What follows belongs to an exercise in optimizing a design on an open flow for small area; a production flow would make more cautious choices.
At most, simulation tests tie the RTL to the original design; equivalence was not proved.
Some runs may be left out. An edit can pass the tests and still lose a function that they never use.
No functional check of the RTL was part of runs 3 to 6.

--- flow/run.sh ---
#!/bin/bash
# synth_recipe.tcl (not shown) runs the flow's synth.tcl, then flattens the netlist and writes it again
# the make line also repeats each setting of config.mk as NAME=value (left out here)
make -C /OpenROAD-flow-scripts/flow DESIGN_CONFIG=/design/flow/config.mk WORK_HOME=/design/flow/orfs CLKGATE_MAP_FILE= SYNTH_SCRIPT=/design/flow/synth_recipe.tcl finish
--- flow/config.mk ---
export PLATFORM = sky130hd
export DESIGN_NAME = top
export DESIGN_NICKNAME = top
export VERILOG_FILES = /design/flow/design.v
export SDC_FILE = /design/flow/constraint.sdc
export NUM_CORES = 4
export LEC_CHECK = 0
export CAP_MARGIN = 20
export CORE_MARGIN = 2
export CORE_UTILIZATION = 40
export SLEW_MARGIN = 20
--- flow/constraint.sdc ---
create_clock -name core_clock -period 10.0 [get_ports {Clock}]
set_input_delay 2.0000 -clock core_clock [delete_from_list [all_inputs] [get_ports {Clock}]]
set_output_delay 2.0000 -clock core_clock [all_outputs]
set_load 0.01 [all_outputs]
--- flow/design.v ---
module uart_rx 
  #(parameter CLKS_PER_BIT = 87)
  (
   input        i_Clock,  
   input        i_Reset,  
   input        i_Rx_Serial,  
   output       o_Rx_DV,  
   output [7:0] o_Rx_Byte  
   );
  parameter s_IDLE         = 3'b000;
  parameter s_RX_START_BIT = 3'b001;
  parameter s_RX_DATA_BITS = 3'b010;
  parameter s_RX_STOP_BIT  = 3'b011;
  parameter s_CLEANUP      = 3'b100;
  reg           r_Rx_Data_R;
  reg           r_Rx_Data;
  reg [7:0]     r_Clock_Count;
  reg [2:0]     r_Bit_Index;  
  reg [7:0]     r_Rx_Byte;
  reg           r_Rx_DV;  
  reg [2:0]     r_SM_Main;  
  always @(posedge i_Clock)
    begin
      if (i_Reset)
        begin
          r_Rx_Data_R <= 1'b1;
          r_Rx_Data   <= 1'b1;
        end
      else
        begin
          r_Rx_Data_R <= i_Rx_Serial;
          r_Rx_Data   <= r_Rx_Data_R;
        end
    end
  always @(posedge i_Clock)
    begin
      if (i_Reset)
        begin
          r_Clock_Count <= 0;
          r_Bit_Index   <= 0;
          r_Rx_Byte     <= 0;
          r_Rx_DV       <= 1'b0;
          r_SM_Main     <= s_IDLE;
        end
      else
      case (r_SM_Main)
        s_IDLE :
          begin
            r_Rx_DV       <= 1'b0;
            r_Clock_Count <= 0;
            r_Bit_Index   <= 0;
            if (r_Rx_Data == 1'b0)           
              r_SM_Main <= s_RX_START_BIT;
            else
              r_SM_Main <= s_IDLE;
          end
        s_RX_START_BIT :
          begin
            if (r_Clock_Count == (CLKS_PER_BIT-1)/2)
              begin
                if (r_Rx_Data == 1'b0)
                  begin
                    r_Clock_Count <= 0;   
                    r_SM_Main     <= s_RX_DATA_BITS;
                  end
                else
                  r_SM_Main <= s_IDLE;
              end
            else
              begin
                r_Clock_Count <= r_Clock_Count + 1;
                r_SM_Main     <= s_RX_START_BIT;
              end
          end  
        s_RX_DATA_BITS :
          begin
            if (r_Clock_Count < CLKS_PER_BIT-1)
              begin
                r_Clock_Count <= r_Clock_Count + 1;
                r_SM_Main     <= s_RX_DATA_BITS;
              end
            else
              begin
                r_Clock_Count          <= 0;
                r_Rx_Byte[r_Bit_Index] <= r_Rx_Data;
                if (r_Bit_Index < 7)
                  begin
                    r_Bit_Index <= r_Bit_Index + 1;
                    r_SM_Main   <= s_RX_DATA_BITS;
                  end
                else
                  begin
                    r_Bit_Index <= 0;
                    r_SM_Main   <= s_RX_STOP_BIT;
                  end
              end
          end  
        s_RX_STOP_BIT :
          begin
            if (r_Clock_Count < CLKS_PER_BIT-1)
              begin
                r_Clock_Count <= r_Clock_Count + 1;
                r_SM_Main     <= s_RX_STOP_BIT;
              end
            else
              begin
                r_Rx_DV       <= 1'b1;
                r_Clock_Count <= 0;
                r_SM_Main     <= s_CLEANUP;
              end
          end  
        s_CLEANUP :
          begin
            r_SM_Main <= s_IDLE;
            r_Rx_DV   <= 1'b0;
          end
        default :
          r_SM_Main <= s_IDLE;
      endcase
    end   
  assign o_Rx_DV   = r_Rx_DV;
  assign o_Rx_Byte = r_Rx_Byte;
endmodule  
module uart_tx 
  #(parameter CLKS_PER_BIT = 87)
  (
   input       i_Clock,
   input       i_Reset,  
   input       i_Tx_DV,  
   input [7:0] i_Tx_Byte, 
   output      o_Tx_Active,
   output reg  o_Tx_Serial,
   output      o_Tx_Done
   );
  parameter s_IDLE         = 3'b000;
  parameter s_TX_START_BIT = 3'b001;
  parameter s_TX_DATA_BITS = 3'b010;
  parameter s_TX_STOP_BIT  = 3'b011;
  parameter s_CLEANUP      = 3'b100;
  reg [2:0]    r_SM_Main;
  reg [7:0]    r_Clock_Count;
  reg [2:0]    r_Bit_Index;
  reg [7:0]    r_Tx_Data;
  reg          r_Tx_Done;
  reg          r_Tx_Active;
  always @(posedge i_Clock)
    begin
      if (i_Reset)
        begin
          o_Tx_Serial   <= 1'b1;
          r_SM_Main     <= s_IDLE;
          r_Clock_Count <= 0;
          r_Bit_Index   <= 0;
          r_Tx_Data     <= 0;
          r_Tx_Done     <= 1'b0;
          r_Tx_Active   <= 1'b0;
        end
      else
      case (r_SM_Main)
        s_IDLE :
          begin
            o_Tx_Serial   <= 1'b1;          
            r_Tx_Done     <= 1'b0;
            r_Clock_Count <= 0;
            r_Bit_Index   <= 0;
            if (i_Tx_DV == 1'b1)
              begin
                r_Tx_Active <= 1'b1;
                r_Tx_Data   <= i_Tx_Byte;
                r_SM_Main   <= s_TX_START_BIT;
              end
            else
              r_SM_Main <= s_IDLE;
          end  
        s_TX_START_BIT :
          begin
            o_Tx_Serial <= 1'b0;
            if (r_Clock_Count < CLKS_PER_BIT-1)
              begin
                r_Clock_Count <= r_Clock_Count + 1;
                r_SM_Main     <= s_TX_START_BIT;
              end
            else
              begin
                r_Clock_Count <= 0;
                r_SM_Main     <= s_TX_DATA_BITS;
              end
          end  
        s_TX_DATA_BITS :
          begin
            o_Tx_Serial <= r_Tx_Data[r_Bit_Index];
            if (r_Clock_Count < CLKS_PER_BIT-1)
              begin
                r_Clock_Count <= r_Clock_Count + 1;
                r_SM_Main     <= s_TX_DATA_BITS;
              end
            else
              begin
                r_Clock_Count <= 0;
                if (r_Bit_Index < 7)
                  begin
                    r_Bit_Index <= r_Bit_Index + 1;
                    r_SM_Main   <= s_TX_DATA_BITS;
                  end
                else
                  begin
                    r_Bit_Index <= 0;
                    r_SM_Main   <= s_TX_STOP_BIT;
                  end
              end
          end  
        s_TX_STOP_BIT :
          begin
            o_Tx_Serial <= 1'b1;
            if (r_Clock_Count < CLKS_PER_BIT-1)
              begin
                r_Clock_Count <= r_Clock_Count + 1;
                r_SM_Main     <= s_TX_STOP_BIT;
              end
            else
              begin
                r_Tx_Done     <= 1'b1;
                r_Clock_Count <= 0;
                r_SM_Main     <= s_CLEANUP;
                r_Tx_Active   <= 1'b0;
              end
          end  
        s_CLEANUP :
          begin
            r_Tx_Done <= 1'b1;
            r_SM_Main <= s_IDLE;
          end
        default :
          r_SM_Main <= s_IDLE;
      endcase
    end
  assign o_Tx_Active = r_Tx_Active;
  assign o_Tx_Done   = r_Tx_Done;
endmodule
`timescale 1ns / 1ps
module synq_fifo #(parameter data_width = 8, depth = 32)
    (clk, rst, wr_en, wr_data, rd_en, rd_data, f_empty, f_full);
    input clk;
    input rst;
    input wr_en;
    input [data_width-1:0] wr_data;
    input rd_en;
    output [data_width-1:0] rd_data; 
    output f_empty;
    output f_full;
    reg [data_width-1:0] r_rd_data;
    reg [$clog2(depth)-1:0] wr_ptr, rd_ptr;
    reg [data_width-1:0] fifo [depth-1:0];
    integer count;
    always @(posedge clk)
    begin
        if(rst)
        begin
            r_rd_data <= 0;
            wr_ptr <= 0;
            rd_ptr <= 0;
            count <= 0;
        end
        else if(wr_en && !f_full && rd_en && !f_empty)
        begin
            fifo[wr_ptr] <= wr_data;
            wr_ptr <= wr_ptr+1;
            count <= count;
            r_rd_data <= fifo[rd_ptr];
            rd_ptr <= rd_ptr+1;
            fifo[rd_ptr] <= 0;
        end
        else if(wr_en && !f_full)
        begin
            fifo[wr_ptr] <= wr_data;
            wr_ptr <= wr_ptr+1;
            count <= count + 1'b1;
        end
        else if(rd_en && !f_empty)
        begin
            r_rd_data <= fifo[rd_ptr];
            rd_ptr <= rd_ptr+1;
            count <= count - 1'b1;
            fifo[rd_ptr] <= 0;
        end
        else
            r_rd_data <= 0;
    end
    assign rd_data = r_rd_data;
    assign f_full = (count == depth);
    assign f_empty = (count ==0);
endmodule
module control_logic(
    input i_Clock,
    input i_Reset,
    input [7:0] i_Byte,
    input i_DV,
    output o_wr_en,
    output o_rd_en,
    output [7:0] o_wr_Byte
    );
    reg [7:0] r_i_Byte;
    reg r_wr_en;
    reg r_rd_en;
    reg [7:0] r_wr_Byte;
    always @(posedge i_Clock)
    begin
        if (i_Reset)
        begin
            r_i_Byte  <= 0;
            r_wr_en   <= 0;
            r_rd_en   <= 0;
            r_wr_Byte <= 0;
        end
        else begin
        r_i_Byte[7:0] <= i_Byte[7:0];
        if(!i_DV)
        begin
            r_wr_en <= 0;
            r_rd_en <= 0;
            r_wr_Byte <= 0;
        end
        else begin
            if (r_i_Byte[7:0] == 8'h5C)
            begin
                r_rd_en <= 1;
            end
            else begin
                r_wr_en <= 1;
                r_wr_Byte <= i_Byte;
            end
        end
        end
     end
    assign o_wr_en = r_wr_en;
    assign o_rd_en = r_rd_en;
    assign o_wr_Byte = r_wr_Byte;
endmodule
module top(
    input Clock,
    input Reset,
    input Rx_Serial,
    output f_full,
    output f_empty,
    output Tx_Active,
    output Tx_Serial,
    output Tx_Done
    );
    wire DV,rd,wr;
    wire [7:0] Byte,rd_dt,wr_dt;
    reg tx_dv;
    always @(posedge Clock)
        if (Reset) tx_dv <= 1'b0;
        else       tx_dv <= rd;
uart_rx uart_rx_inst(
   .i_Clock(Clock),
   .i_Reset(Reset),
   .i_Rx_Serial(Rx_Serial), 
   .o_Rx_DV(DV), 
   .o_Rx_Byte(Byte) 
   );
uart_tx uart_tx_inst(
   .i_Clock(Clock),
   .i_Reset(Reset),
   .i_Tx_DV(tx_dv),
   .i_Tx_Byte(rd_dt), 
   .o_Tx_Active(Tx_Active),
   .o_Tx_Serial(Tx_Serial),
   .o_Tx_Done(Tx_Done)
   );
synq_fifo synq_fifo_inst(
    .clk(Clock), 
    .rst(Reset), 
    .wr_en(wr), 
    .wr_data(wr_dt), 
    .rd_en(rd), 
    .rd_data(rd_dt), 
    .f_empty(f_empty), 
    .f_full(f_full)
    );
control_logic control_logic_inst(
    .i_Clock(Clock),
   .i_Reset(Reset),
    .i_Byte(Byte),
    .i_DV(DV),
    .o_wr_en(wr),
    .o_rd_en(rd),
    .o_wr_Byte(wr_dt)
    ); 
endmodule
Fig. 1: run 1, M2 wires
(3 px per um)
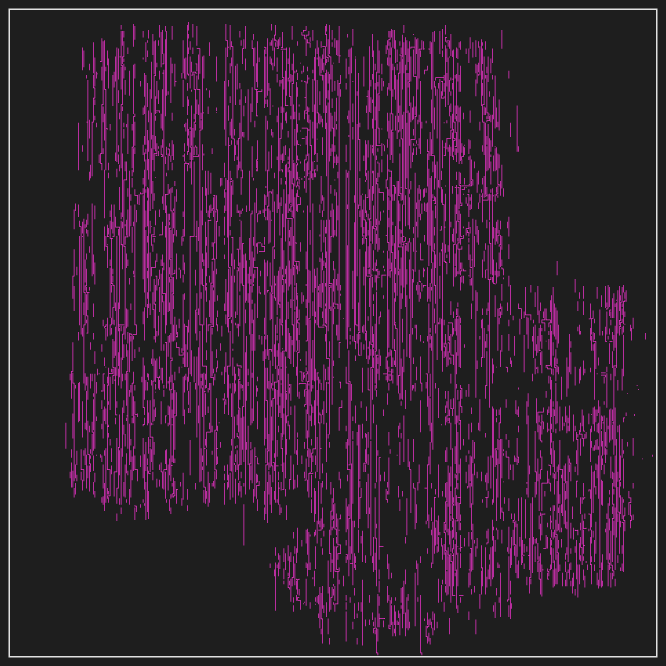
main direction: vertical
longest straight run: 88.7 um
wire length on this layer: 21.4 mm
share of all routed wire: 45%

Fig. 2: run 1, routing congestion
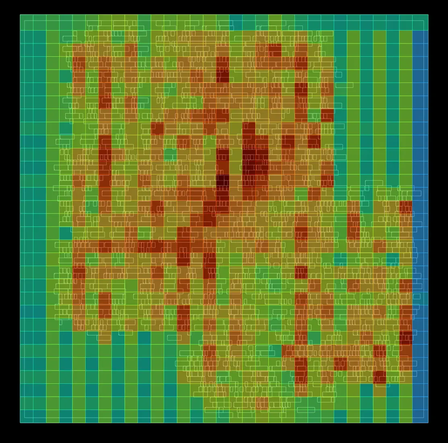
fraction of met1 tracks used by global routing: 28.1%
Total GRT Usage: 20.3%
final standard cell utilization of the core: 44.8%
M2 GR Usage: 32.1%
highest-utilization routing layer at the global route stage: met2

Fig. 3: run 1, signal metal coverage by tile
(1.5 px per um) 22 x 22 tiles, from black (low) to pale yellow (high), scaled to the fullest tile. Values are wire area over tile area, all layers added.
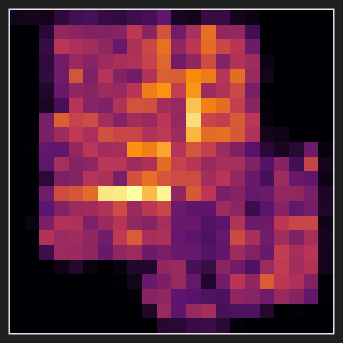
emptiest ninth of the die: bottom left
mean over tiles: 0.17
densest ninth of the die: middle

==> results.txt, run 1 <==
dominant kind of cell by area=multi-input combinational cells; Final period util=about half; count of boundary I/O pins=8; post-route cell area=between 0.015 and 0.02 sq mm; max-slew violation count=0; register with the most flip-flops=synq_fifo_inst.fifo; H-tree Lvls=2; maximum clock frequency=208 MHz; width of the die=215 um; sequential standard cell area=roughly 0.0076 sq mm; start point of the worst min-delay path=uart_rx_inst.r_Rx_Data_R; ranking of synthesized cells by instance count=380 x sky130_fd_sc_hd__dfxtp_1, 369 x sky130_fd_sc_hd__nand2_1, 341 x sky130_fd_sc_hd__a21oi_1; flip-flop and latch count after synthesis=380; total die area=roughly 0.046 sq mm; EDFF count, synth=0; setup repair after global routing missed its margin=no; CTS clk-pin slew, worst paths=~0.060 ns; number of inverters outside the clock class in the layout=19; library cells used by synthesis=56; # setup viols final=0; main combinational cell family by area after synthesis=compound AO/OA/AOI/OAI gates; effective utilization at floorplan=40.5%; CP Depth=4; max-cap violation count=0; first-pass GRT wire length=76,900 um; share of the final layout cell area in multi-input gates=between 40% and 50%; maximum net fanout on the critical path=3; number of standard cells in the final layout excluding fillers=~2,700; simple-gate share of the synthesized area=between 10% and 20%; count of clock-net buffers in the final layout=61; largest net degree at the start of global routing=73; Worst Hold Depth=1; wire length after detailed routing=approximately 48,000 um; Final Skew=0.0240 ns; CP arrival=~2.8 ns; post-layout worst setup margin=just over 5 ns; min cycle time layout=around 4.8 ns; metal2 WL=roughly 21,000 um; most common cell in the synthesized netlist=sky130_fd_sc_hd__dfxtp_1; length of routed wiring on met1=between 20,000 and 25,000 um; Synth Warn #=5; largest stage delay on the critical path=about 0.65 ns; Fin Hold WS=0.405 ns; Non-clk bufs=29; proportion of synthesized area in mux cells=between 10 and 15%; critical path startpoint=synq_fifo_inst.count[14]; met3 Use GR=3.61%; area occupied by multi-input gates=between 0.009 and 0.01 sq mm; launching point of the worst reg2reg path=synq_fifo_inst.count[14]; antenna viol nets, final=0; Avg Vias per Cell=between 5 and 6; relative max-transition margin=between 30% and 40%; count of input and output buffers=7; post-synth top area share=42.6%; crit path capture type=primary output; violation count after the first detailed-routing iteration=between 1,000 and 1,500; via count of the first global-routing pass=~14,000; termination of the worst setup path=f_empty; count of flip-flops and latches=380; hold-fix buffer count after cts=0; worst min-delay path endpoint=uart_rx_inst.r_Rx_Data; routed len/inst=about 18 um; xor/xnor share of the synthesized area=2.01%; detailed-router iteration count before antenna repair=5; placed cell count=~2,600; GRT overflow=0; most common flop cell mapped by yosys=sky130_fd_sc_hd__dfxtp_1; flip-flop count of the largest register, all copies and words added=around 260; commonest cells after routing, fill and taps aside=377 x sky130_fd_sc_hd__dfxtp_1, 365 x sky130_fd_sc_hd__nand2_1, 341 x sky130_fd_sc_hd__a21oi_1; endpoints failing hold=0; number of antenna violations at the first check in global routing=0; sequential share of cell area=around two fifths; Post-Synth Adder-Cell Area=about 3.3%; number of multi-input logic gates=1,555; reg2reg end=synq_fifo_inst.count[29]; routed length on met3=2860 um; clock tree from TritonCTS=done; TritonCTS Sinks=380; fraction of registers with async set or reset after synthesis=0%; standard cell with the maximum stage delay on the critical path=sky130_fd_sc_hd__clkdlybuf4s50_1; number of buffers created by CTS=42; die height=215 um; netlist area before placement=0.0179 sq mm; worst min-delay path category=flop to flop; outcome=no timing/DRC/antenna violations; global placement routability congestion=~0.84; Core Rows=77
Fig. 4: run 1, sequential cells colored by instance or generate block
(3 px per um) Other sequential cells in the stronger gray, the rest of the logic in the fainter gray.
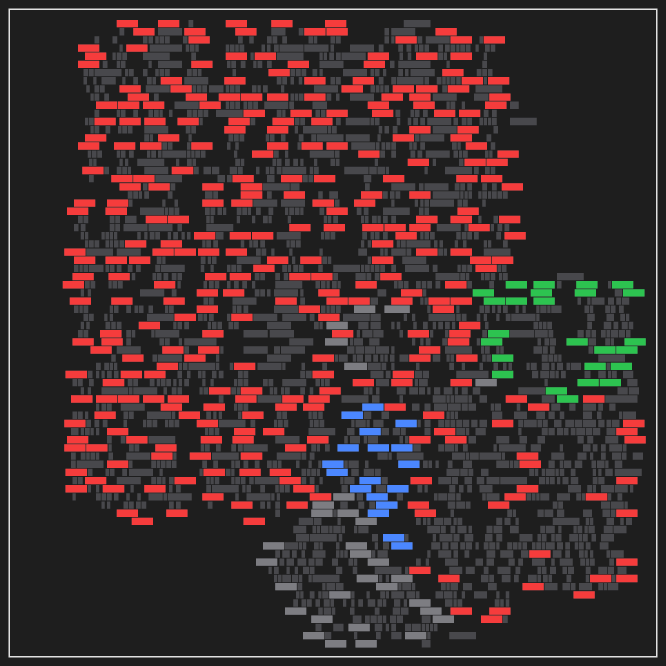

## Run 2: files that changed since run 1, shown whole
==> flow/design.v <==
module uart_rx (
   input        i_Clock,
   input        i_Reset,
   input        i_Rx_Serial,
   output       o_Cmd,       
   output       o_Pop,       
   output       o_Hold,      
   output       o_Wr_Win,    
   output [7:0] o_Lane       
   );
  localparam s_IDLE  = 3'b000;
  localparam s_CMD   = 3'b001;   
  localparam s_CLEAN = 3'b010;   
  localparam s_START = 3'b100;
  localparam s_DATA  = 3'b101;
  localparam s_STOP  = 3'b110;
  reg       r_Rx_Data_R;
  reg       r_Rx_Data;
  reg [2:0] r_SM;
  reg [6:0] r_Cnt;
  reg [2:0] r_Idx;
  reg       r_Hold;
  reg       r_Miss;
  wire w_Busy  = r_SM[2];
  wire w_Data  = (r_SM == s_DATA);
  wire w_Half  = r_Cnt[5] & r_Cnt[3] & r_Cnt[1] & r_Cnt[0];    
  wire w_Full  = r_Cnt[6] & r_Cnt[4] & r_Cnt[2] & r_Cnt[1];    
  wire w_Start = (r_SM == s_START);
  wire w_End   = w_Start ? w_Half : w_Full;
  wire w_Samp  = w_Data & w_Full;
  wire [7:0] c_Cmd = 8'h5C;
  wire w_Exp = c_Cmd[r_Idx];
  always @(posedge i_Clock)
    begin
      if (i_Reset)
        begin
          r_Rx_Data_R <= 1'b1;
          r_Rx_Data   <= 1'b1;
        end
      else
        begin
          r_Rx_Data_R <= i_Rx_Serial;
          r_Rx_Data   <= r_Rx_Data_R;
        end
    end
  always @(posedge i_Clock)
    begin
      if (!w_Busy || w_End)
        r_Cnt <= 0;
      else
        r_Cnt <= r_Cnt + 1;
      if (w_Samp)
        begin
          r_Hold <= r_Rx_Data;
          r_Miss <= ((r_Idx != 0) & r_Miss) | (r_Rx_Data ^ w_Exp);
        end
    end
  always @(posedge i_Clock)
    begin
      if (i_Reset)
        begin
          r_SM  <= s_IDLE;
          r_Idx <= 0;
        end
      else
        begin
          if (w_Samp)
            r_Idx <= r_Idx + 1;
          case (r_SM)
            s_START :
              if (w_Half)
                r_SM <= r_Rx_Data ? s_IDLE : s_DATA;
            s_DATA :
              if (w_Full && r_Idx == 7)
                r_SM <= s_STOP;
            s_STOP :
              if (w_Full)
                r_SM <= s_CLEAN;
            s_CLEAN :
              r_SM <= s_CMD;
            default :
              r_SM <= r_Rx_Data ? s_IDLE : s_START;
          endcase
        end
    end
  assign o_Cmd    = (r_SM == s_CMD);
  assign o_Pop    = !r_Miss;
  assign o_Hold   = r_Hold;
  assign o_Wr_Win = (r_Cnt[6:5] == 2'b00) &
                    ((w_Data & (r_Idx != 0)) | (r_SM == s_STOP));
  genvar g;
  generate
    for (g = 0; g < 8; g = g + 1)
      begin : lane
        assign o_Lane[g] = (r_Idx == ((g + 1) % 8));
      end
  endgenerate
endmodule
module uart_tx (
   input        i_Clock,
   input        i_Reset,
   input        i_Tx_DV,
   input        i_Zero,      
   input        i_Hit,       
   input        i_Bit,       
   output [2:0] o_Lane,
   output       o_Tx_Active,
   output reg   o_Tx_Serial,
   output       o_Tx_Done
   );
  localparam s_IDLE  = 3'b000;
  localparam s_IDLED = 3'b001;   
  localparam s_CLEAN = 3'b011;
  localparam s_START = 3'b100;
  localparam s_DATA  = 3'b101;
  localparam s_STOP  = 3'b110;
  reg [2:0] r_SM;
  reg [6:0] r_Cnt;
  reg [2:0] r_Idx;    
  reg       r_Next;
  reg       r_Zero;
  wire w_Busy  = r_SM[2];
  wire w_Idle  = ~r_SM[2] & ~r_SM[1];
  wire w_Data  = (r_SM == s_DATA);
  wire w_Full  = r_Cnt[6] & r_Cnt[4] & r_Cnt[2] & r_Cnt[1];    
  wire w_Fetch = (r_SM == s_START || w_Data) && (r_Cnt[6:5] == 2'b01) && i_Hit;
  always @(posedge i_Clock)
    begin
      if (!w_Busy || w_Full)
        r_Cnt <= 0;
      else
        r_Cnt <= r_Cnt + 1;
      if (w_Fetch)
        r_Next <= i_Bit;
      if (w_Idle)
        r_Zero <= i_Zero;
    end
  always @(posedge i_Clock)
    begin
      if (i_Reset)
        begin
          r_SM        <= s_IDLE;
          r_Idx       <= 0;
          o_Tx_Serial <= 1'b1;
        end
      else
        begin
          if (w_Full && (r_SM == s_START || (w_Data && r_Idx != 0)))
            r_Idx <= r_Idx + 1;
          if (r_SM == s_START)
            o_Tx_Serial <= 1'b0;
          else if (w_Data)
            begin
              if (r_Cnt == 0)
                o_Tx_Serial <= r_Next & ~r_Zero;
            end
          else
            o_Tx_Serial <= 1'b1;
          case (r_SM)
            s_START :
              if (w_Full)
                r_SM <= s_DATA;
            s_DATA :
              if (w_Full && r_Idx == 0)
                r_SM <= s_STOP;
            s_STOP :
              if (w_Full)
                r_SM <= s_CLEAN;
            s_CLEAN :
              r_SM <= s_IDLED;
            default :
              r_SM <= i_Tx_DV ? s_START : s_IDLE;
          endcase
        end
    end
  assign o_Lane      = r_Idx;
  assign o_Tx_Active = r_SM[2];
  assign o_Tx_Done   = ~r_SM[2] & r_SM[0];
endmodule
module synq_fifo (
    input        clk,
    input        rst,
    input        wr_en,      
    input        rd_en,      
    input        lane_wr,    
    input  [7:0] lane_sel,
    input        lane_bit,
    input  [2:0] rd_lane,    
    output       rd_hit,     
    output       rd_bit,
    output       f_empty,
    output       f_full
    );
    reg [7:0] r_Ring [0:31];
    reg [4:0] a_pos, b_pos;
    reg       r_full;
    wire w_eq   = (a_pos == b_pos);
    wire w_pop  = rd_en & ~f_empty;
    wire w_push = wr_en & ~r_full;
    wire w_wr   = lane_wr & (b_pos == 5'd0) & ~r_full;
    integer i;
    always @(posedge clk)
    begin
        for (i = 0; i < 31; i = i + 1)
            r_Ring[i] <= r_Ring[i+1];
        r_Ring[31] <= (w_wr ? lane_sel : 8'h00) & {8{lane_bit}} |
                      (w_wr ? ~lane_sel : 8'hFF) & r_Ring[0];
    end
    always @(posedge clk)
    begin
        if (rst)
        begin
            a_pos  <= 0;
            b_pos  <= 0;
            r_full <= 0;
        end
        else
        begin
            if (!w_pop)
                a_pos <= a_pos - 1;
            if (!w_push)
                b_pos <= b_pos - 1;
            if (w_pop)
                r_full <= 0;
            else if (w_push)
                r_full <= (a_pos == b_pos + 5'd1);
        end
    end
    assign rd_hit  = (a_pos == 5'd1);
    assign rd_bit  = r_Ring[0][rd_lane];
    assign f_empty = w_eq & ~r_full;
    assign f_full  = r_full;
endmodule
module control_logic(
    input  i_Clock,
    input  i_Reset,
    input  i_Cmd,
    input  i_Pop,
    input  i_Empty,
    output o_wr_en,
    output o_rd_en,
    output o_Tx_DV,
    output o_Tx_Zero
    );
    reg r_Tx_DV;
    reg r_Zero;
    always @(posedge i_Clock)
    begin
        if (i_Reset)
            r_Tx_DV <= 1'b0;
        else
            r_Tx_DV <= i_Cmd & i_Pop;
        r_Zero <= i_Empty;
    end
    assign o_wr_en   = i_Cmd & ~i_Pop;
    assign o_rd_en   = i_Cmd & i_Pop;
    assign o_Tx_DV   = r_Tx_DV;
    assign o_Tx_Zero = r_Zero;
endmodule
module top(
    input Clock,
    input Reset,
    input Rx_Serial,
    output f_full,
    output f_empty,
    output Tx_Active,
    output Tx_Serial,
    output Tx_Done
    );
    wire       cmd, pop, hold, wr_win, rd, wr, tx_dv, tx_zero, hit, rbit;
    wire [7:0] lane;
    wire [2:0] tx_lane;
uart_rx uart_rx_inst(
   .i_Clock(Clock),
   .i_Reset(Reset),
   .i_Rx_Serial(Rx_Serial),
   .o_Cmd(cmd),
   .o_Pop(pop),
   .o_Hold(hold),
   .o_Wr_Win(wr_win),
   .o_Lane(lane)
   );
control_logic control_logic_inst(
    .i_Clock(Clock),
    .i_Reset(Reset),
    .i_Cmd(cmd),
    .i_Pop(pop),
    .i_Empty(f_empty),
    .o_wr_en(wr),
    .o_rd_en(rd),
    .o_Tx_DV(tx_dv),
    .o_Tx_Zero(tx_zero)
    );
synq_fifo synq_fifo_inst(
    .clk(Clock),
    .rst(Reset),
    .wr_en(wr),
    .rd_en(rd),
    .lane_wr(wr_win),
    .lane_sel(lane),
    .lane_bit(hold),
    .rd_lane(tx_lane),
    .rd_hit(hit),
    .rd_bit(rbit),
    .f_empty(f_empty),
    .f_full(f_full)
    );
uart_tx uart_tx_inst(
   .i_Clock(Clock),
   .i_Reset(Reset),
   .i_Tx_DV(tx_dv),
   .i_Zero(tx_zero),
   .i_Hit(hit),
   .i_Bit(rbit),
   .o_Lane(tx_lane),
   .o_Tx_Active(Tx_Active),
   .o_Tx_Serial(Tx_Serial),
   .o_Tx_Done(Tx_Done)
   );
endmodule
Fig. 5: run 2, sequential cells colored by instance or generate block
(4 px per um) Other cells in gray.
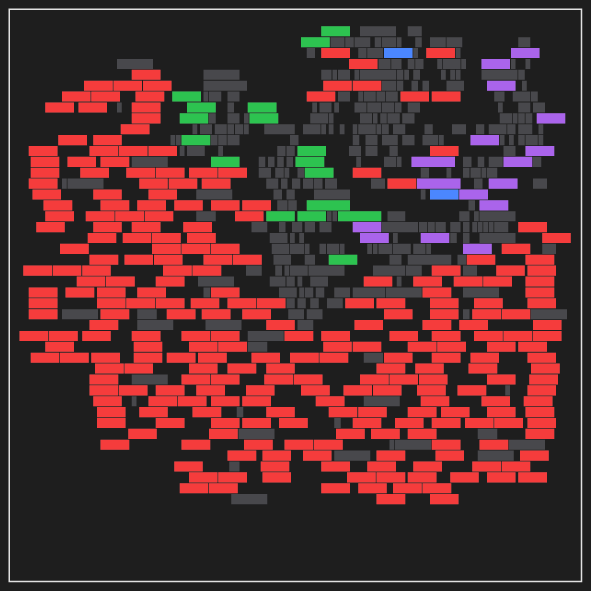
legend:
  synq_fifo_inst:
    color: red
    sequential_cells: 267
  control_logic_inst:
    color: blue
    sequential_cells: 2
  uart_tx_inst:
    color: purple
    sequential_cells: 16
  uart_rx_inst:
    color: green
    sequential_cells: 17
    where: top middle

Fig. 6: run 2, wiring by layer
(3 px per um) Only two layers are drawn.
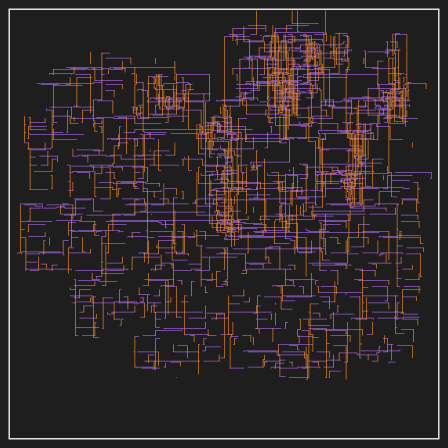
legend:
  met2:
    color: orange
    wire_length: 4,090 um
  met1:
    color: purple
    wire_length: 5,070 um

Fig. 7: run 2, routing congestion
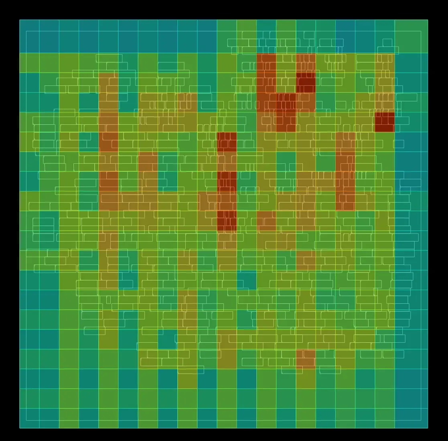
M2 GR Usage: 14.8%
fraction of met1 tracks used by global routing: 14.5%
routed len/inst: 12.2 um
met3 Use GR: 2.82%
Total GRT Usage: 10.3%

Fig. 8: run 2, M2 wires
(4 px per um)
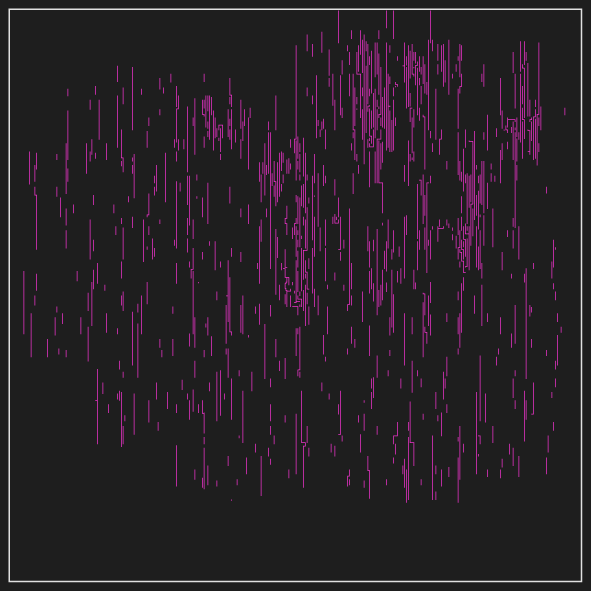
share of all routed wire: 41%
longest straight run: 34.0 um
wire length on this layer: 4,090 um

==> results.txt, run 2 <==
count of flip-flops and latches=302 (was 380); xor/xnor share of the synthesized area=3.19% (was 2.01%); placed cell count=766 (was 2,574); max-cap violation count=0 (unchanged); via count of the first global-routing pass=3,669 (was 14,146); simple-gate share of the synthesized area=8.23% (was 16.0%); Worst Hold Depth=0 (was 1); hold-fix buffer count after cts=0 (unchanged); dominant kind of cell by area=sequential cells (was multi-input combinational cells); Non-clk bufs=7 (was 29); effective utilization at floorplan=41.0% (was 40.5%); proportion of synthesized area in mux cells=3.02% (was 11.6%); number of antenna violations at the first check in global routing=0 (unchanged); highest-utilization routing layer at the global route stage=met2 (unchanged); EDFF count, synth=4 (was 0); number of standard cells in the final layout excluding fillers=814 (was 2,651); number of inverters outside the clock class in the layout=16 (was 19); relative max-transition margin=40.6% (was 32.9%); most common flop cell mapped by yosys=sky130_fd_sc_hd__dfxtp_1 (unchanged); main combinational cell family by area after synthesis=simple AND/OR/NAND/NOR gates (was compound AO/OA/AOI/OAI gates); max-slew violation count=0 (unchanged); number of buffers created by CTS=27 (was 42); sequential standard cell area=0.00609 sq mm (was 0.00761 sq mm); setup repair after global routing missed its margin=no (unchanged); Avg Vias per Cell=4.45 (was 5.65); H-tree Lvls=1 (was 2); Final Skew=0.0115 ns (was 0.0240 ns); register with the most flip-flops=synq_fifo_inst.r_Ring (was synq_fifo_inst.fifo); metal2 WL=4090 um (was 21,400 um); ranking of synthesized cells by instance count=298 x sky130_fd_sc_hd__dfxtp_1, 38 x sky130_fd_sc_hd__nor2_1, 17 x sky130_fd_sc_hd__xnor2_1 (was 380 x sky130_fd_sc_hd__dfxtp_1, 369 x sky130_fd_sc_hd__nand2_1, 341 x sky130_fd_sc_hd__a21oi_1); launching point of the worst reg2reg path=synq_fifo_inst.r_full (was synq_fifo_inst.count[14]); wire length after detailed routing=9930 um (was 47,600 um); width of the die=143 um (was 215 um); maximum net fanout on the critical path=7 (was 3); reg2reg end=synq_fifo_inst.r_Ring[31][3] (was synq_fifo_inst.count[29]); CTS clk-pin slew, worst paths=0.06 ns (about the same); crit path capture type=primary output (unchanged); flip-flop count of the largest register, all copies and words added=256 (unchanged); CP Depth=4 (unchanged); largest net degree at the start of global routing=33 (was 73); number of multi-input logic gates=207 (was 1,555); count of boundary I/O pins=8 (unchanged); clock tree from TritonCTS=done (unchanged); Final period util=43.1% (was 48.1%); Synth Warn #=5 (unchanged); standard cell with the maximum stage delay on the critical path=sky130_fd_sc_hd__clkdlybuf4s50_1 (unchanged); start point of the worst min-delay path=synq_fifo_inst.r_Ring[9][1] (was uart_rx_inst.r_Rx_Data_R); sequential share of cell area=68.3% (was 38.6%); violation count after the first detailed-routing iteration=170 (was 1,490); die height=143 um (was 215 um); count of input and output buffers=7 (unchanged); area occupied by multi-input gates=0.00149 sq mm (was 0.00959 sq mm); post-layout worst setup margin=5.69 ns (was 5.19 ns); min cycle time layout=4.31 ns (was 4.81 ns); most common cell in the synthesized netlist=sky130_fd_sc_hd__dfxtp_1 (unchanged); fraction of registers with async set or reset after synthesis=0% (unchanged); # setup viols final=0 (unchanged); total die area=0.0204 sq mm (was 0.0464 sq mm); share of the final layout cell area in multi-input gates=16.8% (was 48.5%); library cells used by synthesis=45 (was 56); commonest cells after routing, fill and taps aside=298 x sky130_fd_sc_hd__dfxtp_1, 38 x sky130_fd_sc_hd__nor2_1, 29 x sky130_fd_sc_hd__clkbuf_16 (was 377 x sky130_fd_sc_hd__dfxtp_1, 365 x sky130_fd_sc_hd__nand2_1, 341 x sky130_fd_sc_hd__a21oi_1); outcome=no timing/DRC/antenna violations (unchanged)
Fig. 9: run 2, signal metal coverage by tile
(2 px per um) 29 x 29 tiles, from black (low) to pale yellow (high), scaled to the fullest tile. Values are wire area over tile area, all layers added.
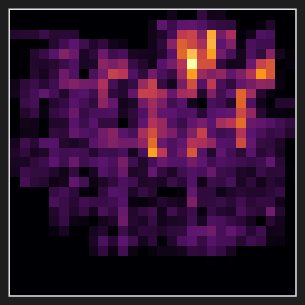

==> run 3: changes to the inputs <==
--- a/flow/design.v
+++ b/flow/design.v
@@ -101,4 +101,4 @@
    input        i_Reset,
-   input        i_Tx_DV,
-   input        i_Zero,      
+   input        i_Rd,        
+   input        i_Empty,     
    input        i_Hit,       
@@ -112,6 +112,8 @@
   localparam s_IDLED = 3'b001;   
-  localparam s_CLEAN = 3'b011;
-  localparam s_START = 3'b100;
+  localparam s_CLEAN = 3'b010;
+  localparam s_PRED  = 3'b011;
+  localparam s_PRE   = 3'b100;
   localparam s_DATA  = 3'b101;
-  localparam s_STOP  = 3'b110;
+  localparam s_START = 3'b110;
+  localparam s_STOP  = 3'b111;
   reg [2:0] r_SM;
@@ -121,7 +123,8 @@
   reg       r_Zero;
-  wire w_Busy  = r_SM[2];
-  wire w_Idle  = ~r_SM[2] & ~r_SM[1];
+  wire w_Busy  = r_SM[2] & (r_SM[1] | r_SM[0]);
+  wire w_Ready = ~r_SM[2] & ~(r_SM[1] & r_SM[0]);
   wire w_Data  = (r_SM == s_DATA);
+  wire w_Start = (r_SM == s_START);
   wire w_Full  = r_Cnt[6] & r_Cnt[4] & r_Cnt[2] & r_Cnt[1];    
-  wire w_Fetch = (r_SM == s_START || w_Data) && (r_Cnt[6:5] == 2'b01) && i_Hit;
+  wire w_Fetch = (w_Start | w_Data) & (r_Cnt[6:5] == 2'b01) & i_Hit;
   always @(posedge i_Clock)
@@ -134,4 +137,4 @@
         r_Next <= i_Bit;
-      if (w_Idle)
-        r_Zero <= i_Zero;
+      if (w_Ready & i_Rd)
+        r_Zero <= i_Empty;
     end
@@ -147,5 +150,5 @@
         begin
-          if (w_Full && (r_SM == s_START || (w_Data && r_Idx != 0)))
+          if (w_Full && (w_Start || (w_Data && r_Idx != 0)))
             r_Idx <= r_Idx + 1;
-          if (r_SM == s_START)
+          if (w_Start)
             o_Tx_Serial <= 1'b0;
@@ -159,2 +162,8 @@
           case (r_SM)
+            s_IDLE, s_IDLED :
+              r_SM <= i_Rd ? s_PRE : s_IDLE;
+            s_CLEAN :
+              r_SM <= i_Rd ? s_PRED : s_IDLED;
+            s_PRE, s_PRED :
+              r_SM <= s_START;
             s_START :
@@ -168,6 +177,2 @@
                 r_SM <= s_CLEAN;
-            s_CLEAN :
-              r_SM <= s_IDLED;
-            default :
-              r_SM <= i_Tx_DV ? s_START : s_IDLE;
           endcase
@@ -176,4 +181,4 @@
   assign o_Lane      = r_Idx;
-  assign o_Tx_Active = r_SM[2];
-  assign o_Tx_Done   = ~r_SM[2] & r_SM[0];
+  assign o_Tx_Active = w_Busy;
+  assign o_Tx_Done   = ~r_SM[2] & (r_SM[1] | r_SM[0]);
 endmodule
@@ -195,7 +200,7 @@
     reg [4:0] a_pos, b_pos;
-    reg       r_full;
+    reg       r_last_push;    
     wire w_eq   = (a_pos == b_pos);
     wire w_pop  = rd_en & ~f_empty;
-    wire w_push = wr_en & ~r_full;
-    wire w_wr   = lane_wr & (b_pos == 5'd0) & ~r_full;
+    wire w_push = wr_en & ~f_full;
+    wire w_wr   = lane_wr & (b_pos == 5'd0) & ~f_full;
     integer i;
@@ -214,3 +219,3 @@
             b_pos  <= 0;
-            r_full <= 0;
+            r_last_push <= 0;
         end
@@ -223,5 +228,5 @@
             if (w_pop)
-                r_full <= 0;
+                r_last_push <= 0;
             else if (w_push)
-                r_full <= (a_pos == b_pos + 5'd1);
+                r_last_push <= 1;
         end
@@ -230,30 +235,13 @@
     assign rd_bit  = r_Ring[0][rd_lane];
-    assign f_empty = w_eq & ~r_full;
-    assign f_full  = r_full;
+    assign f_empty = w_eq & ~r_last_push;
+    assign f_full  = w_eq & r_last_push;
 endmodule
 module control_logic(
-    input  i_Clock,
-    input  i_Reset,
     input  i_Cmd,
     input  i_Pop,
-    input  i_Empty,
     output o_wr_en,
-    output o_rd_en,
-    output o_Tx_DV,
-    output o_Tx_Zero
+    output o_rd_en
     );
-    reg r_Tx_DV;
-    reg r_Zero;
-    always @(posedge i_Clock)
-    begin
-        if (i_Reset)
-            r_Tx_DV <= 1'b0;
-        else
-            r_Tx_DV <= i_Cmd & i_Pop;
-        r_Zero <= i_Empty;
-    end
-    assign o_wr_en   = i_Cmd & ~i_Pop;
-    assign o_rd_en   = i_Cmd & i_Pop;
-    assign o_Tx_DV   = r_Tx_DV;
-    assign o_Tx_Zero = r_Zero;
+    assign o_wr_en = i_Cmd & ~i_Pop;
+    assign o_rd_en = i_Cmd & i_Pop;
 endmodule
@@ -269,3 +257,3 @@
     );
-    wire       cmd, pop, hold, wr_win, rd, wr, tx_dv, tx_zero, hit, rbit;
+    wire       cmd, pop, hold, wr_win, rd, wr, hit, rbit;
     wire [7:0] lane;
@@ -283,11 +271,6 @@
 control_logic control_logic_inst(
-    .i_Clock(Clock),
-    .i_Reset(Reset),
     .i_Cmd(cmd),
     .i_Pop(pop),
-    .i_Empty(f_empty),
     .o_wr_en(wr),
-    .o_rd_en(rd),
-    .o_Tx_DV(tx_dv),
-    .o_Tx_Zero(tx_zero)
+    .o_rd_en(rd)
     );
@@ -310,4 +293,4 @@
    .i_Reset(Reset),
-   .i_Tx_DV(tx_dv),
-   .i_Zero(tx_zero),
+   .i_Rd(rd),
+   .i_Empty(f_empty),
    .i_Hit(hit),
--- a/flow/config.mk
+++ b/flow/config.mk
@@ -9,3 +9,6 @@
 export CORE_MARGIN = 2
-export CORE_UTILIZATION = 40
+export CORE_UTILIZATION = 60
+export CTS_BUF_LIST = sky130_fd_sc_hd__clkbuf_8
+export CTS_CLUSTER_DIAMETER = 50
+export CTS_CLUSTER_SIZE = 15
 export SLEW_MARGIN = 20
Fig. 10: run 3, signal metal coverage by tile
(3 px per um) 23 x 23 tiles, from black (low) to pale yellow (high), scaled to the fullest tile. Values are wire area over tile area, all layers added.
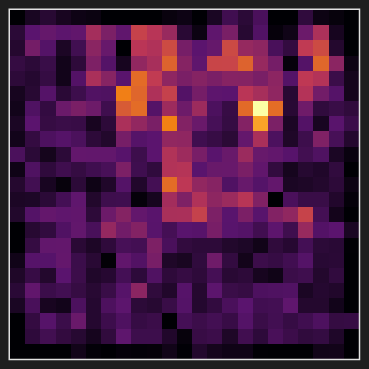
densest ninth of the die: top middle
tiles over half the peak: 5.1%
fullest tile: 0.50
emptiest ninth of the die: bottom right

Fig. 11: run 3, sequential cells colored by instance or generate block
(4 px per um) Other cells in gray.
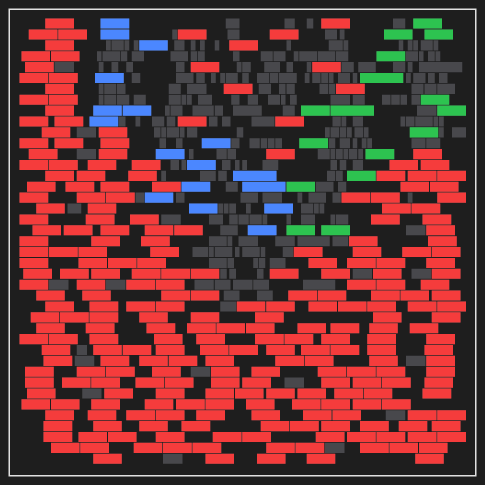
legend:
  uart_rx_inst:
    color: blue
    sequential_cells: 17
  uart_tx_inst:
    color: green
    sequential_cells: 16
    where: top right
  synq_fifo_inst:
    color: red
    sequential_cells: 267
    where: widely spread

==> results.txt, run 3 <==
Post-Synth Adder-Cell Area=2.48% (was 2.60%); Fin Hold WS=0.326 ns (was 0.318 ns); flip-flop count of the largest register, all copies and words added=256 (unchanged); standard cell with the maximum stage delay on the critical path=sky130_fd_sc_hd__clkdlybuf4s50_1 (unchanged); max-slew violation count=0 (unchanged); number of buffers created by CTS=25 (was 27); M2 GR Usage=20.0% (was 14.8%); worst min-delay path category=flop to flop (unchanged); highest-utilization routing layer at the global route stage=met1 (was met2); post-synth top area share=78.3% (was 77.5%); routed len/inst=12.2 um (about the same); hold-fix buffer count after cts=0 (unchanged); worst min-delay path endpoint=synq_fifo_inst.r_Ring[0][6] (was synq_fifo_inst.r_Ring[8][1]); critical path startpoint=synq_fifo_inst.a_pos[0] (was synq_fifo_inst.b_pos[2]); number of inverters outside the clock class in the layout=17 (was 16); library cells used by synthesis=50 (was 45); launching point of the worst reg2reg path=uart_rx_inst.r_Idx[0] (was synq_fifo_inst.r_full); reg2reg end=synq_fifo_inst.r_Ring[31][3] (unchanged); Final period util=42.1% (was 43.1%); crit path capture type=primary output (unchanged); number of standard cells in the final layout excluding fillers=729 (was 814); CP arrival=2.21 ns (was 2.31 ns); violation count after the first detailed-routing iteration=175 (was 170); CTS clk-pin slew, worst paths=0.08 ns (was 0.06 ns); die height=116 um (was 143 um); start point of the worst min-delay path=synq_fifo_inst.r_Ring[1][6] (was synq_fifo_inst.r_Ring[9][1]); TritonCTS Sinks=300 (was 302); via count of the first global-routing pass=3,283 (was 3,669); outcome=no timing/DRC/antenna violations (unchanged); proportion of synthesized area in mux cells=2.20% (was 3.02%); sequential share of cell area=73.5% (was 68.3%); count of clock-net buffers in the final layout=25 (was 39); setup repair after global routing missed its margin=no (unchanged); total die area=0.0135 sq mm (was 0.0204 sq mm); Non-clk bufs=7 (unchanged); netlist area before placement=0.00756 sq mm (was 0.00769 sq mm); routed length on met3=244 um (was 384 um); relative max-transition margin=47.1% (was 40.6%); global placement routability congestion=0.769 (was 0.767); largest stage delay on the critical path=0.61 ns (was 0.59 ns); length of routed wiring on met1=4780 um (was 5070 um); min cycle time layout=4.21 ns (was 4.31 ns); main combinational cell family by area after synthesis=simple AND/OR/NAND/NOR gates (unchanged); maximum net fanout on the critical path=5 (was 7); fraction of registers with async set or reset after synthesis=0% (unchanged); post-layout worst setup margin=5.79 ns (was 5.69 ns); # setup viols final=0 (unchanged); maximum clock frequency=238 MHz (was 232 MHz); number of multi-input logic gates=201 (was 207); sequential standard cell area=0.00605 sq mm (was 0.00609 sq mm); number of antenna violations at the first check in global routing=0 (unchanged); Worst Hold Depth=0 (unchanged); antenna viol nets, final=0 (unchanged); count of input and output buffers=7 (unchanged); share of the final layout cell area in multi-input gates=17.2% (was 16.8%); effective utilization at floorplan=60.7% (was 41.0%); endpoints failing hold=0 (unchanged); Core Rows=41 (was 50); first-pass GRT wire length=15,100 um (was 17,200 um); max-cap violation count=0 (unchanged); dominant kind of cell by area=sequential cells (unchanged); Avg Vias per Cell=4.71 (was 4.45); commonest cells after routing, fill and taps aside=296 x sky130_fd_sc_hd__dfxtp_1, 43 x sky130_fd_sc_hd__nor2_1, 25 x sky130_fd_sc_hd__clkbuf_8 (was 298 x sky130_fd_sc_hd__dfxtp_1, 38 x sky130_fd_sc_hd__nor2_1, 29 x sky130_fd_sc_hd__clkbuf_16); placed cell count=697 (was 766); post-route cell area=0.00822 sq mm (was 0.00891 sq mm)
Fig. 12: run 3, routing congestion
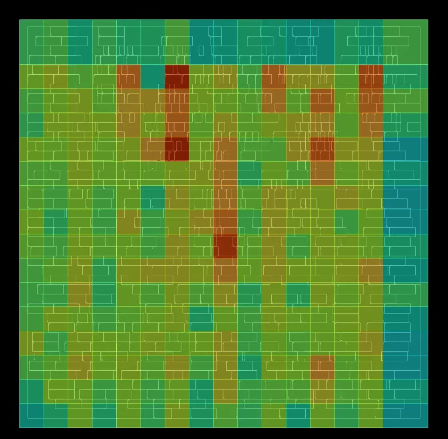
final standard cell utilization of the core: 66.0%
Total GRT Usage: 13.7%
met3 Use GR: 3.01%

Fig. 13: run 3, M2 wires
(4 px per um)
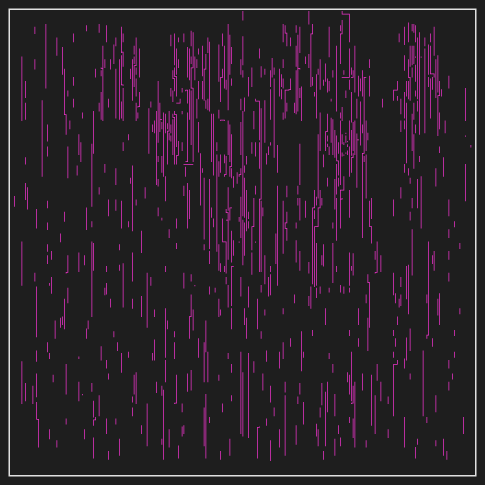
nets with wire on the layer: 478
wire length on this layer: 3,620 um
share of all routed wire: 41%
main direction: vertical
longest straight run: 26.2 um

Fig. 14: run 3, wiring by layer
(4 px per um) Only two layers are drawn.
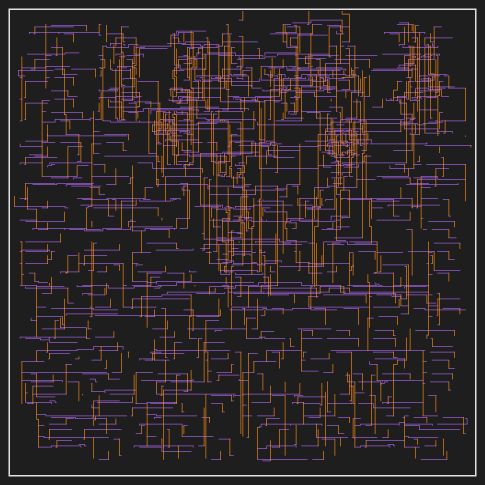

==> run 4: changes to the inputs <==
--- a/flow/config.mk
+++ b/flow/config.mk
@@ -10,5 +10,5 @@
 export CORE_UTILIZATION = 60
-export CTS_BUF_LIST = sky130_fd_sc_hd__clkbuf_8
-export CTS_CLUSTER_DIAMETER = 50
-export CTS_CLUSTER_SIZE = 15
+export CTS_BUF_LIST = sky130_fd_sc_hd__clkbuf_4
+export CTS_CLUSTER_DIAMETER = 30
+export CTS_CLUSTER_SIZE = 8
 export SLEW_MARGIN = 20
Fig. 15: run 4, wiring by layer
(4 px per um) Only two layers are drawn.
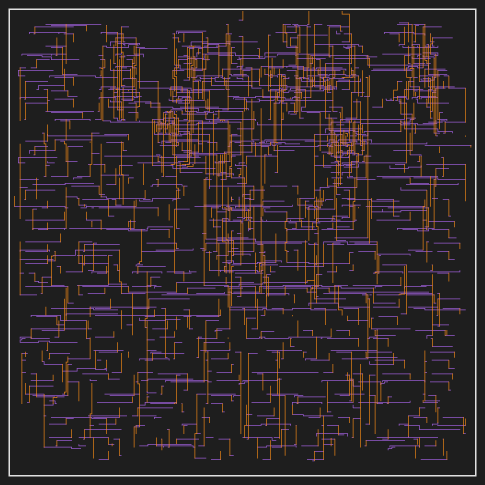
legend:
  met2:
    color: orange
    wire_length: 3,660 um
  met1:
    color: purple
    wire_length: 4,840 um

Fig. 16: run 4, routing congestion
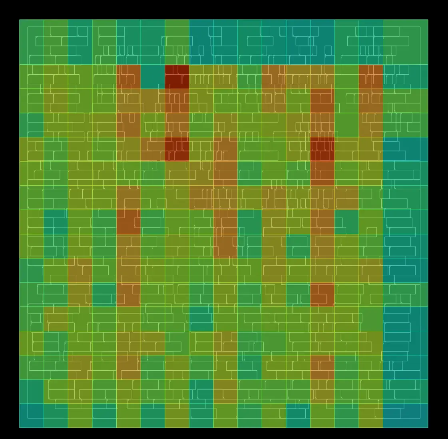
Total GRT Usage: 14.5%
fraction of met1 tracks used by global routing: 20.1%
final standard cell utilization of the core: 66.8%
met3 Use GR: 5.03%

Fig. 17: run 4, sequential cells colored by instance or generate block
(4 px per um) Other cells in gray.
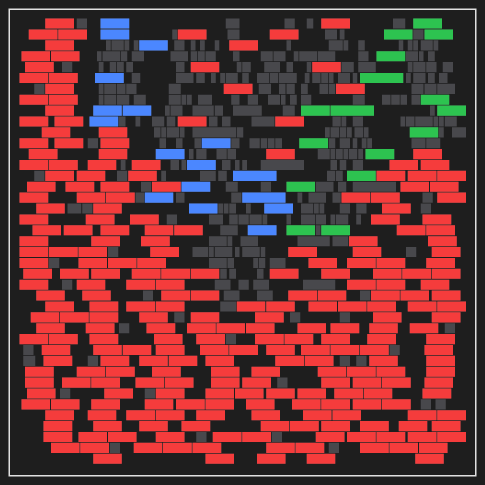
legend:
  synq_fifo_inst:
    color: red
    sequential_cells: 267
    where: widely spread
  uart_tx_inst:
    color: green
    sequential_cells: 16
    where: top right
  uart_rx_inst:
    color: blue
    sequential_cells: 17

Fig. 18: run 4, signal metal coverage by tile
(3 px per um) 23 x 23 tiles, from black (low) to pale yellow (high), scaled to the fullest tile. Values are wire area over tile area, all layers added.
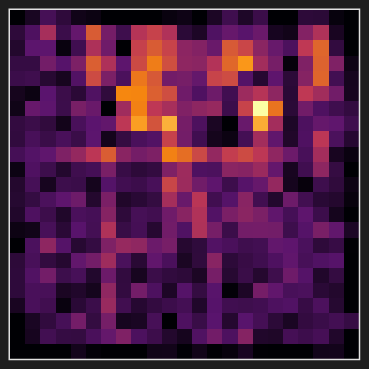
mean over tiles: 0.11
tiles over half the peak: 8.3%
densest ninth of the die: top middle
fullest tile: 0.47
nearly empty tiles: 8.3%

==> results.txt, run 4 <==
min cycle time layout=4.29 ns (was 4.21 ns); fraction of registers with async set or reset after synthesis=0% (unchanged); sequential standard cell area=0.00605 sq mm (unchanged); sequential share of cell area=72.6% (was 73.5%); reg2reg end=synq_fifo_inst.r_Ring[31][3] (unchanged); CTS clk-pin slew, worst paths=0.08 ns (about the same); Non-clk bufs=7 (unchanged); relative max-transition margin=46.7% (was 47.1%); width of the die=116 um (unchanged); library cells used by synthesis=50 (unchanged); count of clock-net buffers in the final layout=50 (was 25); placed cell count=697 (unchanged); clock tree from TritonCTS=done (unchanged); simple-gate share of the synthesized area=7.89% (unchanged); most common cell in the synthesized netlist=sky130_fd_sc_hd__dfxtp_1 (unchanged); post-layout worst setup margin=5.71 ns (was 5.79 ns); ranking of synthesized cells by instance count=296 x sky130_fd_sc_hd__dfxtp_1, 43 x sky130_fd_sc_hd__nor2_1, 17 x sky130_fd_sc_hd__inv_1 (unchanged); Final period util=42.9% (was 42.1%); launching point of the worst reg2reg path=uart_rx_inst.r_Idx[0] (unchanged); highest-utilization routing layer at the global route stage=met2 (was met1); netlist area before placement=0.00756 sq mm (unchanged); Post-Synth Adder-Cell Area=2.48% (unchanged); number of standard cells in the final layout excluding fillers=760 (was 729); maximum net fanout on the critical path=5 (unchanged); global placement routability congestion=0.769 (unchanged); count of flip-flops and latches=300 (unchanged); CP Depth=4 (unchanged); crit path capture type=primary output (unchanged); standard cell with the maximum stage delay on the critical path=sky130_fd_sc_hd__clkdlybuf4s50_1 (unchanged); count of boundary I/O pins=8 (unchanged); endpoints failing hold=0 (unchanged); worst min-delay path category=flop to flop (unchanged); violation count after the first detailed-routing iteration=175 (unchanged); first-pass GRT wire length=15,600 um (was 15,100 um); xor/xnor share of the synthesized area=2.53% (unchanged); main combinational cell family by area after synthesis=simple AND/OR/NAND/NOR gates (unchanged); Avg Vias per Cell=4.71 (about the same); effective utilization at floorplan=60.7% (unchanged); Final Skew=0.0174 ns (was 0.0112 ns); total die area=0.0135 sq mm (unchanged); hold-fix buffer count after cts=0 (unchanged); start point of the worst min-delay path=synq_fifo_inst.r_Ring[15][2] (was synq_fifo_inst.r_Ring[1][6]); maximum clock frequency=233 MHz (was 238 MHz); area occupied by multi-input gates=0.00141 sq mm (unchanged); Core Rows=41 (unchanged); H-tree Lvls=2 (was 1); number of multi-input logic gates=201 (unchanged); commonest cells after routing, fill and taps aside=296 x sky130_fd_sc_hd__dfxtp_1, 50 x sky130_fd_sc_hd__clkbuf_4, 43 x sky130_fd_sc_hd__nor2_1 (was 296 x sky130_fd_sc_hd__dfxtp_1, 43 x sky130_fd_sc_hd__nor2_1, 25 x sky130_fd_sc_hd__clkbuf_8); EDFF count, synth=4 (unchanged); Fin Hold WS=0.320 ns (was 0.326 ns); outcome=no timing/DRC/antenna violations (unchanged); largest net degree at the start of global routing=33 (unchanged); CP arrival=2.29 ns (was 2.21 ns); flip-flop and latch count after synthesis=300 (unchanged); number of antenna violations at the first check in global routing=0 (unchanged); share of the final layout cell area in multi-input gates=17.0% (was 17.2%); wire length after detailed routing=9110 um (was 8880 um); number of inverters outside the clock class in the layout=17 (unchanged); termination of the worst setup path=f_empty (unchanged); post-synth top area share=78.3% (unchanged); antenna viol nets, final=0 (unchanged); max-cap violation count=0 (unchanged); number of buffers created by CTS=48 (was 25); Synth Warn #=4 (unchanged); detailed-router iteration count before antenna repair=4 (was 6); # setup viols final=0 (unchanged); M2 GR Usage=20.2% (was 20.0%); setup repair after global routing missed its margin=no (unchanged); GRT overflow=0 (unchanged); routed length on met3=414 um (was 244 um); flip-flop count of the largest register, all copies and words added=256 (unchanged); max-slew violation count=0 (unchanged); routed len/inst=12.0 um (was 12.2 um)
Fig. 19: run 4, M2 wires
(4 px per um)
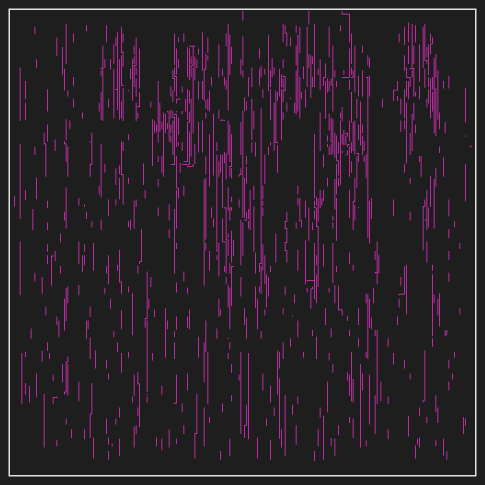

==> run 5: changes to the inputs <==
--- a/flow/design.v
+++ b/flow/design.v
@@ -10,9 +10,10 @@
    );
-  localparam s_IDLE  = 3'b000;
-  localparam s_CMD   = 3'b001;   
-  localparam s_CLEAN = 3'b010;   
-  localparam s_START = 3'b100;
-  localparam s_DATA  = 3'b101;
-  localparam s_STOP  = 3'b110;
-  reg       r_Rx_Data_R;
+  localparam s_IDLE   = 3'b000;
+  localparam s_CMD2   = 3'b001;   
+  localparam s_CLEAN  = 3'b010;   
+  localparam s_CMD1   = 3'b011;   
+  localparam s_START  = 3'b100;
+  localparam s_STARTC = 3'b101;   
+  localparam s_STOP   = 3'b110;
+  localparam s_DATA   = 3'b111;
   reg       r_Rx_Data;
@@ -24,2 +25,3 @@
   wire w_Busy  = r_SM[2];
+  wire w_Start = r_SM[2] & ~r_SM[1];
   wire w_Data  = (r_SM == s_DATA);
@@ -27,3 +29,2 @@
   wire w_Full  = r_Cnt[6] & r_Cnt[4] & r_Cnt[2] & r_Cnt[1];    
-  wire w_Start = (r_SM == s_START);
   wire w_End   = w_Start ? w_Half : w_Full;
@@ -35,11 +36,5 @@
       if (i_Reset)
-        begin
-          r_Rx_Data_R <= 1'b1;
-          r_Rx_Data   <= 1'b1;
-        end
+        r_Rx_Data <= 1'b1;
       else
-        begin
-          r_Rx_Data_R <= i_Rx_Serial;
-          r_Rx_Data   <= r_Rx_Data_R;
-        end
+        r_Rx_Data <= i_Rx_Serial;
     end
@@ -69,5 +64,7 @@
           case (r_SM)
-            s_START :
+            s_START, s_STARTC :
               if (w_Half)
                 r_SM <= r_Rx_Data ? s_IDLE : s_DATA;
+              else
+                r_SM <= s_START;
             s_DATA :
@@ -79,3 +76,5 @@
             s_CLEAN :
-              r_SM <= s_CMD;
+              r_SM <= s_CMD1;
+            s_CMD1 :
+              r_SM <= r_Rx_Data ? s_CMD2 : s_STARTC;
             default :
@@ -85,3 +84,3 @@
     end
-  assign o_Cmd    = (r_SM == s_CMD);
+  assign o_Cmd    = r_SM[0] & ~r_SM[1];
   assign o_Pop    = !r_Miss;
--- a/flow/config.mk
+++ b/flow/config.mk
@@ -9,6 +9,7 @@
 export CORE_MARGIN = 2
-export CORE_UTILIZATION = 60
-export CTS_BUF_LIST = sky130_fd_sc_hd__clkbuf_4
-export CTS_CLUSTER_DIAMETER = 30
-export CTS_CLUSTER_SIZE = 8
+export CORE_UTILIZATION = 70
+export CTS_BUF_LIST = sky130_fd_sc_hd__clkbuf_8
+export CTS_CLUSTER_DIAMETER = 40
+export CTS_CLUSTER_SIZE = 25
+export PLACE_DENSITY = 0.85
 export SLEW_MARGIN = 20
Fig. 20: run 5, M2 wires
(6 px per um)
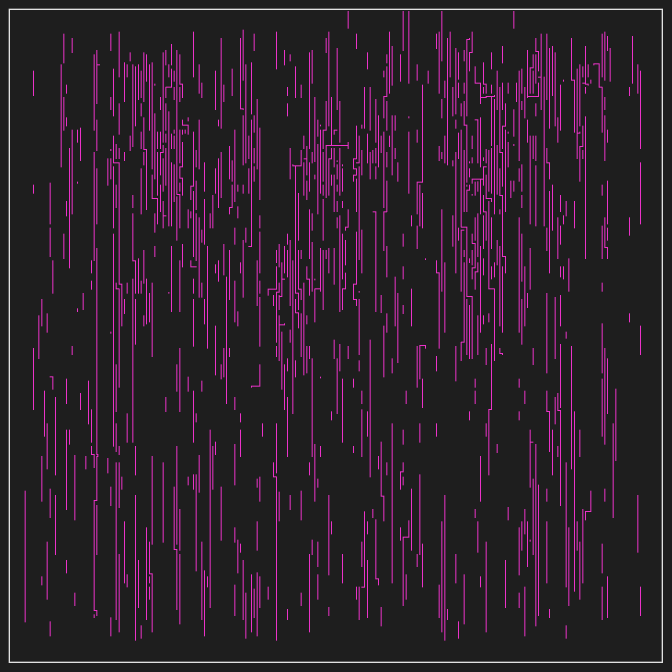
nets with wire on the layer: 514
main direction: vertical
share of all routed wire: 46%
longest straight run: 35.4 um
wire length on this layer: 4,910 um

Fig. 21: run 5, signal metal coverage by tile
(3 px per um) 22 x 22 tiles, from black (low) to pale yellow (high), scaled to the fullest tile. Values are wire area over tile area, all layers added.
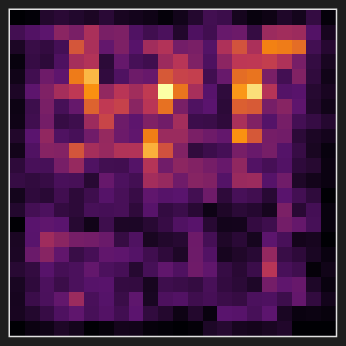
mean over tiles: 0.14
emptiest ninth of the die: bottom right
fullest tile: 0.61
nearly empty tiles: 3.7%

==> results.txt, run 5 <==
antenna viol nets, final=0 (unchanged); clock tree from TritonCTS=done (unchanged); CTS clk-pin slew, worst paths=0.09 ns (was 0.08 ns); commonest cells after routing, fill and taps aside=295 x sky130_fd_sc_hd__dfxtp_1, 38 x sky130_fd_sc_hd__nor2_1, 26 x sky130_fd_sc_hd__clkbuf_8 (was 296 x sky130_fd_sc_hd__dfxtp_1, 50 x sky130_fd_sc_hd__clkbuf_4, 43 x sky130_fd_sc_hd__nor2_1); count of flip-flops and latches=299 (was 300); xor/xnor share of the synthesized area=1.94% (was 2.53%); max-slew violation count=0 (unchanged); number of multi-input logic gates=220 (was 201); Worst Hold Depth=0 (unchanged); Post-Synth Adder-Cell Area=2.45% (was 2.48%); Final period util=45.8% (was 42.9%); post-synth top area share=77.1% (was 78.3%); length of routed wiring on met1=5170 um (was 4840 um); placed cell count=683 (was 697); Avg Vias per Cell=5.01 (was 4.71); Non-clk bufs=7 (unchanged); min cycle time layout=4.58 ns (was 4.29 ns); via count of the first global-routing pass=3,562 (was 3,494); largest stage delay on the critical path=0.60 ns (about the same); GRT overflow=0 (unchanged); endpoints failing hold=0 (unchanged); violation count after the first detailed-routing iteration=243 (was 175); outcome=no timing/DRC/antenna violations (unchanged); worst min-delay path category=flop to flop (unchanged); register with the most flip-flops=synq_fifo_inst.r_Ring (unchanged); number of buffers created by CTS=25 (was 48); count of boundary I/O pins=8 (unchanged); count of input and output buffers=7 (unchanged); netlist area before placement=0.00766 sq mm (was 0.00756 sq mm); # setup viols final=0 (unchanged); sequential share of cell area=71.5% (was 72.6%); launching point of the worst reg2reg path=synq_fifo_inst.b_pos[0] (was uart_rx_inst.r_Idx[0]); first-pass GRT wire length=17,600 um (was 15,600 um); maximum clock frequency=219 MHz (was 233 MHz); number of inverters outside the clock class in the layout=17 (unchanged); start point of the worst min-delay path=synq_fifo_inst.r_Ring[1][6] (was synq_fifo_inst.r_Ring[15][2]); Fin Hold WS=0.321 ns (was 0.320 ns); number of antenna violations at the first check in global routing=0 (unchanged); Final Skew=0.0222 ns (was 0.0174 ns); global placement routability congestion=0.812 (was 0.769); total die area=0.0118 sq mm (was 0.0135 sq mm)
Fig. 22: run 5, routing congestion
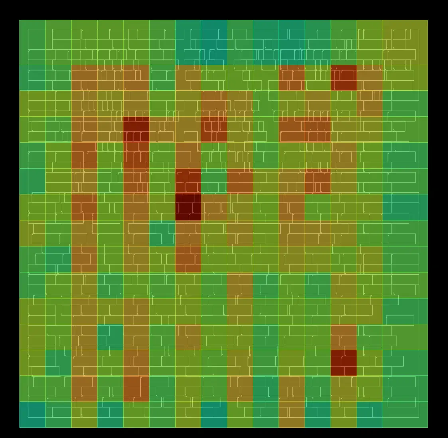
M2 GR Usage: 30.0%
routed len/inst: 14.7 um
met3 Use GR: 4.04%
final standard cell utilization of the core: 78.4%
Total GRT Usage: 19.2%

Fig. 23: run 5, wiring by layer
(4 px per um) Only two layers are drawn.
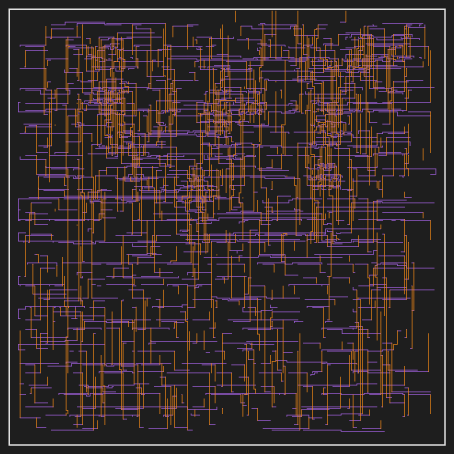
legend:
  met2:
    color: orange
    wire_length: 4,910 um
  met1:
    color: purple
    wire_length: 5,170 um

Fig. 24: run 5, sequential cells colored by instance or generate block
(6 px per um) Other sequential cells in the stronger gray, the rest of the logic in the fainter gray.
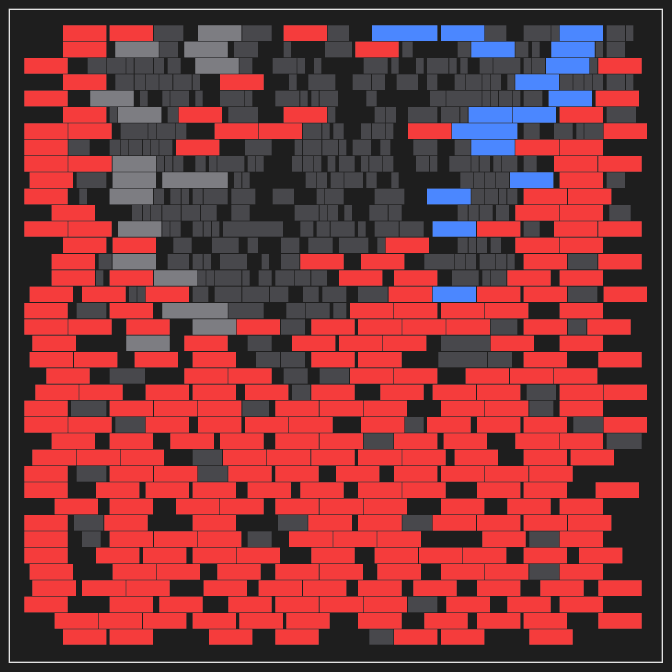

==> run 6: changes to the inputs <==
--- a/flow/config.mk
+++ b/flow/config.mk
@@ -11,4 +11,4 @@
 export CTS_BUF_LIST = sky130_fd_sc_hd__clkbuf_8
-export CTS_CLUSTER_DIAMETER = 40
-export CTS_CLUSTER_SIZE = 25
+export CTS_CLUSTER_DIAMETER = 50
+export CTS_CLUSTER_SIZE = 20
 export PLACE_DENSITY = 0.85
Fig. 25: run 6, sequential cells colored by instance or generate block
(6 px per um) Other sequential cells in the stronger gray, the rest of the logic in the fainter gray.
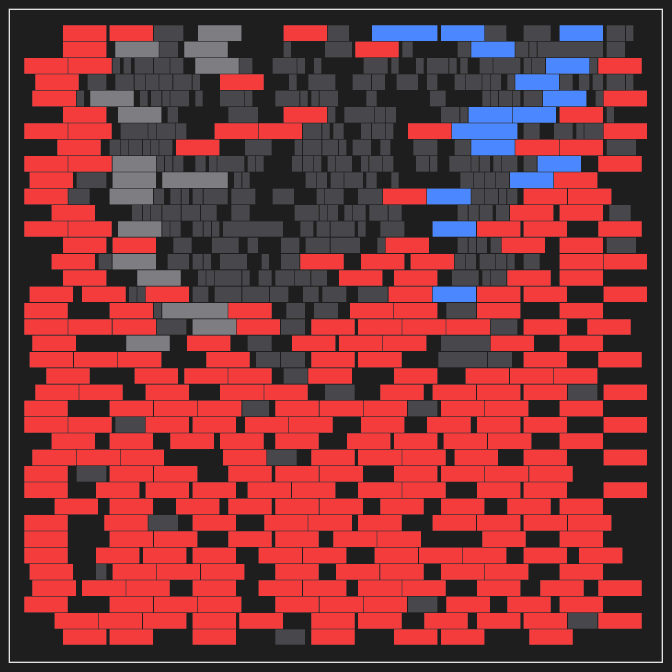
legend:
  synq_fifo_inst:
    color: red
    sequential_cells: 267
    where: widely spread
  uart_tx_inst:
    color: blue
    sequential_cells: 16
    where: top right
not colored: 16

Fig. 26: run 6, routing congestion
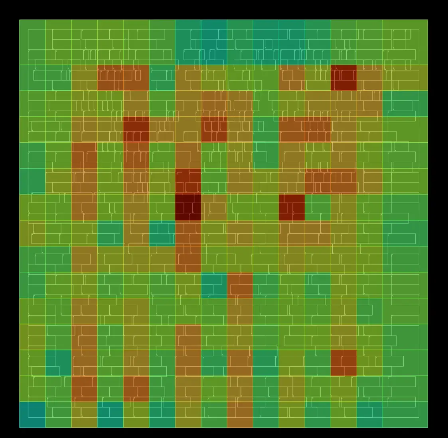
fraction of met1 tracks used by global routing: 26.7%
met3 Use GR: 3.98%

Fig. 27: run 6, wiring by layer
(4 px per um) Only two layers are drawn.
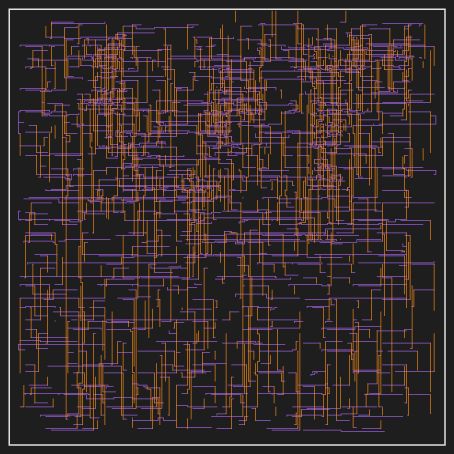
legend:
  met1:
    color: purple
    wire_length: 5,110 um
  met2:
    color: orange
    wire_length: 5,150 um

Fig. 28: run 6, signal metal coverage by tile
(3 px per um) 22 x 22 tiles, from black (low) to pale yellow (high), scaled to the fullest tile. Values are wire area over tile area, all layers added.
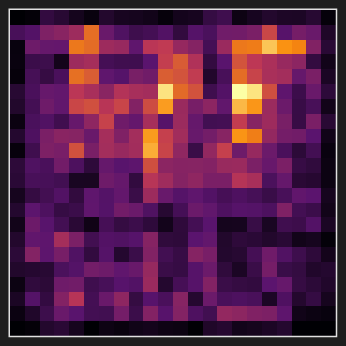
nearly empty tiles: 2.9%
densest ninth of the die: top right
tiles over half the peak: 9.1%

==> results.txt, run 6 <==
outcome=no timing/DRC/antenna violations (unchanged); metal2 WL=5150 um (was 4910 um); data required time at the worst endpoint=8.00 ns (about the same); number of antenna violations at the first check in global routing=0 (unchanged); most common flop cell mapped by yosys=sky130_fd_sc_hd__dfxtp_1 (unchanged); start point of the worst min-delay path=synq_fifo_inst.r_Ring[18][7] (was synq_fifo_inst.r_Ring[1][6]); count of input and output buffers=7 (unchanged); Syn Inst Count=546 (unchanged); hold-fix buffer count after cts=0 (unchanged); Non-clk bufs=7 (unchanged); simple-gate share of the synthesized area=8.14% (unchanged); reg2reg end=synq_fifo_inst.r_Ring[31][1] (unchanged); routed length on met3=453 um (was 434 um); main combinational cell family by area after synthesis=simple AND/OR/NAND/NOR gates (unchanged); largest net degree at the start of global routing=36 (unchanged); H-tree Lvls=1 (unchanged); routed len/inst=15.4 um (was 14.7 um); Total GRT Usage=19.4% (was 19.2%); # setup viols final=0 (unchanged); ranking of synthesized cells by instance count=295 x sky130_fd_sc_hd__dfxtp_1, 38 x sky130_fd_sc_hd__nor2_1, 20 x sky130_fd_sc_hd__nand2_1 (unchanged); worst min-delay path category=flop to flop (unchanged); number of standard cells in the final layout excluding fillers=709 (was 729); detailed-router iteration count before antenna repair=4 (unchanged); maximum net fanout on the critical path=18 (unchanged); Core Rows=38 (unchanged); CP Depth=4 (unchanged); endpoints failing hold=0 (unchanged); first-pass GRT wire length=17,700 um (was 17,600 um); most common cell in the synthesized netlist=sky130_fd_sc_hd__dfxtp_1 (unchanged); length in cells of the worst reg-to-reg path=6 (unchanged); post-layout worst setup margin=5.44 ns (was 5.42 ns); Final Skew=0.0121 ns (was 0.0222 ns); xor/xnor share of the synthesized area=1.94% (unchanged); CTS clk-pin slew, worst paths=0.11 ns (was 0.09 ns); flip-flop and latch count after synthesis=299 (unchanged); commonest cells after routing, fill and taps aside=295 x sky130_fd_sc_hd__dfxtp_1, 38 x sky130_fd_sc_hd__nor2_1, 20 x sky130_fd_sc_hd__nand2_1 (was 295 x sky130_fd_sc_hd__dfxtp_1, 38 x sky130_fd_sc_hd__nor2_1, 26 x sky130_fd_sc_hd__clkbuf_8); placed cell count=683 (unchanged); antenna viol nets, final=0 (unchanged); number of multi-input logic gates=220 (unchanged); area occupied by multi-input gates=0.00153 sq mm (unchanged); fraction of registers with async set or reset after synthesis=0% (unchanged); largest stage delay on the critical path=0.60 ns (about the same); EDFF count, synth=4 (unchanged); max-slew violation count=0 (unchanged); flip-flop count of the largest register, all copies and words added=256 (unchanged); wire length after detailed routing=10,900 um (was 10,700 um); total die area=0.0118 sq mm (unchanged); clock tree from TritonCTS=done (unchanged); register with the most flip-flops=synq_fifo_inst.r_Ring (unchanged); TritonCTS Sinks=299 (unchanged); share of the final layout cell area in multi-input gates=18.7% (was 18.2%); post-route cell area=0.00819 sq mm (was 0.00843 sq mm); leading cell type in the layout, fill and taps excluded=sky130_fd_sc_hd__dfxtp_1 (unchanged); highest-utilization routing layer at the global route stage=met2 (unchanged); width of the die=109 um (unchanged); M2 GR Usage=31.6% (was 30.0%); termination of the worst setup path=f_empty (unchanged); number of buffers created by CTS=19 (was 25); Fin Hold WS=0.332 ns (was 0.321 ns); max-cap violation count=0 (unchanged); post-synth top area share=77.1% (unchanged); length of routed wiring on met1=5110 um (was 5170 um); Synth Warn #=4 (unchanged); netlist area before placement=0.00766 sq mm (unchanged); proportion of synthesized area in mux cells=3.51% (unchanged); Final period util=45.6% (was 45.8%); cell type group with the largest total delay on the critical path=simple AND/OR/NAND/NOR gates (unchanged); maximum clock frequency=220 MHz (was 219 MHz); count of clock-net buffers in the final layout=19 (was 26); critical path startpoint=synq_fifo_inst.b_pos[3] (unchanged); detailed-route DRC error count=0 (unchanged); dominant kind of cell by area=sequential cells (unchanged); CP arrival=2.56 ns (was 2.58 ns); final standard cell utilization of the core=76.2% (was 78.4%); effective utilization at floorplan=71.3% (unchanged); setup repair after global routing missed its margin=no (unchanged); via count of the first global-routing pass=3,587 (was 3,562); sequential standard cell area=0.00603 sq mm (unchanged); crit path capture type=primary output (unchanged); sequential share of cell area=73.6% (was 71.5%); Worst Hold Depth=0 (unchanged); worst min-delay path endpoint=synq_fifo_inst.r_Ring[17][7] (was synq_fifo_inst.r_Ring[0][6]); launching point of the worst reg2reg path=synq_fifo_inst.b_pos[0] (unchanged); standard cell with the maximum stage delay on the critical path=sky130_fd_sc_hd__clkdlybuf4s50_1 (unchanged); number of inverters outside the clock class in the layout=17 (unchanged); relative max-transition margin=59.7% (was 58.7%); count of boundary I/O pins=8 (unchanged); count of flip-flops and latches=299 (unchanged); Worst Setup Slack post-DPL=6.01 ns (unchanged); well tap count=140 (unchanged); Avg Vias per Cell=5.15 (was 5.01); min cycle time layout=4.56 ns (was 4.58 ns); global placement routability congestion=0.812 (unchanged); Post-Synth Adder-Cell Area=2.45% (unchanged); GRT overflow=0 (unchanged); violation count after the first detailed-routing iteration=233 (was 243); die height=109 um (unchanged); library cells used by synthesis=42 (unchanged); registers with the most flip-flops=synq_fifo_inst.r_Ring (256), uart_rx_inst.r_Cnt (7), uart_tx_inst.r_Cnt (7) (unchanged)
Fig. 29: run 6, M2 wires
(6 px per um)
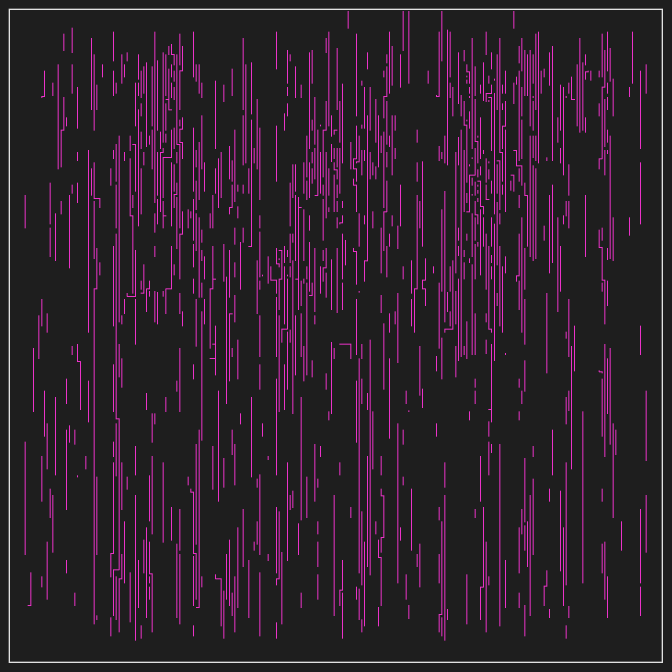

==> run 7: changes to the inputs <==
--- a/flow/design.v
+++ b/flow/design.v
@@ -33,2 +33,11 @@
   wire w_Exp = c_Cmd[r_Idx];
+  wire [7:0] w_Cry;
+  assign w_Cry[0] = 1'b1;
+  genvar c;
+  generate
+    for (c = 0; c < 7; c = c + 1)
+      begin : inc
+        assign w_Cry[c+1] = w_Cry[c] & r_Cnt[c];
+      end
+  endgenerate
   always @(posedge i_Clock)
@@ -42,6 +51,3 @@
     begin
-      if (!w_Busy || w_End)
-        r_Cnt <= 0;
-      else
-        r_Cnt <= r_Cnt + 1;
+      r_Cnt <= {7{w_Busy & ~w_End}} & (r_Cnt ^ w_Cry[6:0]);
       if (w_Samp)
@@ -128,8 +134,14 @@
   wire w_Fetch = (w_Start | w_Data) & (r_Cnt[6:5] == 2'b01) & i_Hit;
+  wire [7:0] w_Cry;
+  assign w_Cry[0] = 1'b1;
+  genvar c;
+  generate
+    for (c = 0; c < 7; c = c + 1)
+      begin : inc
+        assign w_Cry[c+1] = w_Cry[c] & r_Cnt[c];
+      end
+  endgenerate
   always @(posedge i_Clock)
     begin
-      if (!w_Busy || w_Full)
-        r_Cnt <= 0;
-      else
-        r_Cnt <= r_Cnt + 1;
+      r_Cnt <= {7{w_Busy & ~w_Full}} & (r_Cnt ^ w_Cry[6:0]);
       if (w_Fetch)
@@ -204,2 +216,13 @@
     wire w_wr   = lane_wr & (b_pos == 5'd0) & ~f_full;
+    wire [5:0] a_bor, b_bor;
+    assign a_bor[0] = ~w_pop;
+    assign b_bor[0] = ~w_push;
+    genvar g;
+    generate
+        for (g = 0; g < 5; g = g + 1)
+        begin : dec
+            assign a_bor[g+1] = a_bor[g] & ~a_pos[g];
+            assign b_bor[g+1] = b_bor[g] & ~b_pos[g];
+        end
+    endgenerate
     integer i;
@@ -222,6 +245,4 @@
         begin
-            if (!w_pop)
-                a_pos <= a_pos - 1;
-            if (!w_push)
-                b_pos <= b_pos - 1;
+            a_pos <= a_pos ^ a_bor[4:0];
+            b_pos <= b_pos ^ b_bor[4:0];
             if (w_pop)
Fig. 30: run 7, M2 wires
(6 px per um)
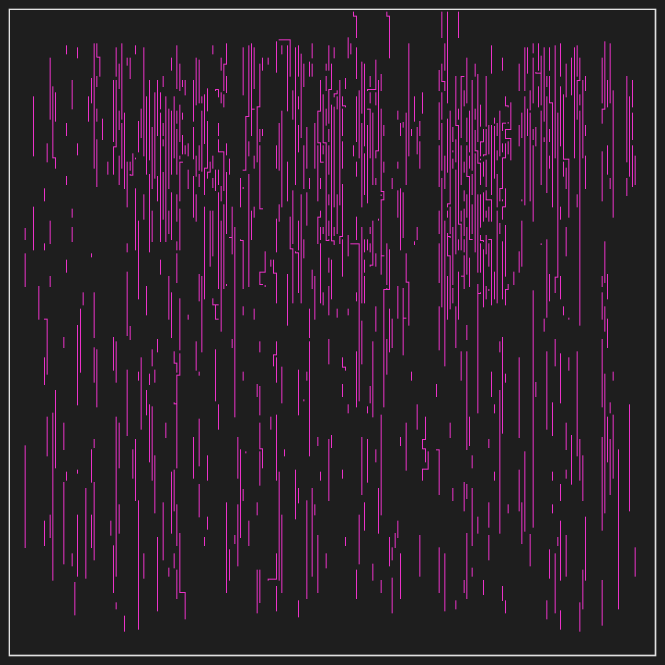
main direction: vertical
nets with wire on the layer: 508
wire length on this layer: 4,650 um

Fig. 31: run 7, routing congestion
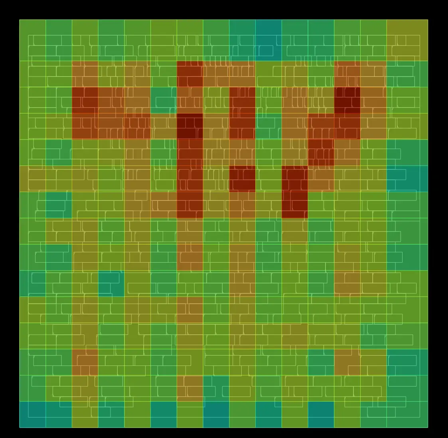
fraction of met1 tracks used by global routing: 24.9%
Total GRT Usage: 18.7%
routed len/inst: 15.2 um
met3 Use GR: 3.87%

Fig. 32: run 7, sequential cells colored by instance or generate block
(6 px per um) Other sequential cells in the stronger gray, the rest of the logic in the fainter gray.
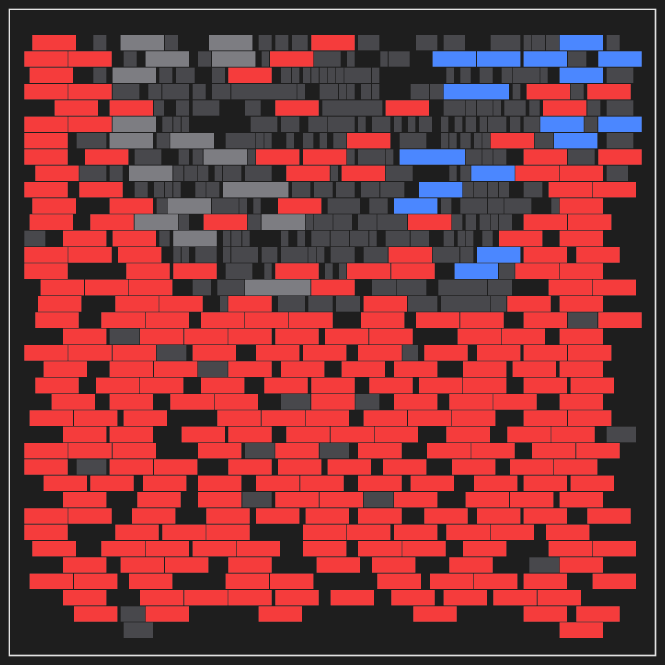
legend:
  uart_tx_inst:
    color: blue
    sequential_cells: 16
    where: top right
  synq_fifo_inst:
    color: red
    sequential_cells: 267
    where: widely spread

Fig. 33: run 7, wiring by layer
(4 px per um) Only two layers are drawn.
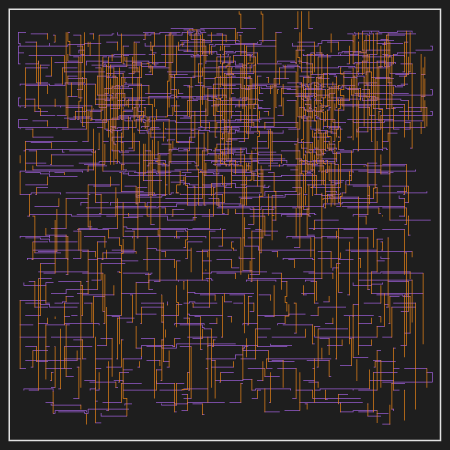
legend:
  met1:
    color: purple
    wire_length: 4,820 um
  met2:
    color: orange
    wire_length: 4,650 um

==> results.txt, run 7 <==
outcome=no timing/DRC/antenna violations (unchanged); Fin Hold WS=0.318 ns (was 0.332 ns); flip-flop count of the largest register, all copies and words added=256 (unchanged); final standard cell utilization of the core=77.3% (was 76.2%); Worst Setup Slack post-DPL=5.96 ns (was 6.01 ns); number of buffers created by CTS=19 (unchanged); wire length after detailed routing=10,200 um (was 10,900 um); violation count after the first detailed-routing iteration=153 (was 233); well tap count=136 (was 140); detailed-route DRC error count=0 (unchanged); simple-gate share of the synthesized area=5.96% (was 8.14%); reg2reg end=synq_fifo_inst.b_pos[4] (was synq_fifo_inst.r_Ring[31][1]); Worst Hold Depth=0 (unchanged); routed length on met3=351 um (was 453 um); launching point of the worst reg2reg path=synq_fifo_inst.b_pos[1] (was synq_fifo_inst.b_pos[0]); library cells used by synthesis=42 (unchanged); maximum clock frequency=216 MHz (was 220 MHz); relative max-transition margin=37.4% (was 59.7%); Syn Inst Count=511 (was 546); post-route cell area=0.00802 sq mm (was 0.00819 sq mm); first-pass GRT wire length=16,800 um (was 17,700 um); registers with the most flip-flops=synq_fifo_inst.r_Ring (256), uart_rx_inst.r_Cnt (7), uart_tx_inst.r_Cnt (7) (unchanged); most common flop cell mapped by yosys=sky130_fd_sc_hd__dfxtp_1 (unchanged); Core Rows=37 (was 38); placed cell count=644 (was 683); main combinational cell family by area after synthesis=simple AND/OR/NAND/NOR gates (unchanged); H-tree Lvls=1 (unchanged); Synth Warn #=4 (unchanged); most common cell in the synthesized netlist=sky130_fd_sc_hd__dfxtp_1 (unchanged); total die area=0.0115 sq mm (was 0.0118 sq mm); count of flip-flops and latches=299 (unchanged); Startpoint Class=flop (unchanged); TritonCTS Sinks=299 (unchanged); leading cell type in the layout, fill and taps excluded=sky130_fd_sc_hd__dfxtp_1 (unchanged); post-layout worst setup margin=5.38 ns (was 5.44 ns); highest-utilization routing layer at the global route stage=met2 (unchanged); count of boundary I/O pins=8 (unchanged); dominant kind of cell by area=sequential cells (unchanged); length in cells of the worst reg-to-reg path=10 (was 6); register with the most flip-flops=synq_fifo_inst.r_Ring (unchanged); post-synth top area share=78.8% (was 77.1%); data required time at the worst endpoint=8.00 ns (about the same); max-slew violation count=0 (unchanged); netlist area before placement=0.00749 sq mm (was 0.00766 sq mm); number of standard cells in the final layout excluding fillers=669 (was 709); cell type group with the largest total delay on the critical path=buffers and inverters (was simple AND/OR/NAND/NOR gates); setup repair after global routing missed its margin=no (unchanged); start point of the worst min-delay path=synq_fifo_inst.r_Ring[13][7] (was synq_fifo_inst.r_Ring[18][7]); count of input and output buffers=7 (unchanged); detailed-router iteration count before antenna repair=4 (unchanged); largest stage delay on the critical path=0.60 ns (about the same); antenna viol nets, final=0 (unchanged); critical path startpoint=synq_fifo_inst.b_pos[1] (was synq_fifo_inst.b_pos[3]); fraction of registers with async set or reset after synthesis=0% (unchanged); commonest cells after routing, fill and taps aside=295 x sky130_fd_sc_hd__dfxtp_1, 27 x sky130_fd_sc_hd__inv_1, 27 x sky130_fd_sc_hd__ha_1 (was 295 x sky130_fd_sc_hd__dfxtp_1, 38 x sky130_fd_sc_hd__nor2_1, 20 x sky130_fd_sc_hd__nand2_1); share of the final layout cell area in multi-input gates=16.6% (was 18.7%); die height=107 um (was 109 um); # setup viols final=0 (unchanged); ranking of synthesized cells by instance count=295 x sky130_fd_sc_hd__dfxtp_1, 27 x sky130_fd_sc_hd__ha_1, 25 x sky130_fd_sc_hd__inv_1 (was 295 x sky130_fd_sc_hd__dfxtp_1, 38 x sky130_fd_sc_hd__nor2_1, 20 x sky130_fd_sc_hd__nand2_1); max-cap violation count=0 (unchanged); effective utilization at floorplan=72.2% (was 71.3%); flip-flop and latch count after synthesis=299 (unchanged); Final period util=46.2% (was 45.6%); proportion of synthesized area in mux cells=2.09% (was 3.51%); standard cell with the maximum stage delay on the critical path=sky130_fd_sc_hd__a221oi_2 (was sky130_fd_sc_hd__clkdlybuf4s50_1); M2 GR Usage=30.2% (was 31.6%); termination of the worst setup path=f_empty (unchanged); area occupied by multi-input gates=0.00133 sq mm (was 0.00153 sq mm); antenna diode count=0 (unchanged); GRT overflow=0 (unchanged); clock tree from TritonCTS=done (unchanged); crit path capture type=primary output (unchanged); Clock Tree Root=sky130_fd_sc_hd__clkbuf_8 (unchanged); xor/xnor share of the synthesized area=1.05% (was 1.94%); worst min-delay path category=flop to flop (unchanged); largest net degree at the start of global routing=26 (was 36); hold-fix buffer count after cts=0 (unchanged); CP arrival=2.62 ns (was 2.56 ns); EDFF count, synth=4 (unchanged); number of inverters outside the clock class in the layout=25 (was 17); Avg Vias per Cell=5.13 (was 5.15); total buffers and inverters traversed by the critical path=2 (was 1); width of the die=107 um (was 109 um); global placement routability congestion=0.832 (was 0.812); maximum net fanout on the critical path=9 (was 18); Final Skew=0.0131 ns (was 0.0121 ns); CTS clk-pin slew, worst paths=0.11 ns (about the same); min cycle time layout=4.62 ns (was 4.56 ns); metal2 WL=4650 um (was 5150 um); count of clock-net buffers in the final layout=19 (unchanged); endpoints failing hold=0 (unchanged); estimated wirelength of the detail-placed design=6660 um (was 6820 um); Post-Synth Adder-Cell Area=4.51% (was 2.45%); Non-clk bufs=7 (unchanged); sequential share of cell area=75.2% (was 73.6%); worst min-delay path endpoint=synq_fifo_inst.r_Ring[12][7] (was synq_fifo_inst.r_Ring[17][7]); sequential standard cell area=0.00603 sq mm (unchanged); number of multi-input logic gates=177 (was 220); via count of the first global-routing pass=3,486 (was 3,587); CP Depth=5 (was 4)
Fig. 34: run 7, signal metal coverage by tile
(3 px per um) 21 x 21 tiles, from black (low) to pale yellow (high), scaled to the fullest tile. Values are wire area over tile area, all layers added.
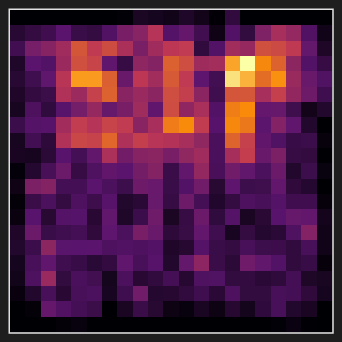

==> run 8: changes to the inputs <==
--- a/flow/config.mk
+++ b/flow/config.mk
@@ -10,5 +10,5 @@
 export CORE_UTILIZATION = 70
-export CTS_BUF_LIST = sky130_fd_sc_hd__clkbuf_8
-export CTS_CLUSTER_DIAMETER = 50
-export CTS_CLUSTER_SIZE = 20
+export CTS_BUF_LIST = sky130_fd_sc_hd__clkbuf_16
+export CTS_CLUSTER_DIAMETER = 60
+export CTS_CLUSTER_SIZE = 35
 export PLACE_DENSITY = 0.85
Fig. 35: run 8, signal metal coverage by tile
(3 px per um) 21 x 21 tiles, from black (low) to pale yellow (high), scaled to the fullest tile. Values are wire area over tile area, all layers added.
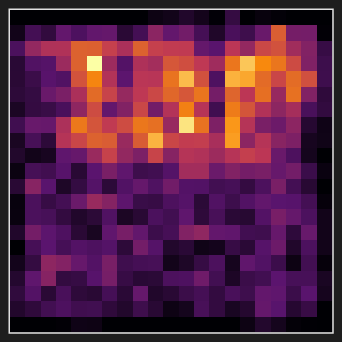
mean over tiles: 0.15
nearly empty tiles: 8.6%
tiles over half the peak: 15%
fullest tile: 0.55

Fig. 36: run 8, wiring by layer
(4 px per um) Only two layers are drawn.
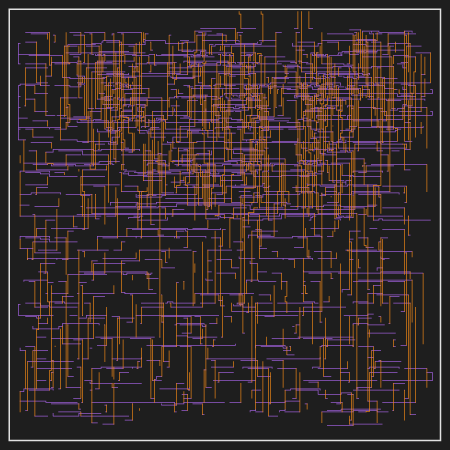
legend:
  met2:
    color: orange
    wire_length: 5,170 um
  met1:
    color: purple
    wire_length: 5,010 um

Fig. 37: run 8, sequential cells colored by instance or generate block
(6 px per um) Other sequential cells in the stronger gray, the rest of the logic in the fainter gray.
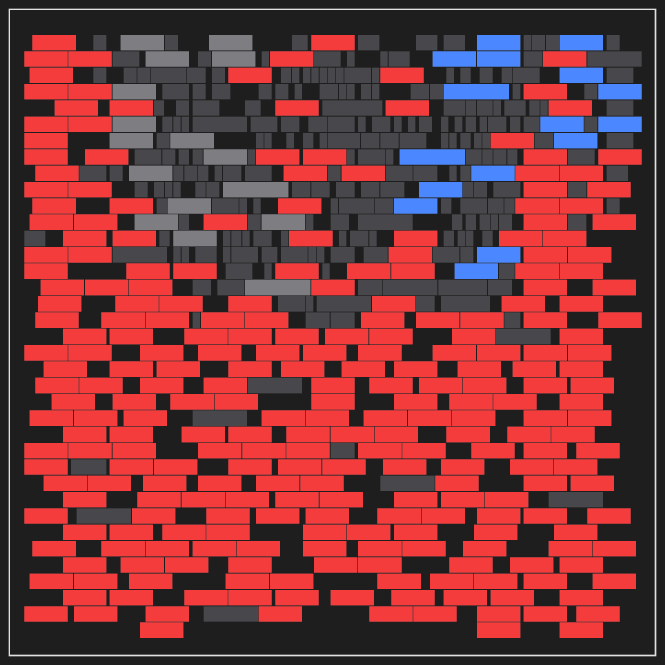
legend:
  uart_tx_inst:
    color: blue
    sequential_cells: 16
    where: top right
  synq_fifo_inst:
    color: red
    sequential_cells: 267
    where: widely spread

Fig. 38: run 8, routing congestion
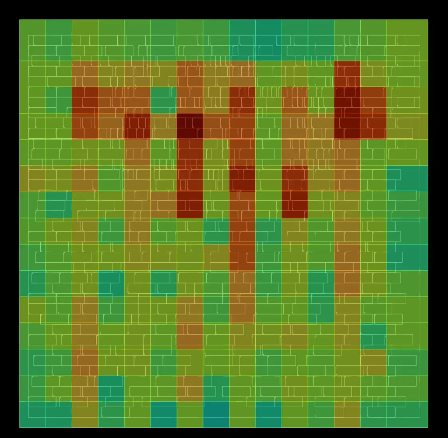
Total GRT Usage: 19.6%
M2 GR Usage: 33.0%
met3 Use GR: 3.57%
final standard cell utilization of the core: 77.9%

==> results.txt, run 8 <==
outcome=no timing/DRC/antenna violations (unchanged); count of input and output buffers=7 (unchanged); length of routed wiring on met1=5010 um (was 4820 um); area occupied by multi-input gates=0.00133 sq mm (unchanged); CP Depth=5 (unchanged); H-tree Lvls=1 (unchanged); Non-clk bufs=7 (unchanged); number of antenna violations at the first check in global routing=1 (unchanged); total die area=0.0115 sq mm (unchanged); flip-flop and latch count after synthesis=299 (unchanged); routed length on met3=300 um (was 351 um); via count of the first global-routing pass=3,495 (was 3,486); Worst Hold Depth=0 (unchanged); number of buffers created by CTS=13 (was 19); width of the die=107 um (unchanged); largest net degree at the start of global routing=37 (was 26); clock tree from TritonCTS=done (unchanged); hold-fix buffer count after cts=0 (unchanged); # setup viols final=0 (unchanged); Final period util=46.2% (about the same); leading cell type in the layout, fill and taps excluded=sky130_fd_sc_hd__dfxtp_1 (unchanged); die height=107 um (unchanged); count of clock-net buffers in the final layout=13 (was 19); total buffers and inverters traversed by the critical path=2 (unchanged); antenna viol nets, final=0 (unchanged); detailed-route DRC error count=0 (unchanged); Final Skew=0.0180 ns (was 0.0131 ns); Core Rows=37 (unchanged); launching point of the worst reg2reg path=synq_fifo_inst.b_pos[1] (unchanged); setup repair after global routing missed its margin=no (unchanged); share of the final layout cell area in multi-input gates=16.5% (was 16.6%); Worst Setup Slack post-DPL=5.96 ns (unchanged); fraction of met1 tracks used by global routing=26.3% (was 24.9%); max-cap violation count=0 (unchanged); worst min-delay path endpoint=synq_fifo_inst.r_Ring[13][3] (was synq_fifo_inst.r_Ring[12][7]); detailed-router iteration count before antenna repair=4 (unchanged); cell type group with the largest total delay on the critical path=buffers and inverters (unchanged); count of flip-flops and latches=299 (unchanged); TritonCTS Sinks=299 (unchanged); worst min-delay path category=flop to flop (unchanged); data required time at the worst endpoint=8.00 ns (about the same); critical path startpoint=synq_fifo_inst.b_pos[1] (unchanged); effective utilization at floorplan=72.2% (unchanged); Startpoint Class=flop (unchanged); routed len/inst=16.3 um (was 15.2 um); min cycle time layout=4.62 ns (about the same); dominant kind of cell by area=sequential cells (unchanged); EDFF count, synth=4 (unchanged); netlist area before placement=0.00749 sq mm (unchanged); xor/xnor share of the synthesized area=1.05% (unchanged); proportion of synthesized area in mux cells=2.09% (unchanged); post-synth top area share=78.8% (unchanged); registers with the most flip-flops=synq_fifo_inst.r_Ring (256), uart_rx_inst.r_Cnt (7), uart_tx_inst.r_Cnt (7) (unchanged); sequential standard cell area=0.00603 sq mm (unchanged); register with the most flip-flops=synq_fifo_inst.r_Ring (unchanged); maximum net fanout on the critical path=9 (unchanged); CP arrival=2.62 ns (about the same); fraction of registers with async set or reset after synthesis=0% (unchanged); commonest cells after routing, fill and taps aside=295 x sky130_fd_sc_hd__dfxtp_1, 27 x sky130_fd_sc_hd__ha_1, 26 x sky130_fd_sc_hd__inv_1 (was 295 x sky130_fd_sc_hd__dfxtp_1, 27 x sky130_fd_sc_hd__inv_1, 27 x sky130_fd_sc_hd__ha_1); library cells used by synthesis=42 (unchanged); Clock Tree Root=sky130_fd_sc_hd__clkbuf_16 (was sky130_fd_sc_hd__clkbuf_8); length in cells of the worst reg-to-reg path=10 (unchanged); flip-flop count of the largest register, all copies and words added=256 (unchanged); antenna diode count=0 (unchanged); GRT overflow=0 (unchanged); Avg Vias per Cell=5.24 (was 5.13); number of multi-input logic gates=177 (unchanged)
Fig. 39: run 8, M2 wires
(6 px per um)
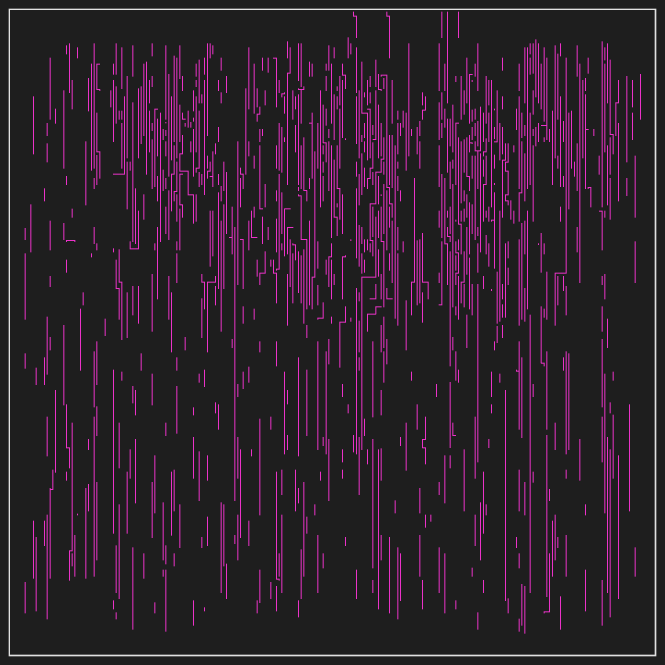

==> run 9: changes to the inputs <==
--- a/flow/design.v
+++ b/flow/design.v
@@ -27,5 +27,3 @@
   wire w_Data  = (r_SM == s_DATA);
-  wire w_Half  = r_Cnt[5] & r_Cnt[3] & r_Cnt[1] & r_Cnt[0];    
   wire w_Full  = r_Cnt[6] & r_Cnt[4] & r_Cnt[2] & r_Cnt[1];    
-  wire w_End   = w_Start ? w_Half : w_Full;
   wire w_Samp  = w_Data & w_Full;
@@ -51,3 +49,3 @@
     begin
-      r_Cnt <= {7{w_Busy & ~w_End}} & (r_Cnt ^ w_Cry[6:0]);
+      r_Cnt <= w_Busy ? ({7{~w_Full}} & (r_Cnt ^ w_Cry[6:0])) : 7'd43;
       if (w_Samp)
@@ -71,3 +69,3 @@
             s_START, s_STARTC :
-              if (w_Half)
+              if (w_Full)
                 r_SM <= r_Rx_Data ? s_IDLE : s_DATA;
@@ -167,3 +165,3 @@
             begin
-              if (r_Cnt == 0)
+              if (r_Cnt[6:5] == 2'b00)
                 o_Tx_Serial <= r_Next & ~r_Zero;
--- a/flow/config.mk
+++ b/flow/config.mk
@@ -10,5 +10,5 @@
 export CORE_UTILIZATION = 70
-export CTS_BUF_LIST = sky130_fd_sc_hd__clkbuf_16
-export CTS_CLUSTER_DIAMETER = 60
-export CTS_CLUSTER_SIZE = 35
+export CTS_BUF_LIST = sky130_fd_sc_hd__clkbuf_8
+export CTS_CLUSTER_DIAMETER = 50
+export CTS_CLUSTER_SIZE = 20
 export PLACE_DENSITY = 0.85
Fig. 40: run 9, M2 wires
(6 px per um)
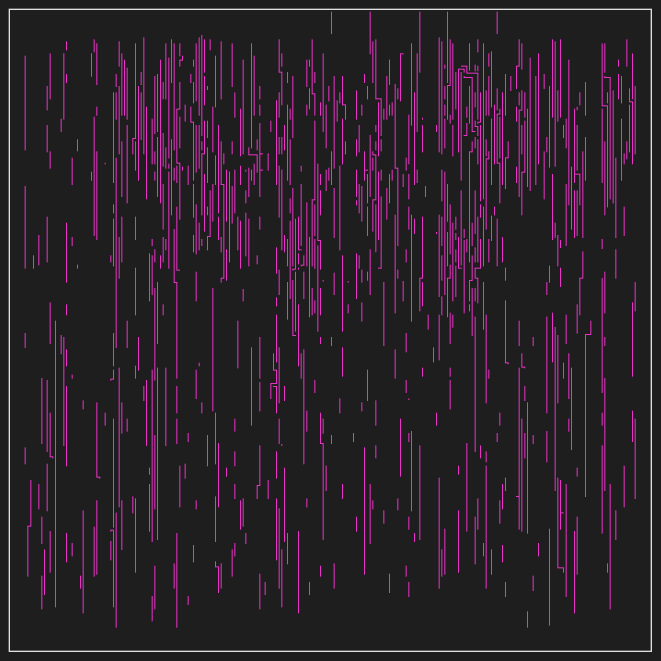
nets with wire on the layer: 482
main direction: vertical
share of all routed wire: 49%
wire length on this layer: 4,730 um

Fig. 41: run 9, wiring by layer
(4 px per um) Only two layers are drawn.
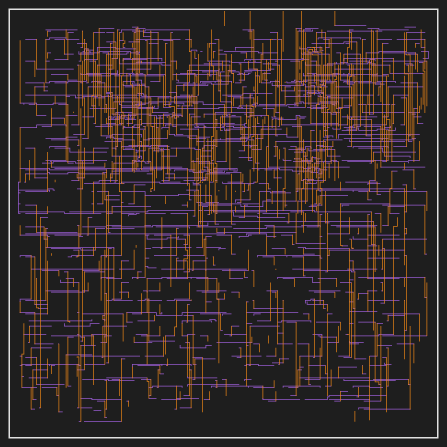
legend:
  met2:
    color: orange
    wire_length: 4,730 um
  met1:
    color: purple
    wire_length: 4,410 um

Fig. 42: run 9, signal metal coverage by tile
(4 px per um) 21 x 21 tiles, from black (low) to pale yellow (high), scaled to the fullest tile. Values are wire area over tile area, all layers added.
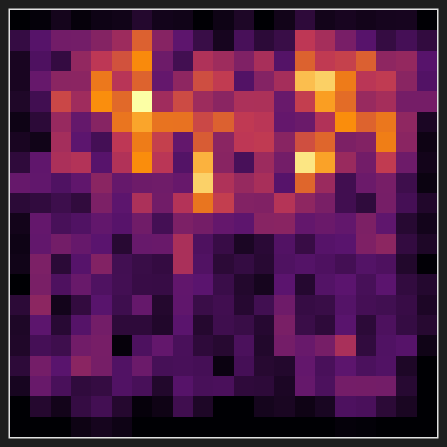
tiles over half the peak: 11%
nearly empty tiles: 7.7%
fullest tile: 0.52
emptiest ninth of the die: bottom middle
mean over tiles: 0.13
densest ninth of the die: top right

Fig. 43: run 9, sequential cells colored by instance or generate block
(6 px per um) Other sequential cells in the stronger gray, the rest of the logic in the fainter gray.
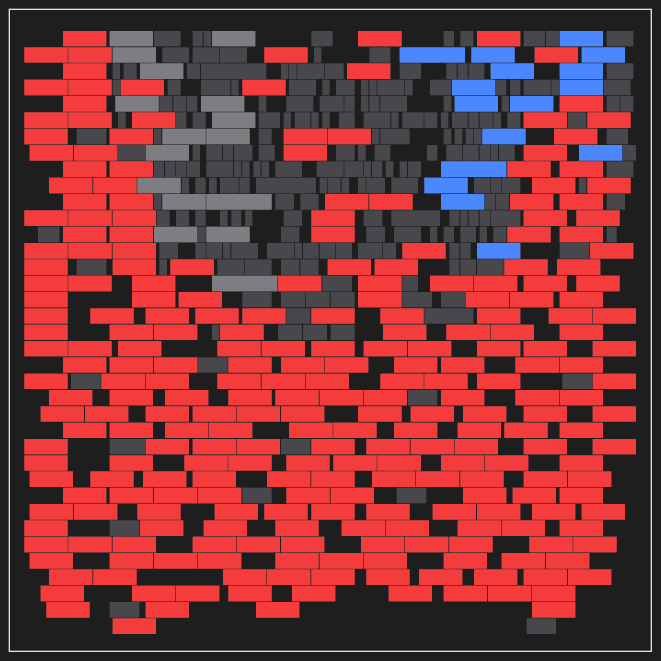
legend:
  uart_tx_inst:
    color: blue
    sequential_cells: 16
    where: top right
  synq_fifo_inst:
    color: red
    sequential_cells: 267
    where: widely spread

==> results.txt, run 9 <==
most common flop cell mapped by yosys=sky130_fd_sc_hd__dfxtp_1 (unchanged); met3 Use GR=3.40% (was 3.57%); effective utilization at floorplan=71.9% (was 72.2%); start point of the worst min-delay path=synq_fifo_inst.r_Ring[13][6] (was synq_fifo_inst.r_Ring[14][3]); dominant kind of cell by area=sequential cells (unchanged); post-synth top area share=79.9% (was 78.8%); hold-fix buffer count after cts=0 (unchanged); width of the die=107 um (about the same); registers with the most flip-flops=synq_fifo_inst.r_Ring (256), uart_rx_inst.r_Cnt (7), uart_tx_inst.r_Cnt (7) (unchanged); Worst Setup Slack post-DPL=6.19 ns (was 5.96 ns); length of routed wiring on met1=4410 um (was 5010 um); CP arrival=2.35 ns (was 2.62 ns); maximum net fanout on the critical path=11 (was 9); length in cells of the worst reg-to-reg path=8 (was 10); fraction of met1 tracks used by global routing=24.1% (was 26.3%); reg2reg end=synq_fifo_inst.a_pos[4] (was synq_fifo_inst.b_pos[4]); sequential share of cell area=76.0% (was 74.6%); Worst Hold Depth=0 (unchanged); simple-gate share of the synthesized area=5.23% (was 5.96%); Total GRT Usage=18.2% (was 19.6%); count of clock-net buffers in the final layout=19 (was 13); Fin Hold WS=0.323 ns (was 0.327 ns); outcome=no timing/DRC/antenna violations (unchanged); total die area=0.0114 sq mm (was 0.0115 sq mm); H-tree Lvls=1 (unchanged); violation count after the first detailed-routing iteration=157 (was 192); Non-clk bufs=7 (unchanged); number of standard cells in the final layout excluding fillers=653 (was 662); crit path capture type=primary output (unchanged); count of flip-flops and latches=299 (unchanged); Avg Vias per Cell=5.00 (was 5.24); highest-utilization routing layer at the global route stage=met2 (unchanged); commonest cells after routing, fill and taps aside=295 x sky130_fd_sc_hd__dfxtp_1, 26 x sky130_fd_sc_hd__ha_1, 22 x sky130_fd_sc_hd__nor2_1, 22 x sky130_fd_sc_hd__inv_1, 19 x sky130_fd_sc_hd__clkbuf_8 (was 295 x sky130_fd_sc_hd__dfxtp_1, 27 x sky130_fd_sc_hd__ha_1, 26 x sky130_fd_sc_hd__inv_1); endpoints failing hold=0 (unchanged); detailed-route DRC error count=0 (unchanged); Post-Synth Adder-Cell Area=4.40% (was 4.51%); placed cell count=629 (was 644); register with the most flip-flops=synq_fifo_inst.r_Ring (unchanged); via count of the first global-routing pass=3,317 (was 3,495); netlist area before placement=0.00739 sq mm (was 0.00749 sq mm); antenna diode count=0 (unchanged); worst min-delay path category=flop to flop (unchanged); cell type group with the largest total delay on the critical path=simple AND/OR/NAND/NOR gates (was buffers and inverters); Final period util=43.5% (was 46.2%); data required time at the worst endpoint=8.00 ns (about the same); xor/xnor share of the synthesized area=1.30% (was 1.05%); metal2 WL=4730 um (was 5170 um); standard cell with the maximum stage delay on the critical path=sky130_fd_sc_hd__clkdlybuf4s50_1 (was sky130_fd_sc_hd__a221oi_2); Startpoint Class=flop (unchanged); max-cap violation count=0 (unchanged); Synth Warn #=4 (unchanged); launching point of the worst reg2reg path=uart_rx_inst.r_SM[0] (was synq_fifo_inst.b_pos[1]); CTS clk-pin slew, worst paths=0.11 ns (was 0.12 ns); leading cell type in the layout, fill and taps excluded=sky130_fd_sc_hd__dfxtp_1 (unchanged); routed len/inst=14.9 um (was 16.3 um); area occupied by multi-input gates=0.00125 sq mm (was 0.00133 sq mm)
Fig. 44: run 9, routing congestion
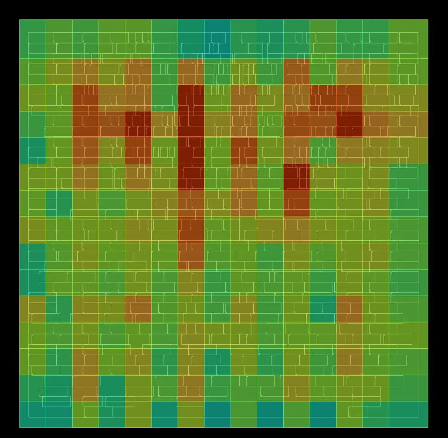

==> run 10: changes to the inputs <==
==> flow/flow/run.sh (new file) <==
#!/bin/bash
# Standard layout; the clock tree is built without dummy loads and the
# ports get the smallest buffer.
export CTS_ARGS="-sink_clustering_enable -repair_clock_nets -sink_clustering_size 40 -sink_clustering_max_diameter 50 -buf_list sky130_fd_sc_hd__clkbuf_16 -dont_use_dummy_load"
export BUFFER_PORTS_ARGS="-buffer_cell sky130_fd_sc_hd__buf_1"
bash standard.sh > standard.log 2>&1
==> flow/standard.sh (new file) <==
#!/bin/bash
# synth_recipe.tcl (not shown) runs the flow's synth.tcl, then flattens the netlist and writes it again
# the make line also repeats each setting of config.mk as NAME=value (left out here)
make -C /OpenROAD-flow-scripts/flow DESIGN_CONFIG=/design/flow/config.mk WORK_HOME=/design/flow/orfs CLKGATE_MAP_FILE= SYNTH_SCRIPT=/design/flow/synth_recipe.tcl "${@:-finish}"
removed: flow/run.sh
Fig. 45: run 10, routing congestion
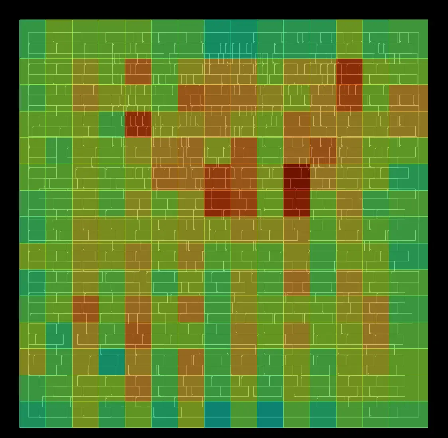
M2 GR Usage: 32.6%
final standard cell utilization of the core: 77.2%
met3 Use GR: 2.98%
Total GRT Usage: 18.6%
fraction of met1 tracks used by global routing: 24.2%

Fig. 46: run 10, M2 wires
(6 px per um)
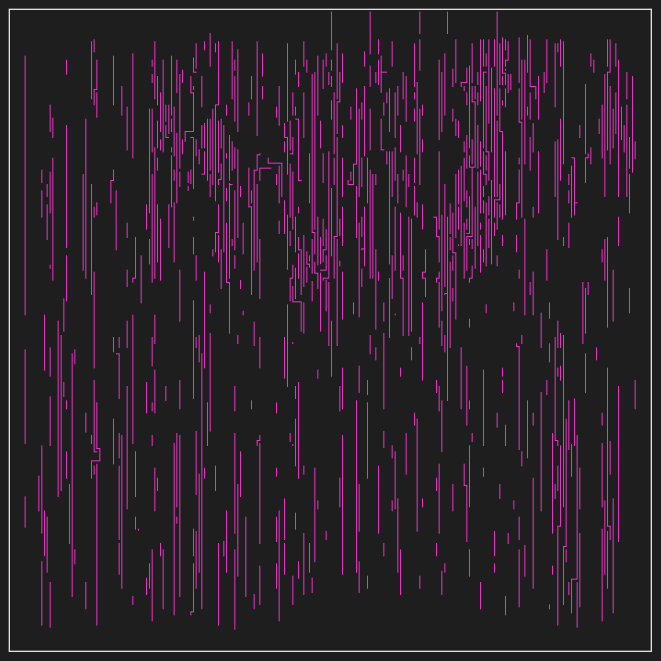
share of all routed wire: 49%
nets with wire on the layer: 485
longest straight run: 43.2 um

==> results.txt, run 10 <==
outcome=no timing/DRC/antenna violations (unchanged); first-pass GRT wire length=16,600 um (was 16,200 um); post-synth top area share=79.9% (unchanged); total buffers and inverters traversed by the critical path=1 (unchanged); CP arrival=1.86 ns (was 2.35 ns); clock tree from TritonCTS=done (unchanged); start point of the worst min-delay path=synq_fifo_inst.r_Ring[31][7] (was synq_fifo_inst.r_Ring[13][6]); max-cap violation count=0 (unchanged); placed cell count=629 (unchanged); Clock Tree Root=sky130_fd_sc_hd__clkbuf_16 (was sky130_fd_sc_hd__clkbuf_8); Fin Hold WS=0.293 ns (was 0.323 ns); standard cell with the maximum stage delay on the critical path=sky130_fd_sc_hd__dfxtp_1 (was sky130_fd_sc_hd__clkdlybuf4s50_1); cell type group with the largest total delay on the critical path=simple AND/OR/NAND/NOR gates (unchanged); Final period util=38.6% (was 43.5%); dominant kind of cell by area=sequential cells (unchanged); flip-flop and latch count after synthesis=299 (unchanged); area occupied by multi-input gates=0.00125 sq mm (unchanged); setup repair after global routing missed its margin=no (unchanged); number of standard cells in the final layout excluding fillers=644 (was 653); EDFF count, synth=4 (unchanged); min cycle time layout=3.86 ns (was 4.35 ns); registers with the most flip-flops=synq_fifo_inst.r_Ring (256), uart_rx_inst.r_Cnt (7), uart_tx_inst.r_Cnt (7) (unchanged); Startpoint Class=flop (unchanged); main combinational cell family by area after synthesis=simple AND/OR/NAND/NOR gates (unchanged); leading cell type in the layout, fill and taps excluded=sky130_fd_sc_hd__dfxtp_1 (unchanged); maximum clock frequency=259 MHz (was 230 MHz); number of buffers created by CTS=15 (was 19); highest-utilization routing layer at the global route stage=met2 (unchanged); launching point of the worst reg2reg path=uart_rx_inst.r_SM[0] (unchanged); data required time at the worst endpoint=8.00 ns (about the same); register with the most flip-flops=synq_fifo_inst.r_Ring (unchanged); die height=107 um (unchanged); routed length on met3=264 um (was 310 um); library cells used by synthesis=40 (unchanged); termination of the worst setup path=f_empty (unchanged); CTS clk-pin slew, worst paths=0.13 ns (was 0.11 ns); most common cell in the synthesized netlist=sky130_fd_sc_hd__dfxtp_1 (unchanged); Worst Hold Depth=0 (unchanged); largest stage delay on the critical path=0.38 ns (was 0.56 ns); Worst Setup Slack post-DPL=6.60 ns (was 6.19 ns); reg2reg end=synq_fifo_inst.a_pos[4] (unchanged); ranking of synthesized cells by instance count=295 x sky130_fd_sc_hd__dfxtp_1, 26 x sky130_fd_sc_hd__ha_1, 22 x sky130_fd_sc_hd__nor2_1 (unchanged); fraction of registers with async set or reset after synthesis=0% (unchanged); number of multi-input logic gates=166 (unchanged); GRT overflow=0 (unchanged); endpoints failing hold=0 (unchanged); # setup viols final=0 (unchanged); largest net degree at the start of global routing=41 (was 26); detailed-route DRC error count=0 (unchanged); proportion of synthesized area in mux cells=2.12% (unchanged); Synth Warn #=4 (unchanged); netlist area before placement=0.00739 sq mm (unchanged); simple-gate share of the synthesized area=5.23% (unchanged); count of clock-net buffers in the final layout=15 (was 19); detailed-router iteration count before antenna repair=4 (was 5)
Fig. 47: run 10, sequential cells colored by instance or generate block
(6 px per um) Other sequential cells in the stronger gray, the rest of the logic in the fainter gray.
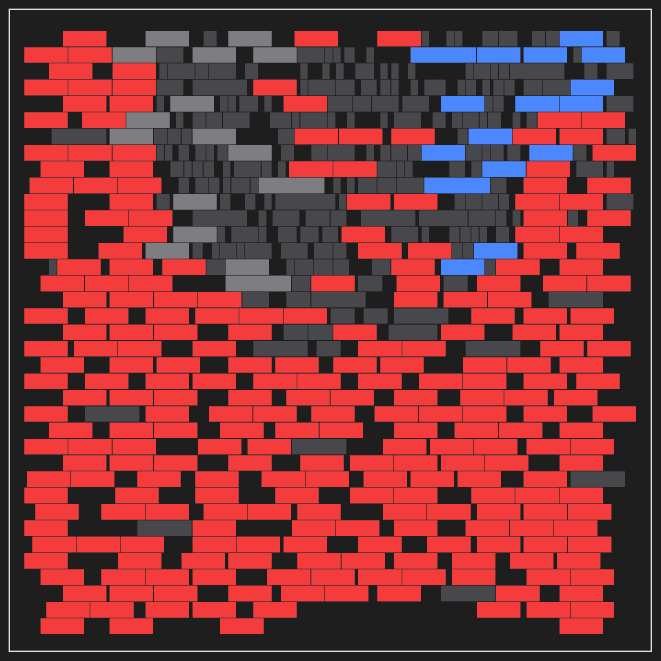
legend:
  synq_fifo_inst:
    color: red
    sequential_cells: 267
    where: widely spread
  uart_tx_inst:
    color: blue
    sequential_cells: 16
    where: top right
not colored: 16

Fig. 48: run 10, wiring by layer
(4 px per um) Only two layers are drawn.
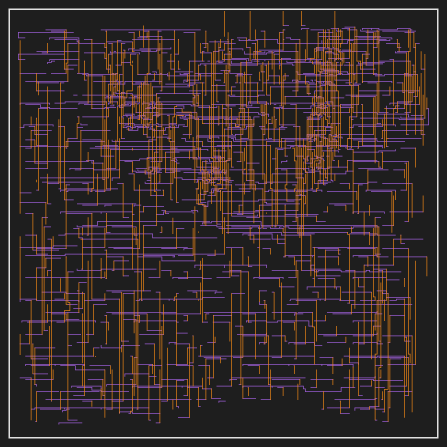
legend:
  met1:
    color: purple
    wire_length: 4,640 um
  met2:
    color: orange
    wire_length: 4,900 um

-- afterwards: timing with drivers on the ports --
The flow's constraints put no driver on any port. The routed layouts listed below were extracted and timed again, unchanged, in two steps. Step 1 sets driving cells, clkbuf_16 on the clock port and buf_2 on the other inputs (assumed; they add their load-dependent delay and slew). Step 2, shift: input delay + t, output delay - t, t = (earliest + latest rising clock arrival at the registers) / 2. This alone moves slack from input paths to output paths. Three values: ideal ports, drivers, drivers and shift; two values: the first two.
run | shift t [ns] | setup WS [ns] | hold WS [ns] | worst register clock-pin slew, ns
run 1 | 0.625 | 5.187 / 5.127 / 5.331 | 0.405 / 0.405 / 0.405 | 0.06 / 0.06
run 2 | 0.548 | 5.694 / 5.651 / 6.199 | 0.318 / 0.318 / 0.318 | 0.07 / 0.07
run 3 | 0.548 | 5.790 / 5.753 / 6.302 | 0.326 / 0.326 / 0.326 | 0.09 / 0.09
run 4 | 0.631 | 5.712 / 5.681 / 6.312 | 0.320 / 0.320 / 0.320 | 0.09 / 0.09
run 5 | 0.561 | 5.424 / 5.388 / 5.950 | 0.321 / 0.321 / 0.321 | 0.12 / 0.12
run 6 | 0.542 | 5.445 / 5.410 / 5.952 | 0.332 / 0.332 / 0.332 | 0.11 / 0.11
run 7 | 0.539 | 5.376 / 5.340 / 5.879 | 0.318 / 0.318 / 0.318 | 0.12 / 0.12
run 8 | 0.507 | 5.377 / 5.337 / 5.844 | 0.327 / 0.327 / 0.327 | 0.12 / 0.12
run 9 | 0.537 | 5.654 / 5.621 / 6.158 | 0.323 / 0.323 / 0.323 | 0.12 / 0.12
run 10 | 0.500 | 6.142 / 6.105 / 6.604 | 0.293 / 0.293 / 0.293 | 0.13 / 0.13
After both steps every run listed still meets setup and hold.
